This is an optimization exercise on Yosys and OpenROAD, whose aim is small area, not a production implementation.
In this exercise RTL edits were held to simulation tests only and were not proved equivalent to the original.
Some runs may be left out. An edit can pass the tests and still lose a function that they never use.
Power and IR drop assume default switching activity.

--- design/flow/run.sh ---
#!/bin/bash
# synth_recipe.tcl (not shown) runs the flow's synth.tcl, then flattens the netlist and writes it again
# the make line also repeats each setting of config.mk as NAME=value (left out here)
make -C /OpenROAD-flow-scripts/flow DESIGN_CONFIG=/design/flow/config.mk WORK_HOME=/design/flow/orfs CLKGATE_MAP_FILE= SYNTH_SCRIPT=/design/flow/synth_recipe.tcl finish
--- design/flow/constraint.sdc ---
create_clock -name core_clock -period 11.0 [get_ports {clk}]
set_input_delay 2.2000 -clock core_clock [delete_from_list [all_inputs] [get_ports {clk}]]
set_output_delay 2.2000 -clock core_clock [all_outputs]
set_load 0.01 [all_outputs]
--- design/flow/config.mk ---
export PLATFORM = sky130hd
export DESIGN_NAME = Single_Cycle_Computer
export DESIGN_NICKNAME = Single_Cycle_Computer
export VERILOG_FILES = /design/flow/design.v
export SDC_FILE = /design/flow/constraint.sdc
export NUM_CORES = 4
export LEC_CHECK = 0
export CAP_MARGIN = 20
export CORE_MARGIN = 2
export CORE_UTILIZATION = 40
export SETUP_SLACK_MARGIN = 0.2
export SLEW_MARGIN = 20
--- design/flow/design.v ---
module RegisterWithWE #(parameter W= 4) (clk, reset, we, load, out);
	input clk, reset, we;
	input [W-1:0] load;
	output reg [W-1:0] out;
	always @ (posedge clk)
	begin
		if(reset == 1) begin
			out <= 0;
		end else begin
			if(we == 1) begin
				out <= load;
			end
		end
	end
endmodule
module Simple_Register #(parameter W=32)(clk, reset, load, out);
	input [W-1:0] load;
	input clk, reset;
	output reg [W-1:0] out;
	always @ (posedge clk)
	begin
		if(reset == 1) begin
			out <= 0;
		end else begin
			out <= load;
		end
	end
endmodule
module Mux_2x1 #(parameter W=32) (in0, in1, s0, out);
	input s0;
	input [W-1:0] in0, in1;		
	output reg [W-1:0] out;
	always @ (*)
	begin
		if(s0 == 1) begin
			out = in1;
		end else begin
			out = in0;
		end
	end
endmodule
module Mux_4x1 #(parameter W=32) (s0,s1,in0,in1,in2,in3,out);
	input s0,s1;
	input [W-1:0] in0,in1,in2,in3;
	output reg [W-1:0] out;
	always @ (*) 
	begin
		case({s1,s0})					
			2'b00: out = in0;
			2'b01: out = in1;
			2'b10: out = in2;
			2'b11: out = in3;
			default: out = 0;
		endcase
	end
endmodule
module adder4 (adder_4_in, adder_4_out);
input [31:0] adder_4_in;
output reg [31:0] adder_4_out;
always@(*)
begin
	adder_4_out<=adder_4_in + 32'd4;
end
endmodule
module ZeroExtend(input_,output_);
	input [11:0] input_;
	output reg [31:0] output_;
	always @ (*)
	begin
		output_ = {20'b0, input_};			 
	end
endmodule
module Left_Right_Shifter(data, sh_amnt, sh_dir, out);
	input [31:0] data;
	input [31:0] sh_amnt;
	input sh_dir;
	output reg [31:0] out;
	always @(*)
	begin
		if(sh_dir) begin					 
			out = data >> sh_amnt;
		end else begin						 
			out = data << sh_amnt;
		end
	end
endmodule
module ALU #(parameter W=32)(input1, input2, ALUControl2, ALUControl1, ALUControl0, CarryOut, overflow, Negative, Zero, out);
	input [W-1:0] input1, input2;
	input ALUControl2, ALUControl1, ALUControl0;	
	output reg [W-1:0] out;
	output reg CarryOut, overflow, Negative, Zero;
	reg [W-1:0] opr_1, opr_2;
	reg [W:0] result;
	reg nz_reg, oc_reg;
	always @ (*) 
	begin
		opr_1 = input1;
		opr_2 = input2;
		result = 0;
		Negative = 0;
		Zero = 0;
		if({ALUControl2,ALUControl1,ALUControl0} > 3'b010) begin
			nz_reg = 1;
			oc_reg = 0;
		end else begin
			nz_reg = 1;
			oc_reg = 1;
		end
		if({ALUControl2,ALUControl1,ALUControl0} == 3'b000) begin
			opr_1 = input1;
			opr_2 = input2;
			result = input1 + input2;
		end else if({ALUControl2,ALUControl1,ALUControl0}== 3'b001) begin
			opr_1 = input1;
			opr_2 = ~input2 + 1'b1; 
			result = input1 + ~input2 + 1'b1;
		end else if({ALUControl2,ALUControl1,ALUControl0} == 3'b010) begin
			opr_1 = input2;
			opr_2 = ~input1 + 1'b1;
			result = input2 + ~input1 + 1'b1;
		end else if({ALUControl2,ALUControl1,ALUControl0} == 3'b011) begin
			result = input1 & ~input2;
		end else if({ALUControl2,ALUControl1,ALUControl0} == 3'b100) begin
			result = input1 & input2;
		end else if({ALUControl2,ALUControl1,ALUControl0} == 3'b101) begin
			result = input1 | input2;
		end else if({ALUControl2,ALUControl1,ALUControl0} == 3'b110) begin
			result = input1 ^ input2;
		end else if({ALUControl2,ALUControl1,ALUControl0} == 3'b111) begin
			result = ~(input1 ^ input2);
		end
		if(nz_reg == 1) begin
			if(result[W-1] == 1) begin
				Negative = 1;
			end else begin
				Negative = 0;
			end
			if(result[W-1:0] == 0) begin
				Zero = 1;
			end else begin
				Zero = 0;
			end
		end
		if(oc_reg == 1) begin
			CarryOut	= result[W];
			overflow = ((opr_1[W-1] == 0 & opr_2[W-1] == 0 & result[W-1] == 1) | (opr_1[W-1] == 1 & opr_2[W-1] == 1 & result[W-1] == 0)) ? 1 : 0;  
		end else begin
			CarryOut= 0;
			overflow = 0;
		end
		out = result[W-1:0];
	end
endmodule
module Reg_File #(parameter W=32) (clk, RegWrite, A1, A2, A3, WD3, R15_in, RD1, RD2, Reg0_out, Reg1_out, Reg2_out,Reg3_out,Reg4_out);
	input clk, RegWrite;
	input [3:0] A1, A2, A3;
	input [W-1:0] WD3, R15_in;
	output reg [W-1:0] RD1,RD2;
	output wire [W-1:0] Reg0_out, Reg1_out, Reg2_out,Reg3_out,Reg4_out;
	wire [15:0] write_enable;
	reg [15:0] decoder_out;   
	wire [W-1:0] Reg5_out, Reg6_out, Reg7_out,Reg8_out, Reg9_out, Reg10_out, Reg11_out, Reg12_out, Reg13_out, Reg14_out, Reg15_out;
	RegisterWithWE #(W) R0(clk, 0, write_enable[0], WD3, Reg0_out);
	RegisterWithWE #(W) R1(clk, 0, write_enable[1], WD3, Reg1_out);
	RegisterWithWE #(W) R2(clk, 0, write_enable[2], WD3, Reg2_out);
	RegisterWithWE #(W) R3(clk, 0, write_enable[3], WD3, Reg3_out);
	RegisterWithWE #(W) R4(clk, 0, write_enable[4], WD3, Reg4_out);
	RegisterWithWE #(W) R5(clk, 0, write_enable[5], WD3, Reg5_out);
	RegisterWithWE #(W) R6(clk, 0, write_enable[6], WD3, Reg6_out);
	RegisterWithWE #(W) R7(clk, 0, write_enable[7], WD3, Reg7_out);
	RegisterWithWE #(W) R8(clk, 0, write_enable[8], WD3, Reg8_out);
	RegisterWithWE #(W) R9(clk, 0, write_enable[9], WD3, Reg9_out);
	RegisterWithWE #(W) R10(clk, 0, write_enable[10], WD3, Reg10_out);
	RegisterWithWE #(W) R11(clk, 0, write_enable[11], WD3, Reg11_out);
	RegisterWithWE #(W) R12(clk, 0, write_enable[12], WD3, Reg12_out);
	RegisterWithWE #(W) R13(clk, 0, write_enable[13], WD3, Reg13_out);
	RegisterWithWE #(W) R14(clk, 0, write_enable[14], WD3, Reg14_out);
	RegisterWithWE #(W) R15(clk, 0, 1, R15_in, Reg15_out);
	always@(*)
	begin
		case(A3)
			4'b0000 : decoder_out<= 16'b0000_0000_0000_0001;	
			4'b0001 : decoder_out<= 16'b0000_0000_0000_0010;
			4'b0010 : decoder_out<= 16'b0000_0000_0000_0100;
			4'b0011 : decoder_out<= 16'b0000_0000_0000_1000;
			4'b0100 : decoder_out<= 16'b0000_0000_0001_0000;
			4'b0101 : decoder_out<= 16'b0000_0000_0010_0000;
			4'b0110 : decoder_out<= 16'b0000_0000_0100_0000;
			4'b0111 : decoder_out<= 16'b0000_0000_1000_0000;
			4'b1000 : decoder_out<= 16'b0000_0001_0000_0000;
			4'b1001 : decoder_out<= 16'b0000_0010_0000_0000;
			4'b1010 : decoder_out<= 16'b0000_0100_0000_0000;
			4'b1011 : decoder_out<= 16'b0000_1000_0000_0000;
			4'b1100 : decoder_out<= 16'b0001_0000_0000_0000;
			4'b1101 : decoder_out<= 16'b0010_0000_0000_0000;
			4'b1110 : decoder_out<= 16'b0100_0000_0000_0000;
			4'b1111 : decoder_out<= 16'b1000_0000_0000_0000;		
		endcase
	end
assign write_enable[0]= RegWrite && decoder_out[0]; 
assign write_enable[1]= RegWrite && decoder_out[1]; 
assign write_enable[2]= RegWrite && decoder_out[2]; 
assign write_enable[3]= RegWrite && decoder_out[3]; 
assign write_enable[4]= RegWrite && decoder_out[4]; 
assign write_enable[5]= RegWrite && decoder_out[5]; 
assign write_enable[6]= RegWrite && decoder_out[6]; 
assign write_enable[7]= RegWrite && decoder_out[7]; 
assign write_enable[8]= RegWrite && decoder_out[8]; 
assign write_enable[9]= RegWrite && decoder_out[9]; 
assign write_enable[10]= RegWrite && decoder_out[10]; 
assign write_enable[11]= RegWrite && decoder_out[11]; 
assign write_enable[12]= RegWrite && decoder_out[12]; 
assign write_enable[13]= RegWrite && decoder_out[13]; 
assign write_enable[14]= RegWrite && decoder_out[14];
assign write_enable[15]= RegWrite && decoder_out[15];  
always @ (*) 
	begin
		case({A1[3],A1[2],A1[1],A1[0]})					
			4'b0000: RD1 = Reg0_out;
			4'b0001: RD1 = Reg1_out;
			4'b0010: RD1 = Reg2_out;
			4'b0011: RD1 = Reg3_out;
			4'b0100: RD1 = Reg4_out;
			4'b0101: RD1 = Reg5_out;
			4'b0110: RD1 = Reg6_out;
			4'b0111: RD1 = Reg7_out;
			4'b1000: RD1 = Reg8_out;
			4'b1001: RD1 = Reg9_out;
			4'b1010: RD1 = Reg10_out;
			4'b1011: RD1 = Reg11_out;
			4'b1100: RD1 = Reg12_out;
			4'b1101: RD1 = Reg13_out;
			4'b1110: RD1 = Reg14_out;
			4'b1111: RD1 = Reg15_out;
			default: RD1 = 0;
		endcase
	end
always @ (*) 
	begin
		case({A2[3],A2[2],A2[1],A2[0]})					
			4'b0000: RD2 = Reg0_out;
			4'b0001: RD2 = Reg1_out;
			4'b0010: RD2 = Reg2_out;
			4'b0011: RD2 = Reg3_out;
			4'b0100: RD2 = Reg4_out;
			4'b0101: RD2 = Reg5_out;
			4'b0110: RD2 = Reg6_out;
			4'b0111: RD2 = Reg7_out;
			4'b1000: RD2 = Reg8_out;
			4'b1001: RD2 = Reg9_out;
			4'b1010: RD2 = Reg10_out;
			4'b1011: RD2 = Reg11_out;
			4'b1100: RD2 = Reg12_out;
			4'b1101: RD2 = Reg13_out;
			4'b1110: RD2 = Reg14_out;
			4'b1111: RD2 = Reg15_out;
			default: RD2 = 0;
		endcase
	end	
endmodule
module Main_Decoder(funct,Op,RD,PCS,RegisterW,MemoryW,ResultSrc,ALUSrc,RegSrc,ALUOp,sh_dir);
	input [5:0] funct;
	input [1:0] Op;
	input [3:0] RD;
	output reg [1:0] ResultSrc;
	output reg PCS, RegisterW, MemoryW, ALUSrc, RegSrc, ALUOp, sh_dir;
	always @ (*)
	begin
		ResultSrc = 2'b01;
		MemoryW = 0;
		ALUSrc = 0;
		RegisterW = 0;
		RegSrc = 0;
		ALUOp = 0;
		sh_dir = 0;
		if(Op[1:0] == 2'b00) begin
			if(funct[5] == 0 & (funct[4:1] == 4'b0100 | funct[4:1] == 4'b0010 | funct[4:1] == 4'b0000 | funct[4:1] == 4'b1100)) begin
				ResultSrc = 2'b01;
				MemoryW = 0;
				ALUSrc = 0; 
				RegisterW = 1;
				RegSrc = 0;
				ALUOp = 1;
			end else if(funct[5] == 1 & funct[4:1] == 4'b0011) begin
				ResultSrc = 2'b10;
				MemoryW = 0; 
				RegisterW = 1;
				ALUOp = 0;
				sh_dir = 0;
			end else if(funct[5] == 1 & funct[4:1] == 4'b0001) begin
				ResultSrc = 2'b10;
				MemoryW = 0; 
				RegisterW = 1;
				ALUOp = 0;
				sh_dir = 1;
			end else if(funct[5] == 0 & funct[4:1] == 4'b1010) begin
				MemoryW = 0;
				ALUSrc = 0;
				RegisterW = 0;
				RegSrc = 0;
				ALUOp = 1;
		 	end
		end else if(Op[1:0] == 2'b01) begin
			if(funct[0] == 1 & funct[5] == 0) begin
				ResultSrc = 2'b00;
				MemoryW = 0;
				ALUSrc = 1; 
				RegisterW = 1;
				ALUOp = 0;
			end else if(funct[0] == 0 & funct[5] == 0) begin
				MemoryW = 1;
				ALUSrc = 1; 
				RegisterW = 0;
				RegSrc = 1;
				ALUOp = 0;
			end
		end
	end
	always @ (*)
	begin
		if(RD == 4'b1111 & RegisterW) begin
			PCS = 1;
		end else begin
			PCS = 0;
		end
	end
endmodule
module ALU_DECODER(funct, ALU_Operation, ALU_Control, Flag_W, dontWrite);
	input [4:0] funct;
	input 		ALU_Operation;
	output reg [2:0] 	ALU_Control;
	output reg [1:0] 	Flag_W;
	output reg 			dontWrite;
	always @ (*)   
	begin
		ALU_Control = 3'b000;
		dontWrite = 0;
		Flag_W = 2'b00;
		if(!ALU_Operation) begin
			ALU_Control = 3'b000;
			dontWrite = 0;
			Flag_W = 2'b00;
		end else begin
			if(funct[4:1] == 4'b0100) begin  
				ALU_Control = 3'b000;
				dontWrite = 0;
				Flag_W = funct[0] ? 2'b11 : 2'b00;
			end else if(funct[4:1] == 4'b0010) begin 
				ALU_Control = 3'b001;
				dontWrite = 0;
				Flag_W = funct[0] ? 2'b11 : 2'b00;
			end else if(funct[4:1] == 4'b0000) begin  
				ALU_Control = 3'b100;
				dontWrite = 0;
				Flag_W = funct[0] ? 2'b10 : 2'b00;
			end else if(funct[4:1] == 4'b1100) begin  
				ALU_Control = 3'b101;
				dontWrite = 0;
				Flag_W = funct[0] ? 2'b10 : 2'b00;
			end else if(funct[4:1] == 4'b1010) begin  
				ALU_Control = 3'b001;
				dontWrite = 1;
				Flag_W = 2'b11;
			end
		end
	end	
endmodule
module Conditonal_logic_Decoder(clk, Condition, ALU_flags, FlagW, PCS, RegW, MemW, dontWrite, PCSrc, Register_Write, Memory_Write);
	input [3:0] Condition,ALU_flags;
	input [1:0] FlagW;
	input clk, PCS, RegW, MemW,dontWrite;
	output wire PCSrc, Register_Write,Memory_Write;
	wire [1:0] Flags_NZ, Flags_CV, FW;
	reg cond_execution;
	always @ (*)   
	begin
		if(Condition[3:0] == 4'b1110) begin
			cond_execution = 1;
		end else if((Condition[3:0] == 4'b0000) & Flags_NZ[0] == 1) begin
			cond_execution = 1;
		end else begin
			cond_execution = 0;
		end
	end
	and a1(FW[1], FlagW[1], cond_execution);
	and a2(FW[0], FlagW[0], cond_execution);	
	and a3(PCSrc, PCS, cond_execution);
	and a4(Memory_Write, MemW, cond_execution);
	and a5(Register_Write, ~dontWrite, RegW, cond_execution);
	RegisterWithWE #(2) nZ(clk, 0, FW[1], ALU_flags[3:2], Flags_NZ[1:0]);
	RegisterWithWE #(2) CV(clk, 0, FW[0], ALU_flags[1:0], Flags_CV[1:0]);	
endmodule
module Main_Controller_(clk, cond, ALUFlags, Funct, Op, Rd, ResultSrc, ALUSrc, RegSrc, sh_dir, ALUControl, PCSrc, Reg_W, Mem_w);
	input clk;
	input [3:0] cond, ALUFlags, Rd;
	input [5:0] Funct;
	input [1:0] Op;
	output [1:0] ResultSrc;
	output ALUSrc, RegSrc, sh_dir, PCSrc, Reg_W, Mem_w;
	output [2:0] ALUControl;
	wire PCS, RegisterW, MemoryW, ALUOp, dontWrite;
	wire [1:0] Flag_W;
	Main_Decoder inst(Funct, Op, Rd, PCS, RegisterW, MemoryW, ResultSrc, ALUSrc, RegSrc, ALUOp, sh_dir);
	ALU_DECODER inst2(Funct[4:0], ALUOp, ALUControl, Flag_W, dontWrite);
	Conditonal_logic_Decoder inst3(clk, cond, ALUFlags, Flag_W, PCS, RegisterW, MemoryW, dontWrite, PCSrc, Reg_W, Mem_w);
endmodule
module Single_Cycle_Computer(clk, rst, pc, instr, mem_addr, mem_wdata, mem_we, mem_rdata);
	input clk, rst;
	output [31:0] pc;
	input [31:0] instr;
	output [31:0] mem_addr, mem_wdata;
	output mem_we;
	input [31:0] mem_rdata;
	wire [1:0] ResultSrc;
	wire ALUSrc, RegSrc, sh_dir, PCSrc, RegWrite, MemWrite;
	wire [2:0] ALUControl;
	wire [3:0] ALUFlags;
	wire [31:0] PCNext, PCPlus4, PCPlus8, Result, SrcA, RD2, SrcB, ExtImm, ALUResult, ShiftOut;
	wire [3:0] RA2;
	wire [31:0] Reg0, Reg1, Reg2, Reg3, Reg4;
	Main_Controller_ inst1(clk, instr[31:28], ALUFlags, instr[25:20], instr[27:26], instr[15:12],
		ResultSrc, ALUSrc, RegSrc, sh_dir, ALUControl, PCSrc, RegWrite, MemWrite);
	Simple_Register #(32) pc_register(clk, rst, PCNext, pc);
	adder4 adding4(pc, PCPlus4);
	adder4 adding4_(PCPlus4, PCPlus8);
	Mux_2x1 #(32) pc_selection(PCPlus4, Result, PCSrc, PCNext);
	Mux_2x1 #(4) Register_Operation_Selection(instr[3:0], instr[15:12], RegSrc, RA2);
	Reg_File #(32) inst(clk, RegWrite, instr[19:16], RA2, instr[15:12], Result, PCPlus8,
		SrcA, RD2, Reg0, Reg1, Reg2, Reg3, Reg4);
	ZeroExtend Zero_Extending(instr[11:0], ExtImm);
	Mux_2x1 #(32) Src2_selection(RD2, ExtImm, ALUSrc, SrcB);
	ALU #(32) inst11(SrcA, SrcB, ALUControl[2], ALUControl[1], ALUControl[0],
		ALUFlags[1], ALUFlags[0], ALUFlags[3], ALUFlags[2], ALUResult);
	Left_Right_Shifter Left_And_Right_Shifting(SrcA, ExtImm, sh_dir, ShiftOut);
	Mux_4x1 #(32) Result_Selection(ResultSrc[0], ResultSrc[1], mem_rdata, ALUResult, ShiftOut, 32'b0, Result);
	assign mem_addr = ALUResult;
	assign mem_wdata = RD2;
	assign mem_we = MemWrite;
endmodule
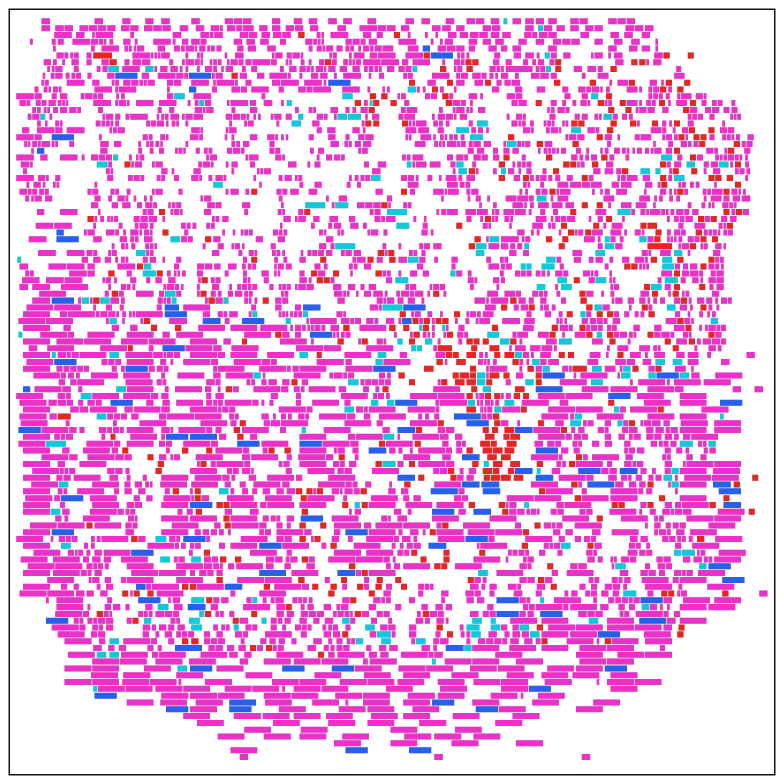
**Above:** run 1 (drive-strength map).
Blue shows _6 and larger, cells 98. Cyan shows _2 cells, cells 195. Magenta shows _0 and _1 cells, cells 3,331. Red shows _3 and _4 cells, cells 434.

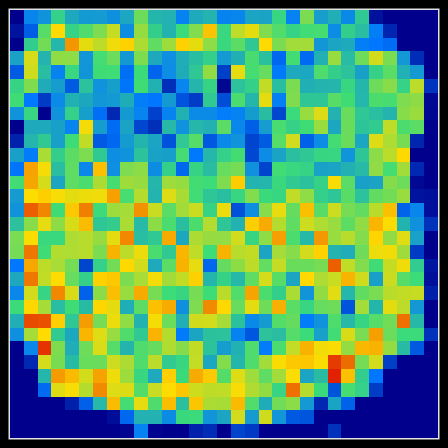
**Above:** run 1 (local utilization).
31 x 31 tiles, from dark blue (low) to red (high), 0 to 100% covered.
The fullest tile reaches 96%. 9.2% of the tiles are over 75% full. The mean over all tiles is 45%.

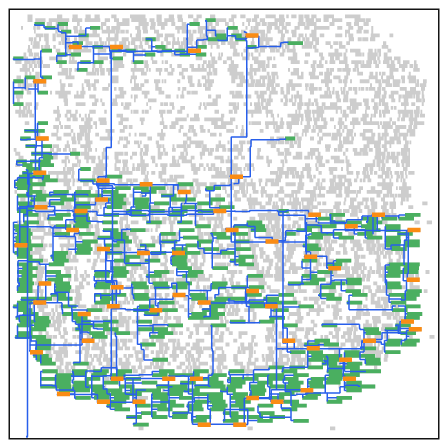
**Above:** run 1 (clock network drawn from the DEF).
Orange shows clock drivers, count 59. Green shows flip-flops, count 545. Blue shows clock wires, length 7,190 um.
There are 60 routed clock nets.
Clock group: 2.12 mW
clock share of power: 30.0%

==> run summary, run 1 <==
- Status: no timing/DRC/antenna violations
- Met1 wire length: 75,030 um
- IO buf count: 162
- # Max-Cap Violations: 0
- Initial Util: 40.35%
- DP Area: 41,410 um^2
- CTS Buffer Depth: 3
- Final period utilization: 97.44%
- P_sw: 2.584 mW
- Count leader, synth: edfxtp_1
- CP max-delay cell: clkdlybuf4s50_1
- GR Overflow Total: 0
- Seq/Total Area, Yosys: 43.36%
- CP Depth: 25
- Synth area leaders: edfxtp_1 (40%), a22oi_1 (5.0%), dfxtp_1 (3.5%), ha_1 (3.4%), a21oi_1 (3.2%)
- Uppermost routed layer: met5
- Gpl congestion: 1.134
- R2R depth: 16
- Post-CTS Setup Inserts: 0
- Crit-path most repeated cell: buf_4
- Final TNS setup: 0 ns
- Commonest cells post-synth: edfxtp_1 (481), nor2_1 (265), nand2_1 (247)
- Post-synthesis mux area share: 3.940%
- Worst Hold Class: flop to flop
- Crit path from: instr[27]
- Clock Pin Slew Worst Setup and Hold Paths: 0.07 ns
- DR WL met3: 33,520 um
- Max Fclk: 0.09329 GHz
- Leading area contributor after synthesis: edfxtp_1
- Hold slack: 0.3729 ns
- DR iter-0 viols: 7,276
- Largest family of logic cells by synthesized area: compound AO/OA/AOI/OAI gates
- Power per cell area: 161.9 nW/um^2
- Largest stage delay, worst path: 0.60 ns
- Slew Viols, Final: 0
- Cell internal pwr: 4.481 mW
- Skew final: 0.03223 ns
- Reg area: 15,730 um^2
- Dpl hpwl: 154,100 um
- Worst VDD drop: 0.1440 mV
- Pin count of the biggest net entering global routing: 65
- # DRC: 0
- CP bufs+invs: 7
- RSZ-0062 raised after global routing: true
- Nets: 4,175
- R2r startpoint: inst.R15.out[19]$_DFF_P_
- Design area: 43,650 um^2
- Synth Area in Compound Gates: 26.39%
==> run 1: metrics by stage <==
stage                     utilization (%)  total power, mW  worst slack [ns]  std cells
after floorplan                         -            3.587             1.507       3678
after global placement              46.07            4.847           0.06439       5116
after detailed placement            46.08            4.841           0.08084       5117
after CTS                           48.36            6.925            0.2162       5227
after global routing                48.55            7.195            0.1837       5235
final                               48.57            7.066            0.2813       5243
==> run 1: worst min path at each step <==
stage	start	end	slack [ns]	cells past startpoint
floorplan	pc_register.out[1]$_SDFFE_PP0P_	inst.R15.out[1]$_DFF_P_	0.35	0
detailed placement	pc_register.out[1]$_SDFFE_PP0P_	inst.R15.out[1]$_DFF_P_	0.36	0
global route	pc_register.out[1]$_SDFFE_PP0P_	inst.R15.out[1]$_DFF_P_	0.38	0
CTS	pc_register.out[1]$_SDFFE_PP0P_	inst.R15.out[1]$_DFF_P_	0.37	0
finish	pc_register.out[1]$_SDFFE_PP0P_	inst.R15.out[1]$_DFF_P_	0.37	0
global placement	pc_register.out[1]$_SDFFE_PP0P_	inst.R15.out[1]$_DFF_P_	0.36	0
==> run 1: placed cells by master (no fill, tap or decap), types with 34 or more instances in the layout <==
| cell | n |
|---|---|
| and3_1 | 36 |
| dfxtp_1 | 64 |
| nand3_1 | 144 |
| xnor2_1 | 45 |
| nor3_1 | 56 |
| o22a_1 | 34 |
| nand2_1 | 246 |
| a22o_1 | 83 |
| clkdlybuf4s50_1 | 154 |
| nand2b_1 | 48 |
| edfxtp_1 | 481 |
| ha_1 | 96 |
| mux2i_1 | 82 |
| clkbuf_16 | 60 |
| nand3b_1 | 49 |
| a221oi_1 | 75 |
| a21oi_1 | 231 |
| inv_1 | 88 |
| mux2_2 | 39 |
| a22oi_1 | 243 |
| nand4_1 | 60 |
| a211oi_1 | 46 |
| buf_4 | 386 |
| nor2_1 | 234 |
| and2_1 | 42 |
| a31oi_1 | 52 |
| o21ai_0 | 118 |
| o211ai_1 | 38 |
==> run 1: cell type report <==
| type | count | area share, % |
|---|---|---|
| Multi-Input combinational cell | 2746 | 43.90 |
| Antenna cell | 9 | 0.05160 |
| Inverter | 92 | 0.7911 |
| Tap cell | 1176 | 3.371 |
| Clock buffer | 67 | 3.500 |
| Clock inverter | 43 | 1.167 |
| Timing Repair Buffer | 565 | 11.20 |
| Sequential cell | 545 | 36.03 |
--- run 2 (changed files replaced; the others as in run 1) ---
==> design/flow/design.v <==
module rf_read(all, sel, out);
	input [511:0] all;
	input [3:0] sel;
	output [31:0] out;
	reg [255:0] l1; reg [127:0] l2; reg [63:0] l3;
	integer k;
	always @(*) begin
		for (k = 0; k < 8; k = k + 1) l1[32*k +: 32] = sel[0] ? all[64*k+32 +: 32] : all[64*k +: 32];
		for (k = 0; k < 4; k = k + 1) l2[32*k +: 32] = sel[1] ? l1[64*k+32 +: 32] : l1[64*k +: 32];
		for (k = 0; k < 2; k = k + 1) l3[32*k +: 32] = sel[2] ? l2[64*k+32 +: 32] : l2[64*k +: 32];
	end
	assign out = sel[3] ? l3[63:32] : l3[31:0];
endmodule
module shifter(a, imm, left, out);
	input [31:0] a;
	input [11:0] imm;
	input left;
	output [31:0] out;
	integer k;
	reg [31:0] ar, s, so;
	always @(*) begin
		for (k = 0; k < 32; k = k + 1) ar[k] = a[31-k];
		s = (left ? ar : a) >> imm[4:0];
		for (k = 0; k < 32; k = k + 1) so[k] = s[31-k];
	end
	assign out = (|imm[11:5]) ? 32'b0 : (left ? so : s);
endmodule
module Single_Cycle_Computer(clk, rst, pc, instr, mem_addr, mem_wdata, mem_we, mem_rdata);
	input clk, rst;
	output reg [31:0] pc;
	input [31:0] instr;
	output [31:0] mem_addr, mem_wdata;
	output mem_we;
	input [31:0] mem_rdata;
	reg [32*15-1:0] regs;    
	reg [31:0] r15;          
	reg z;
	wire [3:0] cond = instr[31:28];
	wire [1:0] op   = instr[27:26];
	wire [5:0] funct = instr[25:20];
	wire [3:0] cmd  = funct[4:1];
	wire [3:0] rn = instr[19:16];
	wire [3:0] rd = instr[15:12];
	wire [3:0] rm = instr[3:0];
	wire [11:0] imm = instr[11:0];
	wire ex     = (cond == 4'b1110) | ((cond == 4'b0000) & z);
	wire dp     = (op == 2'b00) & ~funct[5];
	wire is_alu = dp & ((cmd == 4'b0100) | (cmd == 4'b0010) | (cmd == 4'b0000) | (cmd == 4'b1100));
	wire is_cmp = dp & (cmd == 4'b1010);
	wire is_sh  = (op == 2'b00) & funct[5] & ((cmd == 4'b0011) | (cmd == 4'b0001));
	wire is_mem = (op == 2'b01) & ~funct[5];
	wire is_ldr = is_mem & funct[0];
	wire is_str = is_mem & ~funct[0];
	wire wr     = ex & (is_alu | is_sh | is_ldr);
	wire br     = wr & (rd == 4'b1111);
	wire setz   = ex & (is_cmp | (is_alu & funct[0]));
	wire [3:0] ra2 = op[0] ? rd : rm;
	wire [31:0] a, b;
	rf_read port_a({r15, regs}, rn, a);
	rf_read port_b({r15, regs}, ra2, b);
	wire sub = ~op[0] & cmd[1];                        
	wire [31:0] bx = op[0] ? {20'b0, imm} : (b ^ {32{sub}});
	wire [31:0] sum = a + bx + {31'b0, sub};
	wire [31:0] lg = cmd[3] ? (a | b) : (a & b);
	wire use_lg = cmd[2] ? cmd[3] : ~cmd[1];           
	wire [31:0] alu = use_lg ? lg : sum;
	wire [31:0] sh;
	shifter shift(a, imm, cmd[1], sh);
	wire [31:0] res = op[0] ? mem_rdata : (funct[5] ? sh : alu);
	wire [28:0] inc = pc[31:3] + 29'd1;
	wire [31:0] pc4 = {pc[2] ? inc : pc[31:3], ~pc[2], pc[1:0]};
	wire [31:0] pc8 = {inc, pc[2:0]};
	integer i;
	always @(posedge clk) begin
		if (rst) pc <= 32'b0;
		else pc <= br ? res : pc4;
		r15 <= pc8;
		if (setz) z <= (alu == 32'b0);
		for (i = 0; i < 15; i = i + 1)
			if (wr & (rd == i)) regs[32*i +: 32] <= res;
	end
	assign mem_addr = sum;
	assign mem_wdata = b;
	assign mem_we = ex & is_str;
endmodule
==> design/flow/config.mk <==
export PLATFORM = sky130hd
export DESIGN_NAME = Single_Cycle_Computer
export DESIGN_NICKNAME = Single_Cycle_Computer
export VERILOG_FILES = /design/flow/design.v
export SDC_FILE = /design/flow/constraint.sdc
export NUM_CORES = 4
export LEC_CHECK = 0
export CAP_MARGIN = 20
export CORE_MARGIN = 2
export CORE_UTILIZATION = 40
export SETUP_SLACK_MARGIN = 0.2
export SLEW_MARGIN = 20
export SYNTH_HIERARCHICAL = 1
==> run 2 against run 1 <==
Compared with the run above:
- setup slack improved by 0.39 ns
- combinational power decreased by 45%
- critical path type unchanged
- core utilization decreased by 1.7 points
- synthesized area decreased by 13%
- count of clock-buffer cells in the layout increased by 7
- clock skew increased by 0.0013 ns
- worst hold slack improved by 0.071 ns
- total power decreased by 23%
- maximum frequency increased by 3.8%
- critical path depth decreased by 7
- sequential cell count unchanged
- register-to-register slack improved by 0.53 ns
==> run summary, run 2 <==
- Status: no timing/DRC/antenna violations (unchanged)
- Cell internal pwr: 3.848 mW (was 4.481 mW)
- Hold_sp: pc[1]$_SDFFE_PP0P_ (was pc_register.out[1]$_SDFFE_PP0P_)
- Dpl hpwl: 81,460 um (was 154,100 um)
- Clock Pin Slew Worst Setup and Hold Paths: 0.06 ns (was 0.07 ns)
- Count leader, synth: edfxtp_1 (unchanged)
- Commonest cells post-synth: edfxtp_1 (481), mux4_2 (273), nand2_1 (221) (was edfxtp_1 (481), nor2_1 (265), nand2_1 (247))
- CTS Buffer Depth: 3 (unchanged)
- Reg area: 15,730 um^2 (unchanged)
- Worst VDD drop: 0.1212 mV (was 0.1440 mV)
- Worst Hold Class: flop to flop (unchanged)
- YS warnings: 9 (was 33)
- Leading cell types in the layout, fill and taps excluded: edfxtp_1 (481), mux4_2 (273), nand2_1 (221) (was edfxtp_1 (481), buf_4 (386), nand2_1 (246))
- # DRC: 0 (unchanged)
- Synth area leaders: edfxtp_1 (46%), mux4_2 (20%), dfxtp_1 (4.1%), a22oi_1 (3.3%), nand2_1 (2.6%) (was edfxtp_1 (40%), a22oi_1 (5.0%), dfxtp_1 (3.5%), ha_1 (3.4%), a21oi_1 (3.2%))
- Clock share of power: 33.3% (was 30.0%)
- RSZ-0062 raised after global routing: false (was true)
- WHS Endpoint: r15[1]$_DFF_P_ (was inst.R15.out[1]$_DFF_P_)
- Final period utilization: 93.92% (was 97.44%)
- Final TNS setup: 0 ns (unchanged)
- Post-CTS Setup Inserts: 0 (unchanged)
- Power per cell area: 150.4 nW/um^2 (was 161.9 nW/um^2)
- Pin count of the biggest net entering global routing: 74 (was 65)
- # Max-Cap Violations: 0 (unchanged)
- Total power: 5.476 mW (was 7.066 mW)
- Seq/Total Area, Yosys: 49.94% (was 43.36%)
- P_sw: 1.627 mW (was 2.584 mW)
- R2R depth: 17 (was 16)
- Post-synthesis mux area share: 22.91% (was 3.940%)
- Largest family of logic cells by synthesized area: multiplexers (was compound AO/OA/AOI/OAI gates)
- Skew final: 0.03355 ns (was 0.03223 ns)
- R2r startpoint: regs[96]$_DFFE_PP_ (was inst.R15.out[19]$_DFF_P_)
- Max Fclk: 0.09680 GHz (was 0.09329 GHz)
- GR Overflow Total: 0 (unchanged)
- DR iter-0 viols: 3,154 (was 7,276)
- Multi-input gate area: 15,020 um^2 (was 19,160 um^2)
- Crit path from: instr[12] (was instr[27])
- Leading area contributor after synthesis: edfxtp_1 (unchanged)
- Hold slack: 0.4438 ns (was 0.3729 ns)
- Post_cts resized: 0 (was 2)
- Critical path type: input pin to primary output (unchanged)
run 2: cells by family after synthesis:
kind of cell               count (synthesis)
xor gates and xnor gates                 108
AOI/OAI and AO/OA                        513
and+or+nand+nor                          556
muxes                                    359
DFF                                      545
adders and majority gates                 45
buffers and inverters                    209
run 2: worst max-delay path, stage by stage:
cell and delay (ns):
clkdlybuf4s50_1 0.58, mux2_8 0.43, buf_4 0.38, buf_4 0.24, mux4_2 0.52, a22oi_1 0.20, nand2_1 0.35, xnor2_1 0.26
nor2_1 0.06, ha_1 0.42, a21o_1 0.20, a21o_1 0.12, nand3_1 0.31, a31oi_1 0.41, o211ai_1 0.12, o21ai_1 0.20
xor2_1 0.45, clkdlybuf4s50_1 0.63
run 2: metal layers:
metal  global-route usage [%]  share of wire (%)  vias up
met5                        0                  0        -
met4                    10.41                3.8        0
met3                    6.292                 11      187
met2                    44.95                 46     1421
met1                    39.61                 40    12030
li1                         -                  -     9725
run 2: power groups by stage:
| stage | sequential, mW | clock (mW) | combinational, mW |
|---|---|---|---|
| 2_1_floorplan | 2.34 | 0 | 0.761 |
| 3_3_place_gp | 2.34 | 0 | 1.33 |
| 3_5_place_dp | 2.34 | 0 | 1.33 |
| 4_1_cts | 2.29 | 1.84 | 1.34 |
| 5_1_grt | 2.29 | 1.93 | 1.43 |
| 6_report | 2.29 | 1.82 | 1.36 |
run 2: stage by stage:
step | worst slack (ns) | std cells | cell area, um^2 | util (%)
after global placement | 0.6953 | 3468 | 34620 | 44.54
after detailed placement | 0.7897 | 3468 | 34630 | 44.56
after CTS | 0.7484 | 3565 | 36370 | 46.80
final | 0.6693 | 3566 | 36400 | 46.83
after floorplan | 1.931 | 2335 | 31490 | -
after global routing | 0.4270 | 3565 | 36400 | 46.83
run 2: layout make-up:
| class | instances | area share, % |
|---|---|---|
| diodes | 1 | 0.006875 |
| clock buffers | 74 | 4.259 |
| clock inverters | 23 | 0.5259 |
| inverters | 30 | 0.3094 |
| multi-input cells | 1581 | 41.25 |
| flip-flops and latches | 545 | 43.20 |
| well taps | 1040 | 3.575 |
| repair buffers | 272 | 6.871 |
run 2: Yosys stat by module, one instance, submodules excluded:
| module | cell area, um^2 | copies in the design | cells |
|---|---|---|---|
| shifter | 2580 | 1 | 312 |
| rf_read | 3729 | 2 | 271 |
| Single_Cycle_Computer | 21450 | 1 | 1481 |
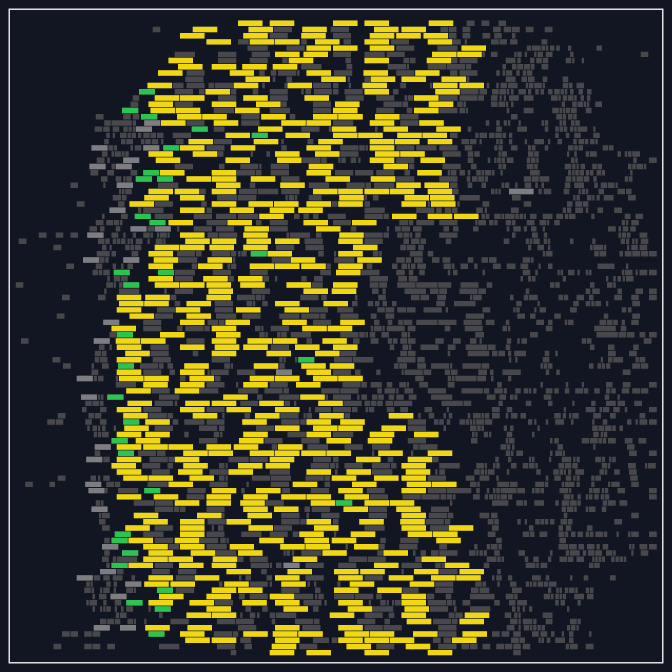
**Above:** run 2 (sequential cells grouped by signal name).
Other sequential cells in the stronger grey, the rest of the logic in the fainter grey.
Green shows r15, sequential cells 32, where a vertical strip on the left. Yellow shows regs, sequential cells 480.
Another 33 sequential cells are not coloured.

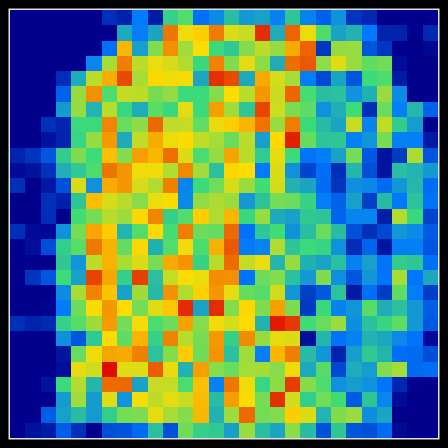
**Above:** run 2 (local utilization).
28 x 28 tiles, from dark blue (low) to red (high), 0 to 100% covered.
The mean over all tiles is 43%. The fullest tile reaches 99%. 14% of the tiles are over 75% full. 12% of the tiles are nearly empty.
Initial Util: 40.51%
Core Area: 77,720 um^2
Util after Layout: 46.83%

==> run 3, diff against run 2 <==
--- a/design/flow/design.v
+++ b/design/flow/design.v
@@ -1,15 +1,13 @@
 module rf_read(all, sel, out);
 	input [511:0] all;
 	input [3:0] sel;
-	output [31:0] out;
-	reg [255:0] l1; reg [127:0] l2; reg [63:0] l3;
+	output reg [31:0] out;
 	integer k;
 	always @(*) begin
-		for (k = 0; k < 8; k = k + 1) l1[32*k +: 32] = sel[0] ? all[64*k+32 +: 32] : all[64*k +: 32];
-		for (k = 0; k < 4; k = k + 1) l2[32*k +: 32] = sel[1] ? l1[64*k+32 +: 32] : l1[64*k +: 32];
-		for (k = 0; k < 2; k = k + 1) l3[32*k +: 32] = sel[2] ? l2[64*k+32 +: 32] : l2[64*k +: 32];
+		out = 32'b0;
+		for (k = 0; k < 16; k = k + 1)
+			out = out | ({32{sel == k}} & all[32*k +: 32]);
 	end
-	assign out = sel[3] ? l3[63:32] : l3[31:0];
 endmodule
 module shifter(a, imm, left, out);
 	input [31:0] a;
==> design/flow/flow/run.sh (new file) <==
#!/bin/bash
# Standard layout, except that ABC maps the logic with flow/area.abc
# (area-oriented) instead of ORFS's speed script. Synthesis is otherwise
# synth_recipe.tcl unchanged (see flow/my_synth.tcl).
set -euo pipefail
W=$PWD
sed -e "s#SYNTH_SCRIPT=[^ ]*#SYNTH_SCRIPT=$W/flow/my_synth.tcl#" standard.sh > my_standard.sh
export MY_ABC_SCRIPT=$W/flow/area.abc
bash my_standard.sh > make.log 2>&1
==> design/flow/flow/area.abc (new file) <==
strash
&get -n
&st
&dch
&nf -R 1000
&put
==> design/flow/flow/my_synth.tcl (new file) <==
proc synth {args} { yosys synth -nofsm -noshare {*}$args }
proc abc {args} {
  if { [info exists ::env(MY_ABC_SCRIPT)] && $::env(MY_ABC_SCRIPT) ne "" } {
    set i [lsearch -exact $args -script]
    if { $i >= 0 } { set args [lreplace $args [expr {$i+1}] [expr {$i+1}] $::env(MY_ABC_SCRIPT)] }
  }
  yosys abc {*}$args
}
source $::env(SCRIPTS_DIR)/synth.tcl
# left out here: clear keep_hierarchy, flatten, clean up, hide names made inside functions, write 1_2_yosys.v
==> design/flow/standard.sh (new file) <==
#!/bin/bash
# synth_recipe.tcl (not shown) runs the flow's synth.tcl, then flattens the netlist and writes it again
# the make line also repeats each setting of config.mk as NAME=value (left out here)
make -C /OpenROAD-flow-scripts/flow DESIGN_CONFIG=/design/flow/config.mk WORK_HOME=/design/flow/orfs CLKGATE_MAP_FILE= SYNTH_SCRIPT=/design/flow/synth_recipe.tcl "${@:-finish}"
removed: design/flow/run.sh
==> run 3 against run 2 <==
Compared with the run above:
- via count grew 1.3%
- core utilization grew 2.4 points
- setup slack lost 0.29 ns
- die area shrank 12%
==> run summary, run 3 <==
- Status: no timing/DRC/antenna violations (unchanged)
- IO buf count: 162 (unchanged)
- RSZ-0062 raised after global routing: true (was false)
- GR Overflow Total: 0 (unchanged)
- Count leader, synth: edfxtp_1 (unchanged)
- YS warnings: 9 (unchanged)
- DIE HEIGHT: 266.2 um (was 284.6 um)
- Clock share of power: 31.3% (was 33.3%)
- DR iter-0 viols: 3,127 (was 3,154)
- Total power: 5.529 mW (was 5.476 mW)
- Synth Area in Compound Gates: 22.93% (was 11.10%)
- Slew Viols, Final: 0 (unchanged)
- Top pwr grp: sequential cells (unchanged)
- Placed cell count: 3,571 (was 3,468)
- # Max-Cap Violations: 0 (unchanged)
- Cell internal pwr: 3.841 mW (was 3.848 mW)
- CTS Buffer Depth: 3 (unchanged)
- Core Area: 68,350 um^2 (was 77,720 um^2)
- Max Fclk: 0.09415 GHz (was 0.09680 GHz)
- # DRC: 0 (unchanged)
- Post-Layout Cell Count: 3,671 (was 3,566)
- Skew final: 0.01682 ns (was 0.03355 ns)
- Dpl hpwl: 76,240 um (was 81,460 um)
- Largest family of logic cells by synthesized area: compound AO/OA/AOI/OAI gates (was multiplexers)
- DP Area: 31,840 um^2 (was 34,630 um^2)
- Measured slew at the worst slew-check pin: 1.066 ns (was 1.198 ns)
- Post-synthesis mux area share: 3.530% (was 22.91%)
- Later-pin clock latency in the skew report: 0.60 ns (about the same)
- Initial Util: 40.25% (was 40.51%)
- Clock group: 1.73 mW (was 1.82 mW)
- Power per cell area: 164.3 nW/um^2 (was 150.4 nW/um^2)
- Pin count of the biggest net entering global routing: 59 (was 74)
- Nets: 2,846 (was 2,582)
- Final period utilization: 96.56% (was 93.92%)
- Hold slack: 0.3933 ns (was 0.4438 ns)
- Seq/Total Area, Yosys: 57.17% (was 49.94%)
- Clock Pin Slew Worst Setup and Hold Paths: 0.06 ns (about the same)
- Gpl congestion: 1.047 (was 1.007)
- Util after Layout: 49.25% (was 46.83%)
- Leading area contributor after synthesis: edfxtp_1 (unchanged)
- Worst VDD drop: 0.1351 mV (was 0.1212 mV)
- Combinational Power: 1.50 mW (was 1.36 mW)
- Commonest non-fill, non-tap cell in the layout: edfxtp_1 (unchanged)
- Commonest cells post-synth: edfxtp_1 (481), nand2_1 (366), a221o_1 (320) (was edfxtp_1 (481), mux4_2 (273), nand2_1 (221))
- Clock Sinks: 545 (unchanged)
- Largest Register: regs (unchanged)
- P_sw: 1.688 mW (was 1.627 mW)
- Final TNS setup: 0 ns (unchanged)
- Critical path type: input pin to primary output (unchanged)
- Seq. pwr: 2.30 mW (was 2.29 mW)
- Lkg Pwr: 11.56 nW (was 12.12 nW)
- Syn nets: 2,456 (was 2,434)
- Dpl ws: 0.05312 ns (was 0.7897 ns)
==> run 3: cell types whose count changed in the layout (fill, tap and decap cells not counted), moves of 35 or more <==
cell,before,now
a221o_1,2,320
mux4_2,273,1
nand2_1,221,366
a22oi_1,137,24
a21oi_1,93,205
o21ai_0,53,134
a222oi_1,1,64
nand4_1,16,77
buf_4,108,162
nor2_1,116,156
mux2_1,0,37
o22ai_1,35,0
==> run 3: area by class of cell <==
cell class / instances / area, um^2 / share of cell area (%)
clock buffer: 68 / 1445 / 4.293
inverter: 22 / 82.58 / 0.2453
antenna: 1 / 2.502 / 0.007434
tap: 882 / 1104 / 3.278
timing repair buffer: 333 / 3055 / 9.077
multi-input combinational: 1790 / 12070 / 35.85
clock inverter: 30 / 178.9 / 0.5315
sequential: 545 / 15730 / 46.71
==> run 3: timing repair <==
item / in CTS / in global routing
buffers inserted: 0 / 1
endpoints found under the setup margin: 5 / 22
gates resized for setup: 3 / 40
endpoints found under the hold margin: 0 / 0
pin swaps: 0 / 1
==> run 3: per-layer routing <==
| layer | up-vias | share of wire, % | GRT usage, % |
|---|---|---|---|
| met1 | 11710 | 41 | 37.99 |
| met5 | - | 0.012 | 0 |
| met4 | 2 | 5.1 | 13.56 |
| li1 | 10560 | - | - |
| met2 | 1222 | 47 | 47.16 |
| met3 | 182 | 6.9 | 3.115 |
==> run 3: path summary, 6_finish.rpt <==
path                 startpoint                  end  slack (ns)  cells past startpoint
max reg2reg  regs[64]$_DFFE_PP_  pc[30]$_SDFFE_PP0P_        4.62                     26
min          pc[0]$_SDFFE_PP0P_       r15[0]$_DFF_P_        0.39                      0
min reg2reg  pc[0]$_SDFFE_PP0P_       r15[0]$_DFF_P_        0.39                      0
max                   instr[13]         mem_addr[13]        0.38                     25
==> run 3: critical path: stages <==
cell and delay (ns):
clkdlybuf4s50_1 0.56, mux2_1 0.19, buf_4 0.15, nand2b_1 0.16, nor3_2 0.08, buf_12 0.18, a222oi_1 0.31, nand4_1 0.14
a221o_1 0.30, a221o_1 0.29, a221o_1 0.28, a221o_1 0.29, a221o_1 0.31, xor2_1 0.15, mux2_1 0.33, ha_1 0.34
a21oi_1 0.15, o21ai_0 0.10, buf_4 0.16, a31oi_2 0.23, nor3_2 0.07, nor3_1 0.21, nor2_2 0.10, xor2_1 0.45
clkdlybuf4s50_1 0.64
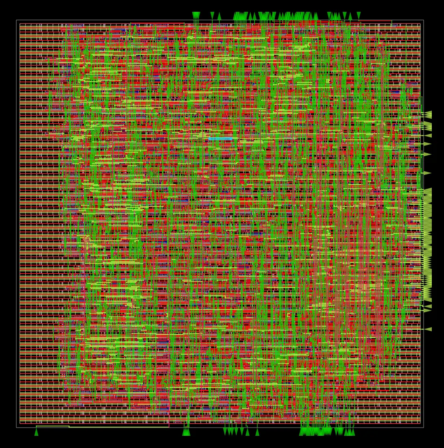
**Above:** run 3 (wires after detailed routing).
Vias: 23,670
global-route usage over all layers: 28.67%
WL final: 104,600 um
met1 wire length: 42,770 um
uppermost routed layer: met5

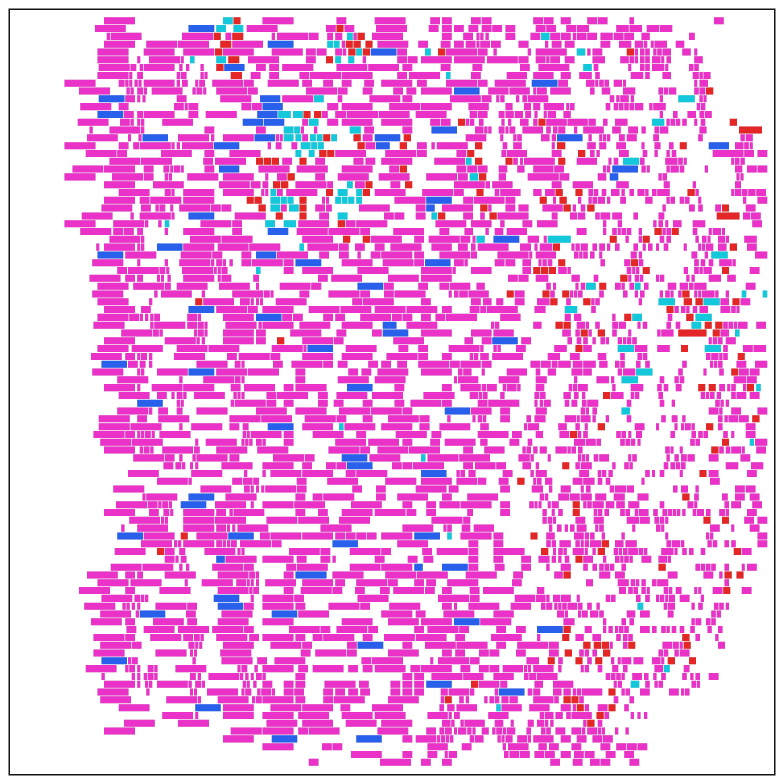
**Above:** run 3 (drive-strength map).
Red shows _3 and _4 cells, cells 172. Magenta shows _0 and _1 cells, cells 2,457. Cyan shows _2 cells, cells 86. Blue shows _6 and larger, cells 73.
final worst slack: 0.3783 ns
design area: 33,660 um^2

==> run 4, diff against run 3 <==
==> design/flow/flow/area.abc (replaced) <==
strash
&get -n
&st
&syn2
&dch
&nf
&put
==> run 4 against run 3 <==
Compared with the run above:
- critical endpoint is now mem_addr[27]
- still clean
- largest cell class unchanged
- first-iteration DRC count up 31%
- maximum frequency about the same
- setup slack better by 0.00056 ns
- total power up 3.3%
==> run summary, run 4 <==
- Syn nets: 2,385 (was 2,456)
- Leading area contributor after synthesis: edfxtp_1 (unchanged)
- IO buf count: 162 (unchanged)
- WL final: 112,000 um (was 104,600 um)
- # Max-Cap Violations: 0 (unchanged)
- Commonest cells post-synth: edfxtp_1 (481), a22oi_1 (390), a21oi_1 (160) (was edfxtp_1 (481), nand2_1 (366), a221o_1 (320))
- Dpl ws: 0.06148 ns (was 0.05312 ns)
- # DRC: 0 (unchanged)
- DR iter-0 viols: 4,104 (was 3,127)
- Dpl hpwl: 76,900 um (was 76,240 um)
- Vias: 24,630 (was 23,670)
- Worst Hold Class: flop to flop (unchanged)
- Slew Viols, Final: 0 (unchanged)
- Clock Pin Slew Worst Setup and Hold Paths: 0.06 ns (about the same)
- Commonest non-fill, non-tap cell in the layout: edfxtp_1 (unchanged)
- Synth area leaders: edfxtp_1 (52%), a22oi_1 (10%), dfxtp_1 (4.6%), a222oi_1 (3.0%), a21oi_1 (2.9%) (was edfxtp_1 (53%), a221o_1 (12%), nand2_1 (5.0%), dfxtp_1 (4.7%), a21oi_1 (3.7%))
- Final TNS setup: 0 ns (unchanged)
- Status: no timing/DRC/antenna violations (unchanged)
- Reg area: 15,730 um^2 (unchanged)
- Final period utilization: 96.56% (about the same)
- Nets: 2,726 (was 2,846)
- Critical path type: input pin to primary output (unchanged)
- Power per cell area: 168.2 nW/um^2 (was 164.3 nW/um^2)
- Worst VDD drop: 0.1184 mV (was 0.1351 mV)
- Placed cell count: 3,500 (was 3,571)
- Multi-input gate area: 12,470 um^2 (was 12,070 um^2)
- GR Overflow Total: 0 (unchanged)
- P_sw: 1.701 mW (was 1.688 mW)
- Seq/Total Area, Yosys: 56.25% (was 57.17%)
- CTS Buffer Depth: 3 (unchanged)
- Cell internal pwr: 4.011 mW (was 3.841 mW)
- CP max-delay cell: nor3_1 (was clkdlybuf4s50_1)
- Crit-path leading delay family: simple AND/OR/NAND/NOR gates (was compound AO/OA/AOI/OAI gates)
- Clock Sinks: 545 (unchanged)
- CP bufs+invs: 3 (was 5)
- Global-route usage over all layers: 30.38% (was 28.67%)
- Post-Layout Cell Count: 3,604 (was 3,671)
- DP Area: 31,920 um^2 (was 31,840 um^2)
- Crit path cell chain: clkdlybuf4s50_1 -> mux2_1 -> and4b_1 -> buf_4 -> a222oi_1 -> nand3_1 -> or4b_1 -> xor2_1 -> mux2_1 -> ha_1 -> a21oi_1 -> o21ai_0 -> nor3_1 -> o31ai_2 -> a221oi_1 -> xnor2_1 -> clkdlybuf4s50_1
- Largest Register: regs (unchanged)
- Hold slack: 0.3676 ns (was 0.3933 ns)
- Measured slew at the worst slew-check pin: 1.092 ns (was 1.066 ns)
- Final worst slack: 0.3788 ns (was 0.3783 ns)
- Lkg Pwr: 11.05 nW (was 11.56 nW)
- Max Fclk: 0.09415 GHz (about the same)
- Initial Util: 40.55% (was 40.25%)
- Pin count of the biggest net entering global routing: 66 (was 59)
- Count leader, synth: edfxtp_1 (unchanged)
-- run 4: cell types whose count changed in the layout (fill, tap and decap cells not counted), sizes merged, moves of 54 or more --
cell and delta:
a22oi +366, nand2 -214, nor2 -67, nand4 -56, o22ai +92, o21ai -54, a221o -318, nand3 +82
-- run 4: power groups by stage --
stage                     Sequential (mW)  Combinational [mW]  Clock, mW
after floorplan                      2.35               0.660          0
after global placement               2.35                1.32          0
after detailed placement             2.35                1.32          0
after CTS                            2.31                1.33       2.05
after global routing                 2.31                1.43       2.12
final                                2.31                1.36       2.04
-- run 4: path summary, 6_finish.rpt --
| kind | start | endpoint | slack (ns) | cells after the start |
|---|---|---|---|---|
| max | instr[14] | mem_addr[27] | 0.38 | 17 |
| min | pc[0]$_SDFFE_PP0P_ | r15[0]$_DFF_P_ | 0.37 | 0 |
| max reg2reg | regs[417]$_DFFE_PP_ | z$_DFFE_PP_ | 5.44 | 18 |
| min reg2reg | pc[0]$_SDFFE_PP0P_ | r15[0]$_DFF_P_ | 0.37 | 0 |
-- run 4: final cells by class --
cell class | instances | share of cell area [%]
repair buffers | 285 | 7.478
well taps | 931 | 3.431
clock buffers | 73 | 4.710
inverters | 21 | 0.2322
flip-flops and latches | 545 | 46.32
clock inverters | 28 | 1.098
diodes | 1 | 0.007371
multi-input cells | 1720 | 36.72
-- run 4: routing by layer --
metal	vias to the layer above	global-route usage [%]	wire length [um]
li1	10460	-	-
met1	12030	40.84	42960
met2	1851	46.68	49330
met3	296	8.082	14360
met4	0	12.40	5365
met5	-	0	0
-- run 4: worst register-to-register path: stages, from the launching register on --
cell      delay (ns)
edfxtp_1        0.41
a222oi_1        0.32
nand3_1         0.26
or4b_1          0.65
xor2_1          0.19
mux2_1          0.35
ha_1            0.27
nor2b_1         0.15
and4_1          0.26
nor2_1          0.09
o21ai_1         0.29
a221oi_1        0.13
buf_4           0.18
o31ai_2         0.44
xor2_1          0.19
o21ai_0         0.40
and4_1          0.33
nand4_1         0.23
nor4_1          0.28
-- run 4: what timing repair did --
action                     4_1_cts  5_1_grt
buffers inserted                 0        2
setup endpoints to repair        3        8
resized for setup                2        9
pin swaps                        0        1
-- run 4: cell families after synthesis --
kind of cell | count (synthesis) | synth area share (%)
xor+xnor | 90 | 2.820
compound gates | 947 | 23.73
fa+ha+maj | 34 | 1.566
mux | 91 | 4.950
buf+inv | 21 | 0.2820
simple gates | 558 | 10.40
flops | 545 | 56.25
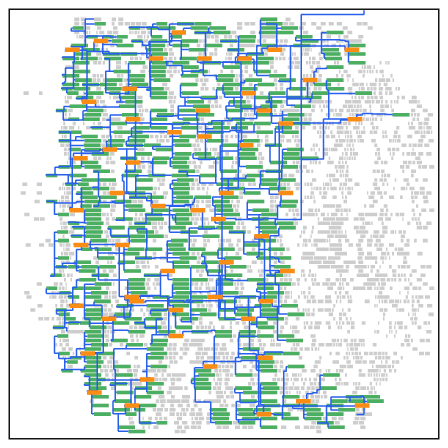
**Above:** run 4 (clock network drawn from the DEF).
Blue shows clock wires, length 6,530 um. Green shows flip-flops, count 545. Orange shows clock drivers, count 54.
There are 55 routed clock nets.
later-pin clock latency in the skew report: 0.63 ns
clock share of power: 35.8%
Clock group: 2.04 mW
skew final: 0.04133 ns

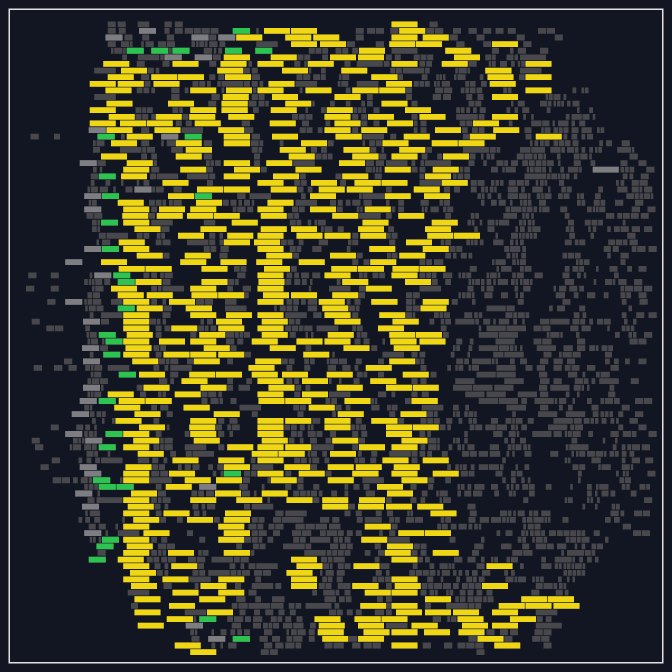
**Above:** run 4 (sequential cells grouped by signal name).
Other sequential cells in the stronger grey, the rest of the logic in the fainter grey.
Yellow shows regs, sequential cells 480. Green shows r15, sequential cells 32, where a vertical strip on the left.
sequential share of cell area: 46.32%
Util after Layout: 49.24%
Seq. pwr: 2.31 mW

==> run 5, diff against run 4 <==
--- a/design/flow/design.v
+++ b/design/flow/design.v
@@ -22,6 +22,31 @@
 		for (k = 0; k < 32; k = k + 1) so[k] = s[31-k];
 	end
 	assign out = (|imm[11:5]) ? 32'b0 : (left ? so : s);
+endmodule
+module adder32(a, b, cin, s);
+	input [31:0] a, b;
+	input cin;
+	output [31:0] s;
+	reg [31:0] g, p, G, P;
+	integer i, d;
+	always @(*) begin
+		g = a & b;
+		p = a ^ b;
+		G = g;
+		P = p;
+		G[0] = g[0] | (p[0] & cin);
+		for (d = 1; d < 32; d = d * 2)
+			for (i = 2*d - 1; i < 32; i = i + 2*d) begin
+				G[i] = G[i] | (P[i] & G[i-d]);
+				P[i] = P[i] & P[i-d];
+			end
+		for (d = 8; d >= 1; d = d / 2)
+			for (i = 3*d - 1; i < 32; i = i + 2*d) begin
+				G[i] = G[i] | (P[i] & G[i-d]);
+				P[i] = P[i] & P[i-d];
+			end
+	end
+	assign s = p ^ {G[30:0], cin};
 endmodule
 module Single_Cycle_Computer(clk, rst, pc, instr, mem_addr, mem_wdata, mem_we, mem_rdata);
 	input clk, rst;
@@ -58,7 +83,8 @@
 	rf_read port_b({r15, regs}, ra2, b);
 	wire sub = ~op[0] & cmd[1];                        
 	wire [31:0] bx = op[0] ? {20'b0, imm} : (b ^ {32{sub}});
-	wire [31:0] sum = a + bx + {31'b0, sub};
+	wire [31:0] sum;
+	adder32 add(a, bx, sub, sum);
 	wire [31:0] lg = cmd[3] ? (a | b) : (a & b);
 	wire use_lg = cmd[2] ? cmd[3] : ~cmd[1];           
 	wire [31:0] alu = use_lg ? lg : sum;
==> design/flow/flow/run.sh (replaced) <==
#!/bin/bash
# Standard layout with two changes:
#  - ABC maps the logic with flow/area.abc (area-oriented) instead of
#    ORFS's speed script; synthesis is otherwise synth_recipe.tcl unchanged
#    (see flow/my_synth.tcl);
#  - ports are buffered with buf_1 instead of the default delay cell.
set -euo pipefail
W=$PWD
sed -e "s#SYNTH_SCRIPT=[^ ]*#SYNTH_SCRIPT=$W/flow/my_synth.tcl#" standard.sh > my_standard.sh
export MY_ABC_SCRIPT=$W/flow/area.abc
bash my_standard.sh "BUFFER_PORTS_ARGS=-buffer_cell sky130_fd_sc_hd__buf_1" finish > make.log 2>&1
==> design/flow/flow/area.abc (replaced) <==
strash
&get -n
&st
&dch
&nf -R 1000
&put
--- a/design/flow/config.mk
+++ b/design/flow/config.mk
@@ -8,6 +8,7 @@
 export CAP_MARGIN = 20
 export CORE_MARGIN = 2
 export CORE_UTILIZATION = 40
+export CTS_BUF_LIST = sky130_fd_sc_hd__clkbuf_4 sky130_fd_sc_hd__clkbuf_8
 export SETUP_SLACK_MARGIN = 0.2
 export SLEW_MARGIN = 20
 export SYNTH_HIERARCHICAL = 1
==> run 5 against run 4 <==
Compared with the run above:
- synthesized cell count down 0.17%
- non-clock buffer count fell by 18
- critical path depth is 11 higher
- core utilization decreased by 2.1 points
- critical endpoint is now mem_addr[31]
- largest cell class unchanged
==> run summary, run 5 <==
- DIE HEIGHT: 264.3 um (was 268.4 um)
- CP max-delay cell: a222oi_1 (was nor3_1)
- WL final: 96,750 um (was 112,000 um)
- YS warnings: 10 (was 9)
- Lkg Pwr: 10.54 nW (was 11.05 nW)
- Gpl congestion: 0.9834 (was 1.017)
- Post-CTS Setup Inserts: 0 (unchanged)
- Count leader, synth: edfxtp_1 (unchanged)
- Skew final: 0.03506 ns (was 0.04133 ns)
- Worst Hold Class: flop to flop (unchanged)
- # DRC: 0 (unchanged)
- Clock Pin Slew Worst Setup and Hold Paths: 0.06 ns (about the same)
- IO buf count: 162 (unchanged)
- Largest Register: regs (unchanged)
- Worst VDD drop: 0.06857 mV (was 0.1184 mV)
- Leading area contributor after synthesis: edfxtp_1 (unchanged)
- Vias: 22,890 (was 24,630)
- Critical path type: input pin to primary output (unchanged)
- Largest stage delay, worst path: 0.41 ns (was 0.71 ns)
- Slew Viols, Final: 0 (unchanged)
- DP Area: 29,870 um^2 (was 31,920 um^2)
- Commonest non-fill, non-tap cell in the layout: edfxtp_1 (unchanged)
- P_sw: 1.533 mW (was 1.701 mW)
- CTS Buffer Depth: 3 (unchanged)
- Dpl hpwl: 66,450 um (was 76,900 um)
- Synth area leaders: edfxtp_1 (53%), a221o_1 (12%), dfxtp_1 (4.7%), nand2_1 (4.7%), a21oi_1 (4.0%) (was edfxtp_1 (52%), a22oi_1 (10%), dfxtp_1 (4.6%), a222oi_1 (3.0%), a21oi_1 (2.9%))
- DR iter-0 viols: 2,689 (was 4,104)
- Status: no timing/DRC/antenna violations (unchanged)
- GR Overflow Total: 0 (unchanged)
- Global-route usage over all layers: 26.98% (was 30.38%)
- Later-pin clock latency in the skew report: 0.68 ns (was 0.63 ns)
- Total power: 5.112 mW (was 5.711 mW)
- Final period utilization: 95.28% (was 96.56%)
- H-tree depth: 3 (was 2)
- Hold slack: 0.3825 ns (was 0.3676 ns)
- Max Fclk: 0.09541 GHz (was 0.09415 GHz)
- CP bufs+invs: 5 (was 3)
- Crit-path most repeated cell: a221o_1
- Cell internal pwr: 3.579 mW (was 4.011 mW)
- Clock Sinks: 545 (unchanged)
- Design area: 31,640 um^2 (was 33,950 um^2)
- Nets: 2,751 (was 2,726)
- Clock share of power: 33.4% (was 35.8%)
- Max_slew headroom: 21.13% (was 27.21%)
- Measured slew at the worst slew-check pin: 1.177 ns (was 1.092 ns)
- Crit-path leading delay family: compound AO/OA/AOI/OAI gates (was simple AND/OR/NAND/NOR gates)
- # Max-Cap Violations: 0 (unchanged)
- RSZ-0062 raised after global routing: false (unchanged)
- Pin count of the biggest net entering global routing: 113 (was 66)
- Multi-input gate area: 11,550 um^2 (was 12,470 um^2)
- Final TNS setup: 0 ns (unchanged)
- Syn nets: 2,394 (was 2,385)
- Crit. End Element: primary output (unchanged)
- Commonest cells post-synth: edfxtp_1 (481), nand2_1 (339), a221o_1 (320) (was edfxtp_1 (481), a22oi_1 (390), a21oi_1 (160))
- Power per cell area: 161.6 nW/um^2 (was 168.2 nW/um^2)
- Seq/Total Area, Yosys: 58.04% (was 56.25%)
[run 5: metal layers]
layer | global-route usage (%) | up-vias | wire, um
met4 | 11.55 | 2 | 3720
met5 | 0 | - | 13
li1 | - | 10190 | -
met1 | 34.35 | 11380 | 39250
met2 | 45.35 | 1122 | 46630
met3 | 4.661 | 198 | 7134
[run 5: final timing paths]
| path | from | end | slack (ns) | cells after the start |
|---|---|---|---|---|
| worst min-delay path | pc[1]$_SDFFE_PP0P_ | r15[1]$_DFF_P_ | 0.38 | 0 |
| worst max register to register | regs[64]$_DFFE_PP_ | z$_DFFE_PP_ | 4.00 | 29 |
| worst min register to register | pc[1]$_SDFFE_PP0P_ | r15[1]$_DFF_P_ | 0.38 | 0 |
| worst max-delay path | instr[26] | mem_addr[31] | 0.52 | 28 |
[run 5: cell type report]
type / count / area share [%]
Antenna cell: 2 / 0.01582
Clock buffer: 118 / 4.619
Clock inverter: 34 / 0.6960
Inverter: 34 / 0.4034
Multi-Input combinational cell: 1703 / 36.51
Sequential cell: 545 / 49.70
Tap cell: 873 / 3.453
Timing Repair Buffer: 267 / 4.603
[run 5: per-stage QoR]
stage,instances,setup WS [ns]
CTS,3574,0.2437
global route,3575,0.2057
floorplan,2282,0.2073
finish,3576,0.5189
global placement,3420,0.1632
detailed placement,3422,0.05430
[run 5: logic make-up (layout without fill, tap and decap cells)]
kind of cell / count (synthesis) / count (layout) / share of synthesized area [%]
AO/OA/AOI/OAI: 783 / 783 / 22.23
AND/OR/NAND/NOR: 737 / 737 / 11.78
flip-flops: 545 / 545 / 58.04
XOR/XNOR: 75 / 75 / 2.424
multiplexers: 62 / 62 / 2.461
adder cells (fa/ha/maj): 46 / 46 / 2.595
buffers and inverters: 34 / 453 / 0.4710
other: 0 / 2 / 0
[run 5: Yosys stat by module, one instance, submodules excluded]
module                 copies in the design  flops+latches  cell area, um^2  cells inside
Single_Cycle_Computer                     1            545            18710          1112
rf_read                                   2              0             2585           342
shifter                                   1              0             2014           346
adder32                                   1              0             1197           140
[run 5: timing repair]
action	in CTS	in global routing
pin swaps	0	4
resized for setup	2	10
setup endpoints to repair	3	4
[run 5: power groups by stage]
stage	sequential (mW)	clock (mW)	combinational [mW]
finish	2.30	1.71	1.11
global route	2.30	1.83	1.19
detailed placement	2.34	0	1.07
global placement	2.34	0	1.06
CTS	2.30	1.74	1.08
floorplan	2.34	0	0.631
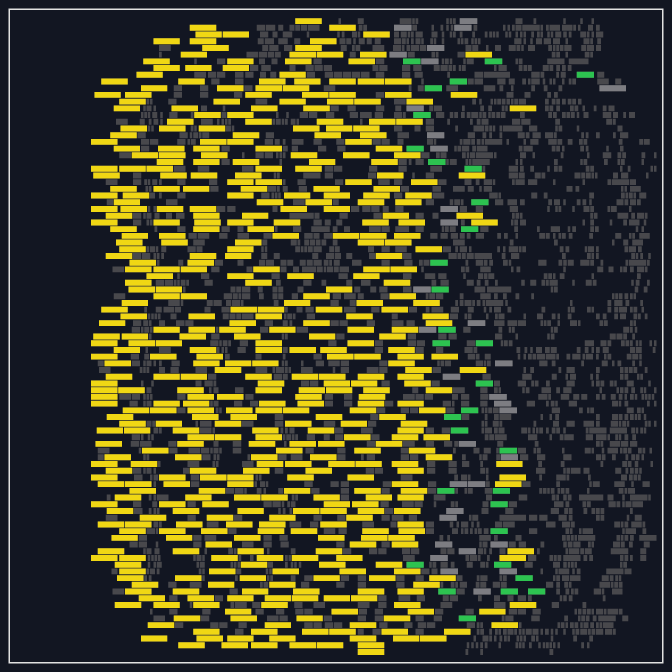
**Above:** run 5 (sequential cells grouped by signal name).
Other sequential cells in the stronger grey, the rest of the logic in the fainter grey.
Yellow shows regs, sequential cells 480. Green shows r15, sequential cells 32.
Another 33 sequential cells are not coloured.
Reg area: 15,730 um^2
sequential share of cell area: 49.70%

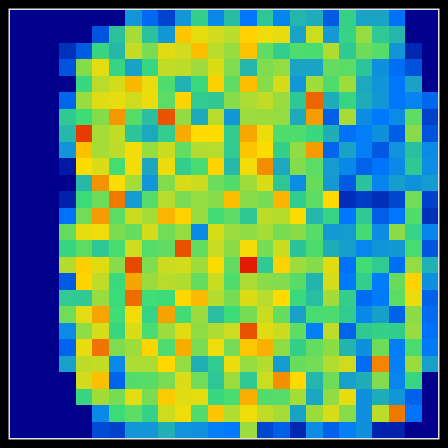
**Above:** run 5 (local utilization).
26 x 26 tiles, from dark blue (low) to red (high), 0 to 100% covered.
The mean over all tiles is 44%. 8.6% of the tiles are over 75% full. 15% of the tiles are nearly empty.
Initial Util: 40.34%
Core Area: 67,160 um^2
Util after Layout: 47.11%

==> run 6, diff against run 5 <==
--- a/design/flow/design.v
+++ b/design/flow/design.v
@@ -23,11 +23,12 @@
 	end
 	assign out = (|imm[11:5]) ? 32'b0 : (left ? so : s);
 endmodule
-module adder32(a, b, cin, s);
+module adder32(a, b, cin, s, g, p);
 	input [31:0] a, b;
 	input cin;
 	output [31:0] s;
-	reg [31:0] g, p, G, P;
+	output reg [31:0] g, p;    
+	reg [31:0] G, P;
 	integer i, d;
 	always @(*) begin
 		g = a & b;
@@ -83,9 +84,9 @@
 	rf_read port_b({r15, regs}, ra2, b);
 	wire sub = ~op[0] & cmd[1];                        
 	wire [31:0] bx = op[0] ? {20'b0, imm} : (b ^ {32{sub}});
-	wire [31:0] sum;
-	adder32 add(a, bx, sub, sum);
-	wire [31:0] lg = cmd[3] ? (a | b) : (a & b);
+	wire [31:0] sum, g, p;
+	adder32 add(a, bx, sub, sum, g, p);
+	wire [31:0] lg = g | (p & {32{cmd[3]}});          
 	wire use_lg = cmd[2] ? cmd[3] : ~cmd[1];           
 	wire [31:0] alu = use_lg ? lg : sum;
 	wire [31:0] sh;
==> design/flow/flow/run.sh (replaced) <==
#!/bin/bash
# Standard layout with two changes:
#  - ABC maps the logic with area-oriented scripts instead of ORFS's speed
#    script: flow/fast.abc for the adder (kept fast: it is on the critical
#    path), flow/area.abc for the other modules. Synthesis is otherwise
#    synth_recipe.tcl unchanged (see flow/my_synth.tcl).
#  - ports are buffered with buf_1 instead of the default delay cell.
# make's output goes to make.log; each ORFS step logs under orfs/logs.
set -euo pipefail
W=$PWD
sed -e "s#SYNTH_SCRIPT=[^ ]*#SYNTH_SCRIPT=$W/flow/my_synth.tcl#" standard.sh > my_standard.sh
export MY_ABC_SCRIPT=$W/flow/area.abc
export MY_ABC_AREA_MODS="Single_Cycle_Computer rf_read shifter"
export MY_ABC_FAST_SCRIPT=$W/flow/fast.abc
export MY_ABC_FAST_MODS="adder32"
bash my_standard.sh "BUFFER_PORTS_ARGS=-buffer_cell sky130_fd_sc_hd__buf_1" finish > make.log 2>&1
==> design/flow/flow/area.abc (replaced) <==
strash
&get -n
&st
&dch
&nf -R 1000
&put
strash
&get -n
&st
&dch
&nf -R 1000
&put
strash
&get -n
&st
&dch
&nf -R 1000
&put
==> design/flow/flow/fast.abc (new file) <==
strash
&get -n
&st
&dch
&nf
&put
==> design/flow/flow/my_synth.tcl (replaced) <==
# synth_recipe.tcl with one change: ABC's script is chosen per module.
# MY_ABC_SCRIPT maps the modules listed in MY_ABC_AREA_MODS (or the whole
# design if that is empty); MY_ABC_FAST_SCRIPT maps the modules listed in
# MY_ABC_FAST_MODS.
proc synth {args} { yosys synth -nofsm -noshare {*}$args }
proc abc_with_script {script argl sel} {
  set i [lsearch -exact $argl -script]
  if { $i >= 0 } { set argl [lreplace $argl [expr {$i+1}] [expr {$i+1}] $script] }
  yosys abc {*}$argl {*}$sel
}
proc abc {args} {
  set area [expr {[info exists ::env(MY_ABC_SCRIPT)] ? $::env(MY_ABC_SCRIPT) : ""}]
  set amods [expr {[info exists ::env(MY_ABC_AREA_MODS)] ? $::env(MY_ABC_AREA_MODS) : ""}]
  set fast [expr {[info exists ::env(MY_ABC_FAST_SCRIPT)] ? $::env(MY_ABC_FAST_SCRIPT) : ""}]
  set fmods [expr {[info exists ::env(MY_ABC_FAST_MODS)] ? $::env(MY_ABC_FAST_MODS) : ""}]
  if { $area eq "" } { yosys abc {*}$args; return }
  if { $fmods ne "" } { abc_with_script $fast $args $fmods }
  abc_with_script $area $args $amods
}
source $::env(SCRIPTS_DIR)/synth.tcl
# left out here: clear keep_hierarchy, flatten, clean up, hide names made inside functions, write 1_2_yosys.v
==> design/flow/config.mk (replaced) <==
export PLATFORM = sky130hd
export DESIGN_NAME = Single_Cycle_Computer
export DESIGN_NICKNAME = Single_Cycle_Computer
export VERILOG_FILES = /design/flow/design.v
export SDC_FILE = /design/flow/constraint.sdc
export NUM_CORES = 4
export LEC_CHECK = 0
export CAP_MARGIN = 10
export CORE_MARGIN = 2
export CORE_UTILIZATION = 70
export CTS_BUF_LIST = sky130_fd_sc_hd__clkbuf_16
export CTS_CLUSTER_DIAMETER = 60
export CTS_CLUSTER_SIZE = 20
export SETUP_SLACK_MARGIN = 0.2
export SLEW_MARGIN = 10
export SYNTH_HIERARCHICAL = 1
==> run 6 against run 5 <==
Compared with the run above:
- synthesized cell count decreased by 7.0%
- design area decreased by 6.7%
- final cell count decreased by 19%
- sequential share of layout area increased by 3.6 points
- global-route usage increased by 21 points
- wire length decreased by 1.8%
- clock skew decreased by 0.011 ns
- die area decreased by 44%
- synthesized area decreased by 3.0%
==> run summary, run 6 <==
- Status: no timing/DRC/antenna violations (unchanged)
- CP max-delay cell: mux2_1 (was a222oi_1)
- Leading area contributor after synthesis: edfxtp_1 (unchanged)
- Lkg Pwr: 9.359 nW (was 10.54 nW)
- Crit. End Element: primary output (unchanged)
- Synth area leaders: edfxtp_1 (55%), a22oi_1 (8.6%), a222oi_1 (5.3%), dfxtp_1 (4.9%), a21oi_1 (3.0%) (was edfxtp_1 (53%), a221o_1 (12%), dfxtp_1 (4.7%), nand2_1 (4.7%), a21oi_1 (4.0%))
- Clock Pin Slew Worst Setup and Hold Paths: 0.07 ns (was 0.06 ns)
- Seq/Total Area, Yosys: 59.84% (was 58.04%)
- YS warnings: 10 (unchanged)
- GR Overflow Total: 0 (unchanged)
- Total power: 4.634 mW (was 5.112 mW)
- Worst Hold Class: flop to flop (unchanged)
- # Max-Cap Violations: 0 (unchanged)
- Hold slack: 0.3744 ns (was 0.3825 ns)
- Max Fclk: 0.09467 GHz (was 0.09541 GHz)
- Met2 usage: 73.54% (was 45.35%)
- Gpl congestion: 1.066 (was 0.9834)
- Worst VDD drop: 0.1565 mV (was 0.06857 mV)
- Pin count of the biggest net entering global routing: 83 (was 113)
- Skew final: 0.02364 ns (was 0.03506 ns)
- Largest Register: regs (unchanged)
- Vias: 23,840 (was 22,890)
- Max_slew headroom: 8.950% (was 21.13%)
- DR iter-0 viols: 5,718 (was 2,689)
- Critical path type: input pin to primary output (unchanged)
- IO buf count: 162 (unchanged)
- Met2 WL: 42,240 um (was 46,630 um)
- WL final: 94,990 um (was 96,750 um)
- DIE HEIGHT: 197.8 um (was 264.3 um)
- RSZ-0062 raised after global routing: false (unchanged)
- Clock Sinks: 545 (unchanged)
- DR WL met3: 15,310 um (was 7134 um)
- Syn nets: 2,238 (was 2,394)
- Routing usage on met1: 61.89% (was 34.35%)
- Met1 wire length: 29,700 um (was 39,250 um)
- Reg area: 15,730 um^2 (unchanged)
- H-tree depth: 2 (was 3)
- Measured slew at the worst slew-check pin: 1.366 ns (was 1.177 ns)
- Uppermost routed layer: met5 (unchanged)
- CTS Buffer Depth: 3 (unchanged)
- Power per cell area: 157.0 nW/um^2 (was 161.6 nW/um^2)
- Final period utilization: 96.03% (was 95.28%)
- Final TNS setup: 0 ns (unchanged)
- Crit path cell chain: buf_2 -> mux2_1 -> nand2b_1 -> nor3_2 -> a222oi_1 -> nand4_1 -> a221oi_1 -> nand3_1 -> xnor2_1 -> o21ai_0 -> clkinv_1 -> fa_1 -> clkinv_1 -> fa_1 -> nand3_1 -> nand2_1 -> a41oi_2 -> o41ai_1 -> buf_4 -> a31oi_2 -> o31ai_4 -> a31o_1 -> fa_1 -> buf_1
- # DRC: 0 (unchanged)
- GRT Max-Usage Layer: met2 (unchanged)
-- run 6: cell types whose count changed in the layout (fill, tap and decap cells not counted), moves of 66 or more --
cell,delta
a22oi_1,+273
a222oi_1,+76
nand3_1,+66
a221oi_1,+71
a221o_1,-319
nand2_1,-204
clkbuf_8,-92
-- run 6: cell type report --
cell class                 instances  share of cell area, %
inverter                          40                 0.5086
clock buffer                      39                  3.306
multi-input combinational       1536                  36.17
antenna                            1               0.008476
clock inverter                    19                 0.5043
sequential                       545                  53.27
timing repair buffer             247                  4.251
tap                              468                  1.983
-- run 6: worst max-delay path: cells and delay by family --
family | cells | cell delay (ns)
AO/OA/AOI/OAI | 8 | 2.64
XOR/XNOR | 1 | 0.20
adder cells (fa/ha/maj) | 3 | 1.04
buffers and inverters | 5 | 0.81
multiplexers | 1 | 0.49
AND/OR/NAND/NOR | 6 | 0.96
-- run 6: path summary, 6_finish.rpt --
kind | start | end | slack, ns | depth (start not counted)
min | pc[0]$_SDFFE_PP0P_ | r15[0]$_DFF_P_ | 0.37 | 0
max reg2reg | regs[96]$_DFFE_PP_ | regs[156]$_DFFE_PP_ | 3.93 | 22
max | instr[26] | mem_addr[30] | 0.44 | 24
min reg2reg | pc[0]$_SDFFE_PP0P_ | r15[0]$_DFF_P_ | 0.37 | 0
-- run 6: kinds of logic after synthesis --
kind of cell	Yosys count	synth area share, %
compound gates	835	22.87
flops	545	59.84
mux	53	2.128
buf+inv	41	0.5999
simple gates	524	9.228
fa+ha+maj	50	2.866
xor+xnor	74	2.466
-- run 6: per-stage QoR --
step,utilization [%],setup slack (ns),cells,cell area [um^2]
2_1_floorplan,-,0.2773,2122,26280
3_3_place_gp,77.10,0.4245,2836,28360
3_5_place_dp,77.10,0.2184,2836,28360
4_1_cts,80.18,0.3529,2894,29490
5_1_grt,80.25,0.1727,2894,29520
6_report,80.26,0.4372,2895,29520
-- run 6: repair_timing --
item | CTS | global route
setup endpoints to repair | 1 | 7
gates resized for setup | 1 | 4
buffers inserted | 0 | 0
-- run 6: where the power goes --
| group | switching, mW | total [mW] | internal (mW) |
|---|---|---|---|
| clock | 0.706 | 1.36 | 0.658 |
| combinational | 0.684 | 0.974 | 0.290 |
| sequential | 0.00366 | 2.30 | 2.29 |
| total | 1.39 | 4.63 | 3.24 |
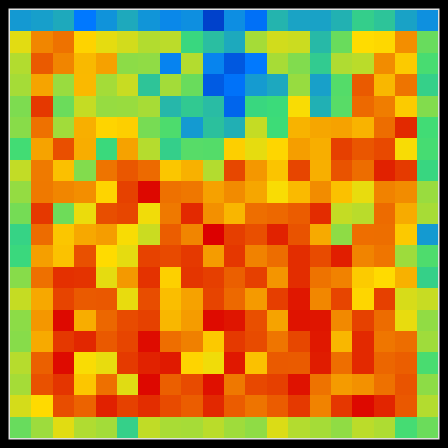
**Above:** run 6 (local utilization).
20 x 20 tiles, from dark blue (low) to red (high), 0 to 100% covered.
The emptiest ninth of the die: top centre. The fullest tile reaches 100%. 59% of the tiles are over 75% full. The mean over all tiles is 74%.
Initial Util: 71.44%
Core Area: 36,790 um^2
Util after Layout: 80.26%

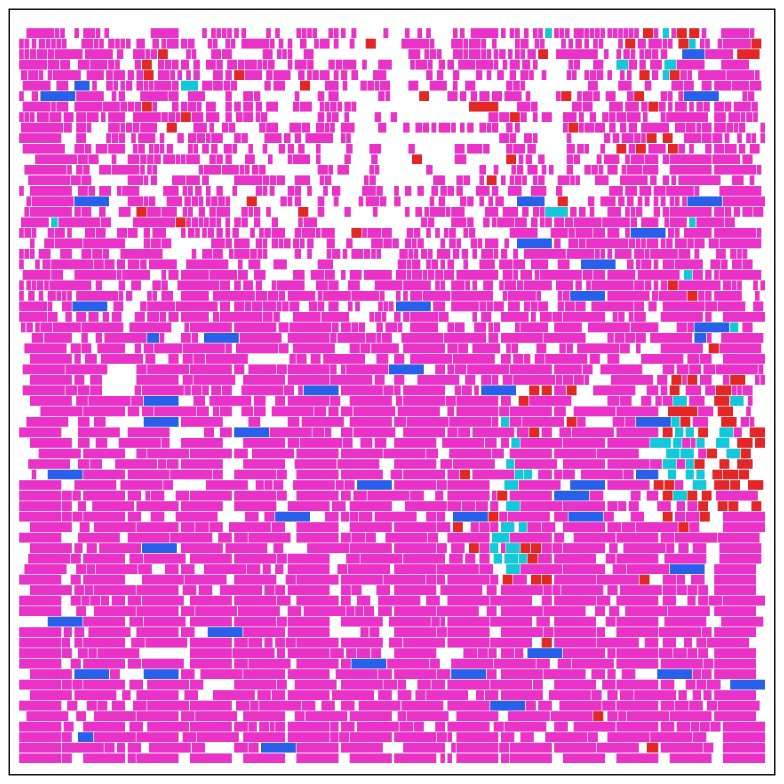
**Above:** run 6 (drive-strength map).
Blue shows _6 and larger, cells 46. Cyan shows _2 cells, cells 48. Red shows _3 and _4 cells, cells 102. Magenta shows _0 and _1 cells, cells 2,230.
final worst slack: 0.4372 ns
design area: 29,520 um^2
P&R area growth vs syn: 12.35%

==> run 7, diff against run 6 <==
--- a/design/flow/config.mk
+++ b/design/flow/config.mk
@@ -8,9 +8,9 @@
 export CAP_MARGIN = 10
 export CORE_MARGIN = 2
 export CORE_UTILIZATION = 70
-export CTS_BUF_LIST = sky130_fd_sc_hd__clkbuf_16
-export CTS_CLUSTER_DIAMETER = 60
-export CTS_CLUSTER_SIZE = 20
+export CTS_BUF_LIST = sky130_fd_sc_hd__clkbuf_8
+export CTS_CLUSTER_DIAMETER = 50
+export CTS_CLUSTER_SIZE = 12
 export SETUP_SLACK_MARGIN = 0.2
 export SLEW_MARGIN = 10
 export SYNTH_HIERARCHICAL = 1
==> run 7 against run 6 <==
Compared with the run above:
- synthesized cell count unchanged
- sequential cell count unchanged
- count of clock-buffer cells in the layout up 16
- largest cell class unchanged
- highest routed layer is now met4
==> run summary, run 7 <==
- Status: no timing/DRC/antenna violations (unchanged)
- R2r startpoint: regs[64]$_DFFE_PP_ (was regs[96]$_DFFE_PP_)
- Post-Layout Cell Count: 2,919 (was 2,895)
- Pin count of the biggest net entering global routing: 83 (unchanged)
- GRT met3 Usage: 12.94% (was 13.34%)
- RSZ-0062 raised after global routing: false (unchanged)
- Final period utilization: 95.60% (was 96.03%)
- Crit. End Element: primary output (unchanged)
- Crit path cell chain: buf_2 -> mux2_1 -> nand2b_1 -> nor3_2 -> a222oi_1 -> nand4_1 -> a221oi_1 -> nand3_1 -> xnor2_1 -> o21ai_0 -> clkinv_1 -> fa_1 -> clkinv_1 -> fa_1 -> nand3_1 -> nand2_1 -> a41oi_2 -> o41ai_1 -> buf_4 -> a31oi_2 -> o31ai_4 -> a31o_1 -> fa_1 -> buf_1 (unchanged)
- Syn nets: 2,238 (unchanged)
- Routing usage on met1: 61.39% (was 61.89%)
- Slew Viols, Final: 0 (unchanged)
- # DRC: 0 (unchanged)
- Reg area: 15,730 um^2 (unchanged)
- H-tree depth: 2 (unchanged)
- Placed cell count: 2,836 (unchanged)
- Leading cell types in the layout, fill and taps excluded: edfxtp_1 (481), a22oi_1 (300), buf_1 (157) (unchanged)
- Max Fclk: 0.09510 GHz (was 0.09467 GHz)
- DR iter-0 viols: 5,634 (was 5,718)
- Power per cell area: 151.1 nW/um^2 (was 157.0 nW/um^2)
- Nets: 2,542 (was 2,523)
- CP max-delay cell: mux2_1 (unchanged)
- R2R depth: 22 (unchanged)
- Multi-input gate area: 10,690 um^2 (was 10,680 um^2)
- Crit path from: instr[26] (unchanged)
- R2r setup slk: 3.96 ns (was 3.93 ns)
- Total power: 4.434 mW (was 4.634 mW)
- Lkg Pwr: 9.326 nW (was 9.359 nW)
- DIE HEIGHT: 197.8 um (unchanged)
- IO buf count: 162 (unchanged)
- Clock Sinks: 545 (unchanged)
- Crit-path most repeated cell: fa_1 (unchanged)
- Later-pin clock latency in the skew report: 0.70 ns (was 0.57 ns)
- Commonest cells post-synth: edfxtp_1 (481), a22oi_1 (300), nor2_1 (160) (unchanged)
- Post-synthesis mux area share: 2.128% (unchanged)
- Dpl hpwl: 60,450 um (unchanged)
- Skew final: 0.05627 ns (was 0.02364 ns)
- Post-Synth Adder-Cell Area: 2.866% (unchanged)
- # Max-Cap Violations: 0 (unchanged)
- WHS Endpoint: r15[1]$_DFF_P_ (was r15[0]$_DFF_P_)
- Final TNS setup: 0 ns (unchanged)
- Worst Hold Class: flop to flop (unchanged)
- Max_slew headroom: 21.43% (was 8.950%)
- Hold_sp: pc[1]$_SDFFE_PP0P_ (was pc[0]$_SDFFE_PP0P_)
- Commonest non-fill, non-tap cell in the layout: edfxtp_1 (unchanged)
- Post-Synth Simple-Gate Area: 9.228% (unchanged)
run 7: cell counts after synthesis:
No cell type changed its count.
run 7: how the worst max path moves through the flow:
| stage | endpoint | slack [ns] | depth (start not counted) |
|---|---|---|---|
| after floorplan | mem_addr[30] | 0.28 | 21 |
| after global placement | mem_addr[31] | 0.42 | 23 |
| after detailed placement | mem_addr[31] | 0.22 | 23 |
| after CTS | mem_addr[31] | 0.21 | 23 |
| after global routing | mem_addr[30] | 0.25 | 24 |
| final | mem_addr[30] | 0.48 | 24 |
run 7: timing repair:
item | CTS | global route
setup buffers | 0 | 0
gates resized for setup | 0 | 6
setup endpoints to repair | 0 | 13
run 7: worst max-delay path: cells and delay by family:
family | cells | cell delay (ns)
buffers and inverters | 5 | 0.81
xor gates and xnor gates | 1 | 0.19
muxes | 1 | 0.50
adders and majority gates | 3 | 1.05
and+or+nand+nor | 6 | 0.96
AOI/OAI and AO/OA | 8 | 2.58
run 7: logic make-up (layout without fill, tap and decap cells):
family	Yosys count	after routing
compound gates	835	835
flops	545	545
simple gates	524	524
xor+xnor	74	74
mux	53	53
fa+ha+maj	50	50
buf+inv	41	370
run 7: metal layers:
layer	wire, um	share of wire, %	up-vias
met1	29580	32	10920
li1	-	-	9612
met5	0	0	-
met2	41260	44	2486
met4	7476	8.0	0
met3	14660	16	517
run 7: power by group:
part	total (mW)	switching (mW)	internal (mW)
combinational	0.970	0.679	0.291
clock	1.17	0.680	0.488
sequential	2.30	0.00353	2.29
run 7: area by class of cell:
cell class / instances / share of cell area, %
tap: 468 / 1.996
sequential: 545 / 53.60
clock inverter: 26 / 0.5459
clock buffer: 55 / 2.580
timing repair buffer: 249 / 4.321
multi-input combinational: 1536 / 36.44
inverter: 40 / 0.5118
run 7: stage by stage:
stage               instance area (um^2)  setup WS, ns  hold slack, ns  utilization [%]
floorplan                          26280        0.2773          0.3936                -
global placement                   28360        0.4245          0.3600            77.10
detailed placement                 28360        0.2184          0.3653            77.10
CTS                                29280        0.2050          0.3821            79.59
global route                       29340        0.2502          0.3977            79.75
finish                             29340        0.4845          0.3830            79.75
run 7: per-module statistics from Yosys, one instance, submodules excluded:
module                 copies in the design  cells inside  cell area, um^2  flops+latches
adder32                                   1           143             1251              0
shifter                                   1           340             1938              0
Single_Cycle_Computer                     1          1019            18400            545
rf_read                                   2           310             2345              0
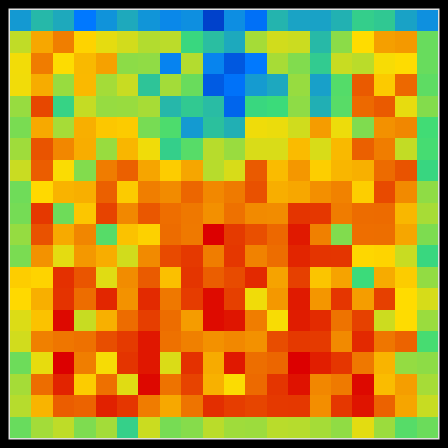
**Above:** run 7 (local utilization).
20 x 20 tiles, from dark blue (low) to red (high), 0 to 100% covered.
The emptiest ninth of the die: top centre. 57% of the tiles are over 75% full. The mean over all tiles is 74%.

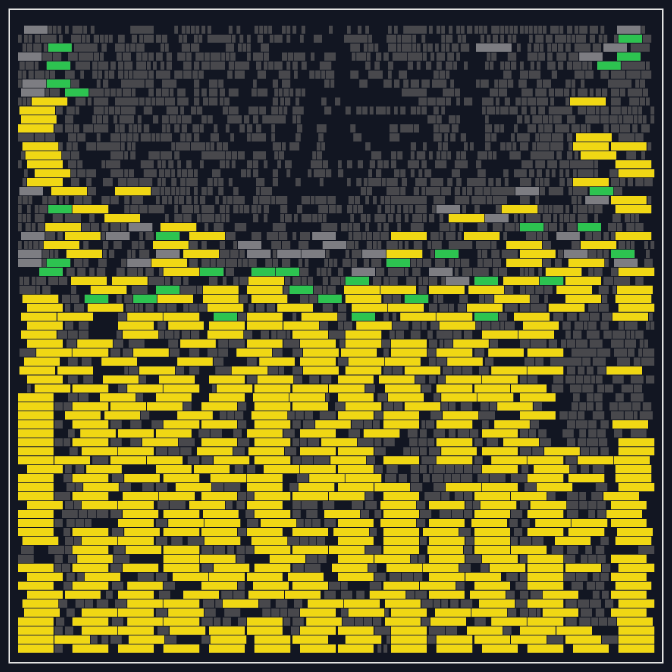
**Above:** run 7 (sequential cells grouped by signal name).
Other sequential cells in the stronger grey, the rest of the logic in the fainter grey.
Yellow shows regs, sequential cells 480. Green shows r15, sequential cells 32.
Seq. pwr: 2.30 mW
Util after Layout: 79.75%
sequential share of cell area: 53.60%

==> run 8, diff against run 7 <==
==> design/flow/config.mk (replaced) <==
export PLATFORM = sky130hd
export DESIGN_NAME = Single_Cycle_Computer
export DESIGN_NICKNAME = Single_Cycle_Computer
export VERILOG_FILES = /design/flow/design.v
export SDC_FILE = /design/flow/constraint.sdc
export NUM_CORES = 4
export LEC_CHECK = 0
export CAP_MARGIN = 0
export CORE_MARGIN = 2
export CORE_UTILIZATION = 70
export CTS_BUF_LIST = sky130_fd_sc_hd__clkbuf_8
export CTS_CLUSTER_DIAMETER = 50
export CTS_CLUSTER_SIZE = 14
export SETUP_SLACK_MARGIN = 0.2
export SLEW_MARGIN = 0
export SYNTH_HIERARCHICAL = 1
==> run 8 against run 7 <==
Compared with the run above:
- sequential share of layout area up 0.25 points
- highest routed layer is now met5
- combinational power is essentially flat
- die area is the same
- global-route usage shrank 0.097 points
- via count up 0.40%
- clock skew shrank 0.024 ns
- synthesized cell count unchanged
- largest power group unchanged
- clock power shrank 6%
==> run summary, run 8 <==
- Leading cell types in the layout, fill and taps excluded: edfxtp_1 (481), a22oi_1 (300), buf_1 (157) (unchanged)
- Final TNS setup: 0 ns (unchanged)
- Crit. End Element: primary output (unchanged)
- GR Overflow Total: 0 (unchanged)
- Post-DR wirelength/cell: 32.17 um (was 31.85 um)
- Crit-path leading delay family: compound AO/OA/AOI/OAI gates (unchanged)
- H-tree depth: 2 (unchanged)
- DR iter-0 viols: 5,611 (was 5,634)
- Syn nets: 2,238 (unchanged)
- Seq/Total Area, Yosys: 59.84% (unchanged)
- Crit-path most repeated cell: fa_1 (unchanged)
- Cell internal pwr: 3.013 mW (was 3.072 mW)
- Count leader, synth: edfxtp_1 (unchanged)
- Crit path cell chain: buf_1 -> mux2_1 -> nand2b_1 -> nor2_2 -> a222oi_1 -> nand4_1 -> a221oi_1 -> nand3_1 -> xnor2_1 -> o21ai_0 -> clkinv_1 -> fa_1 -> clkinv_1 -> fa_1 -> nand3_1 -> nand2_1 -> a41oi_2 -> o41ai_1 -> buf_4 -> a31oi_2 -> o31ai_2 -> a31o_1 -> fa_1 -> buf_1 (was buf_2 -> mux2_1 -> nand2b_1 -> nor3_2 -> a222oi_1 -> nand4_1 -> a221oi_1 -> nand3_1 -> xnor2_1 -> o21ai_0 -> clkinv_1 -> fa_1 -> clkinv_1 -> fa_1 -> nand3_1 -> nand2_1 -> a41oi_2 -> o41ai_1 -> buf_4 -> a31oi_2 -> o31ai_4 -> a31o_1 -> fa_1 -> buf_1)
- Pin count of the biggest net entering global routing: 83 (unchanged)
- Clock share of power: 25.2% (was 26.3%)
- Post-Synth Simple-Gate Area: 9.228% (unchanged)
- IO buf count: 162 (unchanged)
- WL final: 93,470 um (was 92,980 um)
- RSZ-0062 raised after global routing: false (unchanged)
- Hold slack: 0.3803 ns (was 0.3830 ns)
- Lkg Pwr: 9.244 nW (was 9.326 nW)
- Commonest cells post-synth: edfxtp_1 (481), a22oi_1 (300), nor2_1 (160) (unchanged)
- Later-pin clock latency in the skew report: 0.68 ns (was 0.70 ns)
- Largest stage delay, worst path: 0.51 ns (was 0.50 ns)
- Synth Area in Compound Gates: 22.87% (unchanged)
- Global-route usage over all layers: 47.53% (was 47.63%)
- Dpl hpwl: 60,450 um (unchanged)
- YS warnings: 10 (unchanged)
- Sequential Power Share: 52.6% (was 51.8%)
- # Max-Cap Violations: 0 (unchanged)
- Worst Hold Class: flop to flop (unchanged)
- Status: no timing/DRC/antenna violations (unchanged)
- P_sw: 1.353 mW (was 1.362 mW)
- Clock Pin Slew Worst Setup and Hold Paths: 0.08 ns (about the same)
- Largest family of logic cells by synthesized area: compound AO/OA/AOI/OAI gates (unchanged)
- Largest Register: regs (unchanged)
- Ant diodes: 0 (unchanged)
- Yosys top cell area share: 54.97% (unchanged)
- Gate power share: 22.2% (was 21.9%)
- Leading area contributor after synthesis: edfxtp_1 (unchanged)
- CP bufs+invs: 5 (unchanged)
- Worst VDD drop: 0.1797 mV (was 0.1866 mV)
- Switching part of the total power: 30.99% (was 30.71%)
- # DRC: 0 (unchanged)
- P&R area growth vs syn: 11.11% (was 11.64%)
- Slew Viols, Final: 0 (unchanged)
- Post-CTS Setup Inserts: 0 (unchanged)
- Initial Util: 71.44% (unchanged)
- Gpl congestion: 1.066 (unchanged)
- Measured slew at the worst slew-check pin: 1.479 ns (was 1.176 ns)
- Clock Sinks: 545 (unchanged)
- CTS Buffer Depth: 3 (unchanged)
- DIE HEIGHT: 197.8 um (unchanged)
- Post-synthesis mux area share: 2.128% (unchanged)
- Synth area leaders: edfxtp_1 (55%), a22oi_1 (8.6%), a222oi_1 (5.3%), dfxtp_1 (4.9%), a21oi_1 (3.0%) (unchanged)
- Critical path type: input pin to primary output (unchanged)
- Xor/xnor share of the synthesized area: 2.466% (unchanged)
run 8: path summary, 6_finish.rpt:
kind / start / end / slack [ns] / cells past startpoint
setup / recovery: instr[3] / mem_addr[30] / 0.46 / 24
hold / removal: pc[1]$_SDFFE_PP0P_ / r15[1]$_DFF_P_ / 0.38 / 0
setup reg to reg: regs[96]$_DFFE_PP_ / regs[348]$_DFFE_PP_ / 3.97 / 22
hold reg to reg: pc[1]$_SDFFE_PP0P_ / r15[1]$_DFF_P_ / 0.38 / 0
run 8: cells by family (layout without fill, tap and decap cells):
logic type / count (synthesis) / in the layout
AOI/OAI and AO/OA: 835 / 835
xor gates and xnor gates: 74 / 74
adders and majority gates: 50 / 50
buffers and inverters: 41 / 357
DFF: 545 / 545
muxes: 53 / 53
and+or+nand+nor: 524 / 524
run 8: metrics by stage:
stage | util, % | instance area, um^2 | setup slack (ns) | power [mW] | std cells
2_1_floorplan | - | 26280 | 0.2773 | 2.885 | 2122
3_3_place_gp | 77.10 | 28360 | 0.4245 | 3.239 | 2836
3_5_place_dp | 77.10 | 28360 | 0.2184 | 3.258 | 2836
4_1_cts | 79.30 | 29170 | 0.4021 | 4.299 | 2906
5_1_grt | 79.37 | 29200 | 0.2111 | 4.478 | 2906
6_report | 79.37 | 29200 | 0.4629 | 4.367 | 2906
run 8: layout make-up:
type / count / area, um^2 / share of cell area (%)
Timing Repair Buffer: 247 / 1255 / 4.298
Clock buffer: 48 / 660.6 / 2.263
Clock inverter: 22 / 140.1 / 0.4799
Multi-Input combinational cell: 1536 / 10680 / 36.58
Sequential cell: 545 / 15730 / 53.86
Inverter: 40 / 150.1 / 0.5142
Tap cell: 468 / 585.6 / 2.005
run 8: power groups by stage:
stage	sequential, mW	clock, mW	combinational [mW]
after detailed placement	2.34	0	0.916
after global routing	2.30	1.16	1.03
final	2.30	1.10	0.970
after floorplan	2.34	0	0.541
after CTS	2.30	1.08	0.922
after global placement	2.34	0	0.897
run 8: Yosys stat by module, one instance, submodules excluded:
module / cell area, um^2 / copies in the design
Single_Cycle_Computer: 18400 / 1
rf_read: 2345 / 2
shifter: 1938 / 1
adder32: 1251 / 1
run 8: metal layers:
layer | global-route usage (%) | vias up | share of wire (%)
met5 | 0.5109 | - | 0.043
met4 | 29.43 | 6 | 7.8
met3 | 13.05 | 539 | 16
met2 | 71.74 | 2541 | 44
met1 | 61.65 | 10980 | 32
li1 | - | 9563 | -
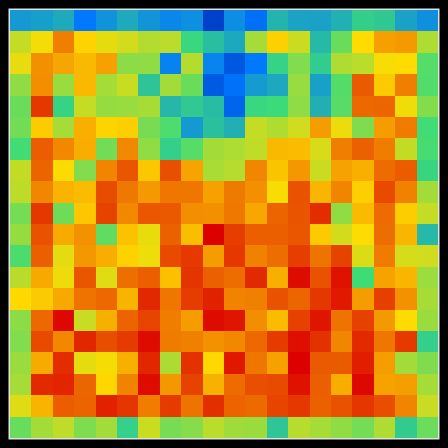
**Above:** run 8 (local utilization).
20 x 20 tiles, from dark blue (low) to red (high), 0 to 100% covered.
The mean over all tiles is 73%. The emptiest ninth of the die: top centre. The fullest tile reaches 100%.
Util after Layout: 79.37%

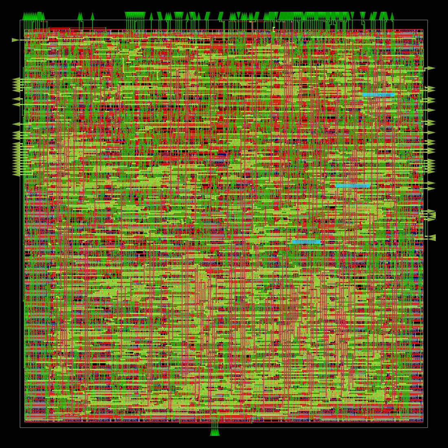
**Above:** run 8 (wires after detailed routing).
met2 WL: 41,220 um
Vias: 23,630

==> separate check: timing with driven ports <==
The results above use ideal ports. As a check the final layouts listed here were re-extracted and re-timed, cells and wires unchanged. Step 1: set_driving_cell puts a clkbuf_16 on clk and a buf_2 on each other input, an assumption about the parent block. Step 2 also shifts input and output timing later by t, the mid clock arrival at the registers, as if the neighbouring blocks saw the same clock. Three values: no drivers, after step 1, after step 2; two values: the first two.
run | shift t [ns] | slack for setup (ns) | slew at the worst register clock pin (ns)
run 1 | 0.733 | 0.281 / 0.259 / 0.259 | 0.07 / 0.07
run 2 | 0.648 | 0.669 / 0.638 / 0.638 | 0.07 / 0.07
run 3 | 0.659 | 0.378 / 0.335 / 0.335 | 0.07 / 0.07
run 4 | 0.676 | 0.379 / 0.341 / 0.341 | 0.07 / 0.07
run 5 | 0.723 | 0.519 / 0.489 / 0.489 | 0.07 / 0.07
run 6 | 0.617 | 0.437 / 0.414 / 0.414 | 0.09 / 0.09
run 7 | 0.723 | 0.484 / 0.461 / 0.461 | 0.09 / 0.09
run 8 | 0.719 | 0.463 / 0.435 / 0.435 | 0.10 / 0.10
After both steps setup and hold are still met in every run listed. The setup slack of run 3, which loses most, moves by -0.043 ns with the drivers and by -0.043 ns with both steps.
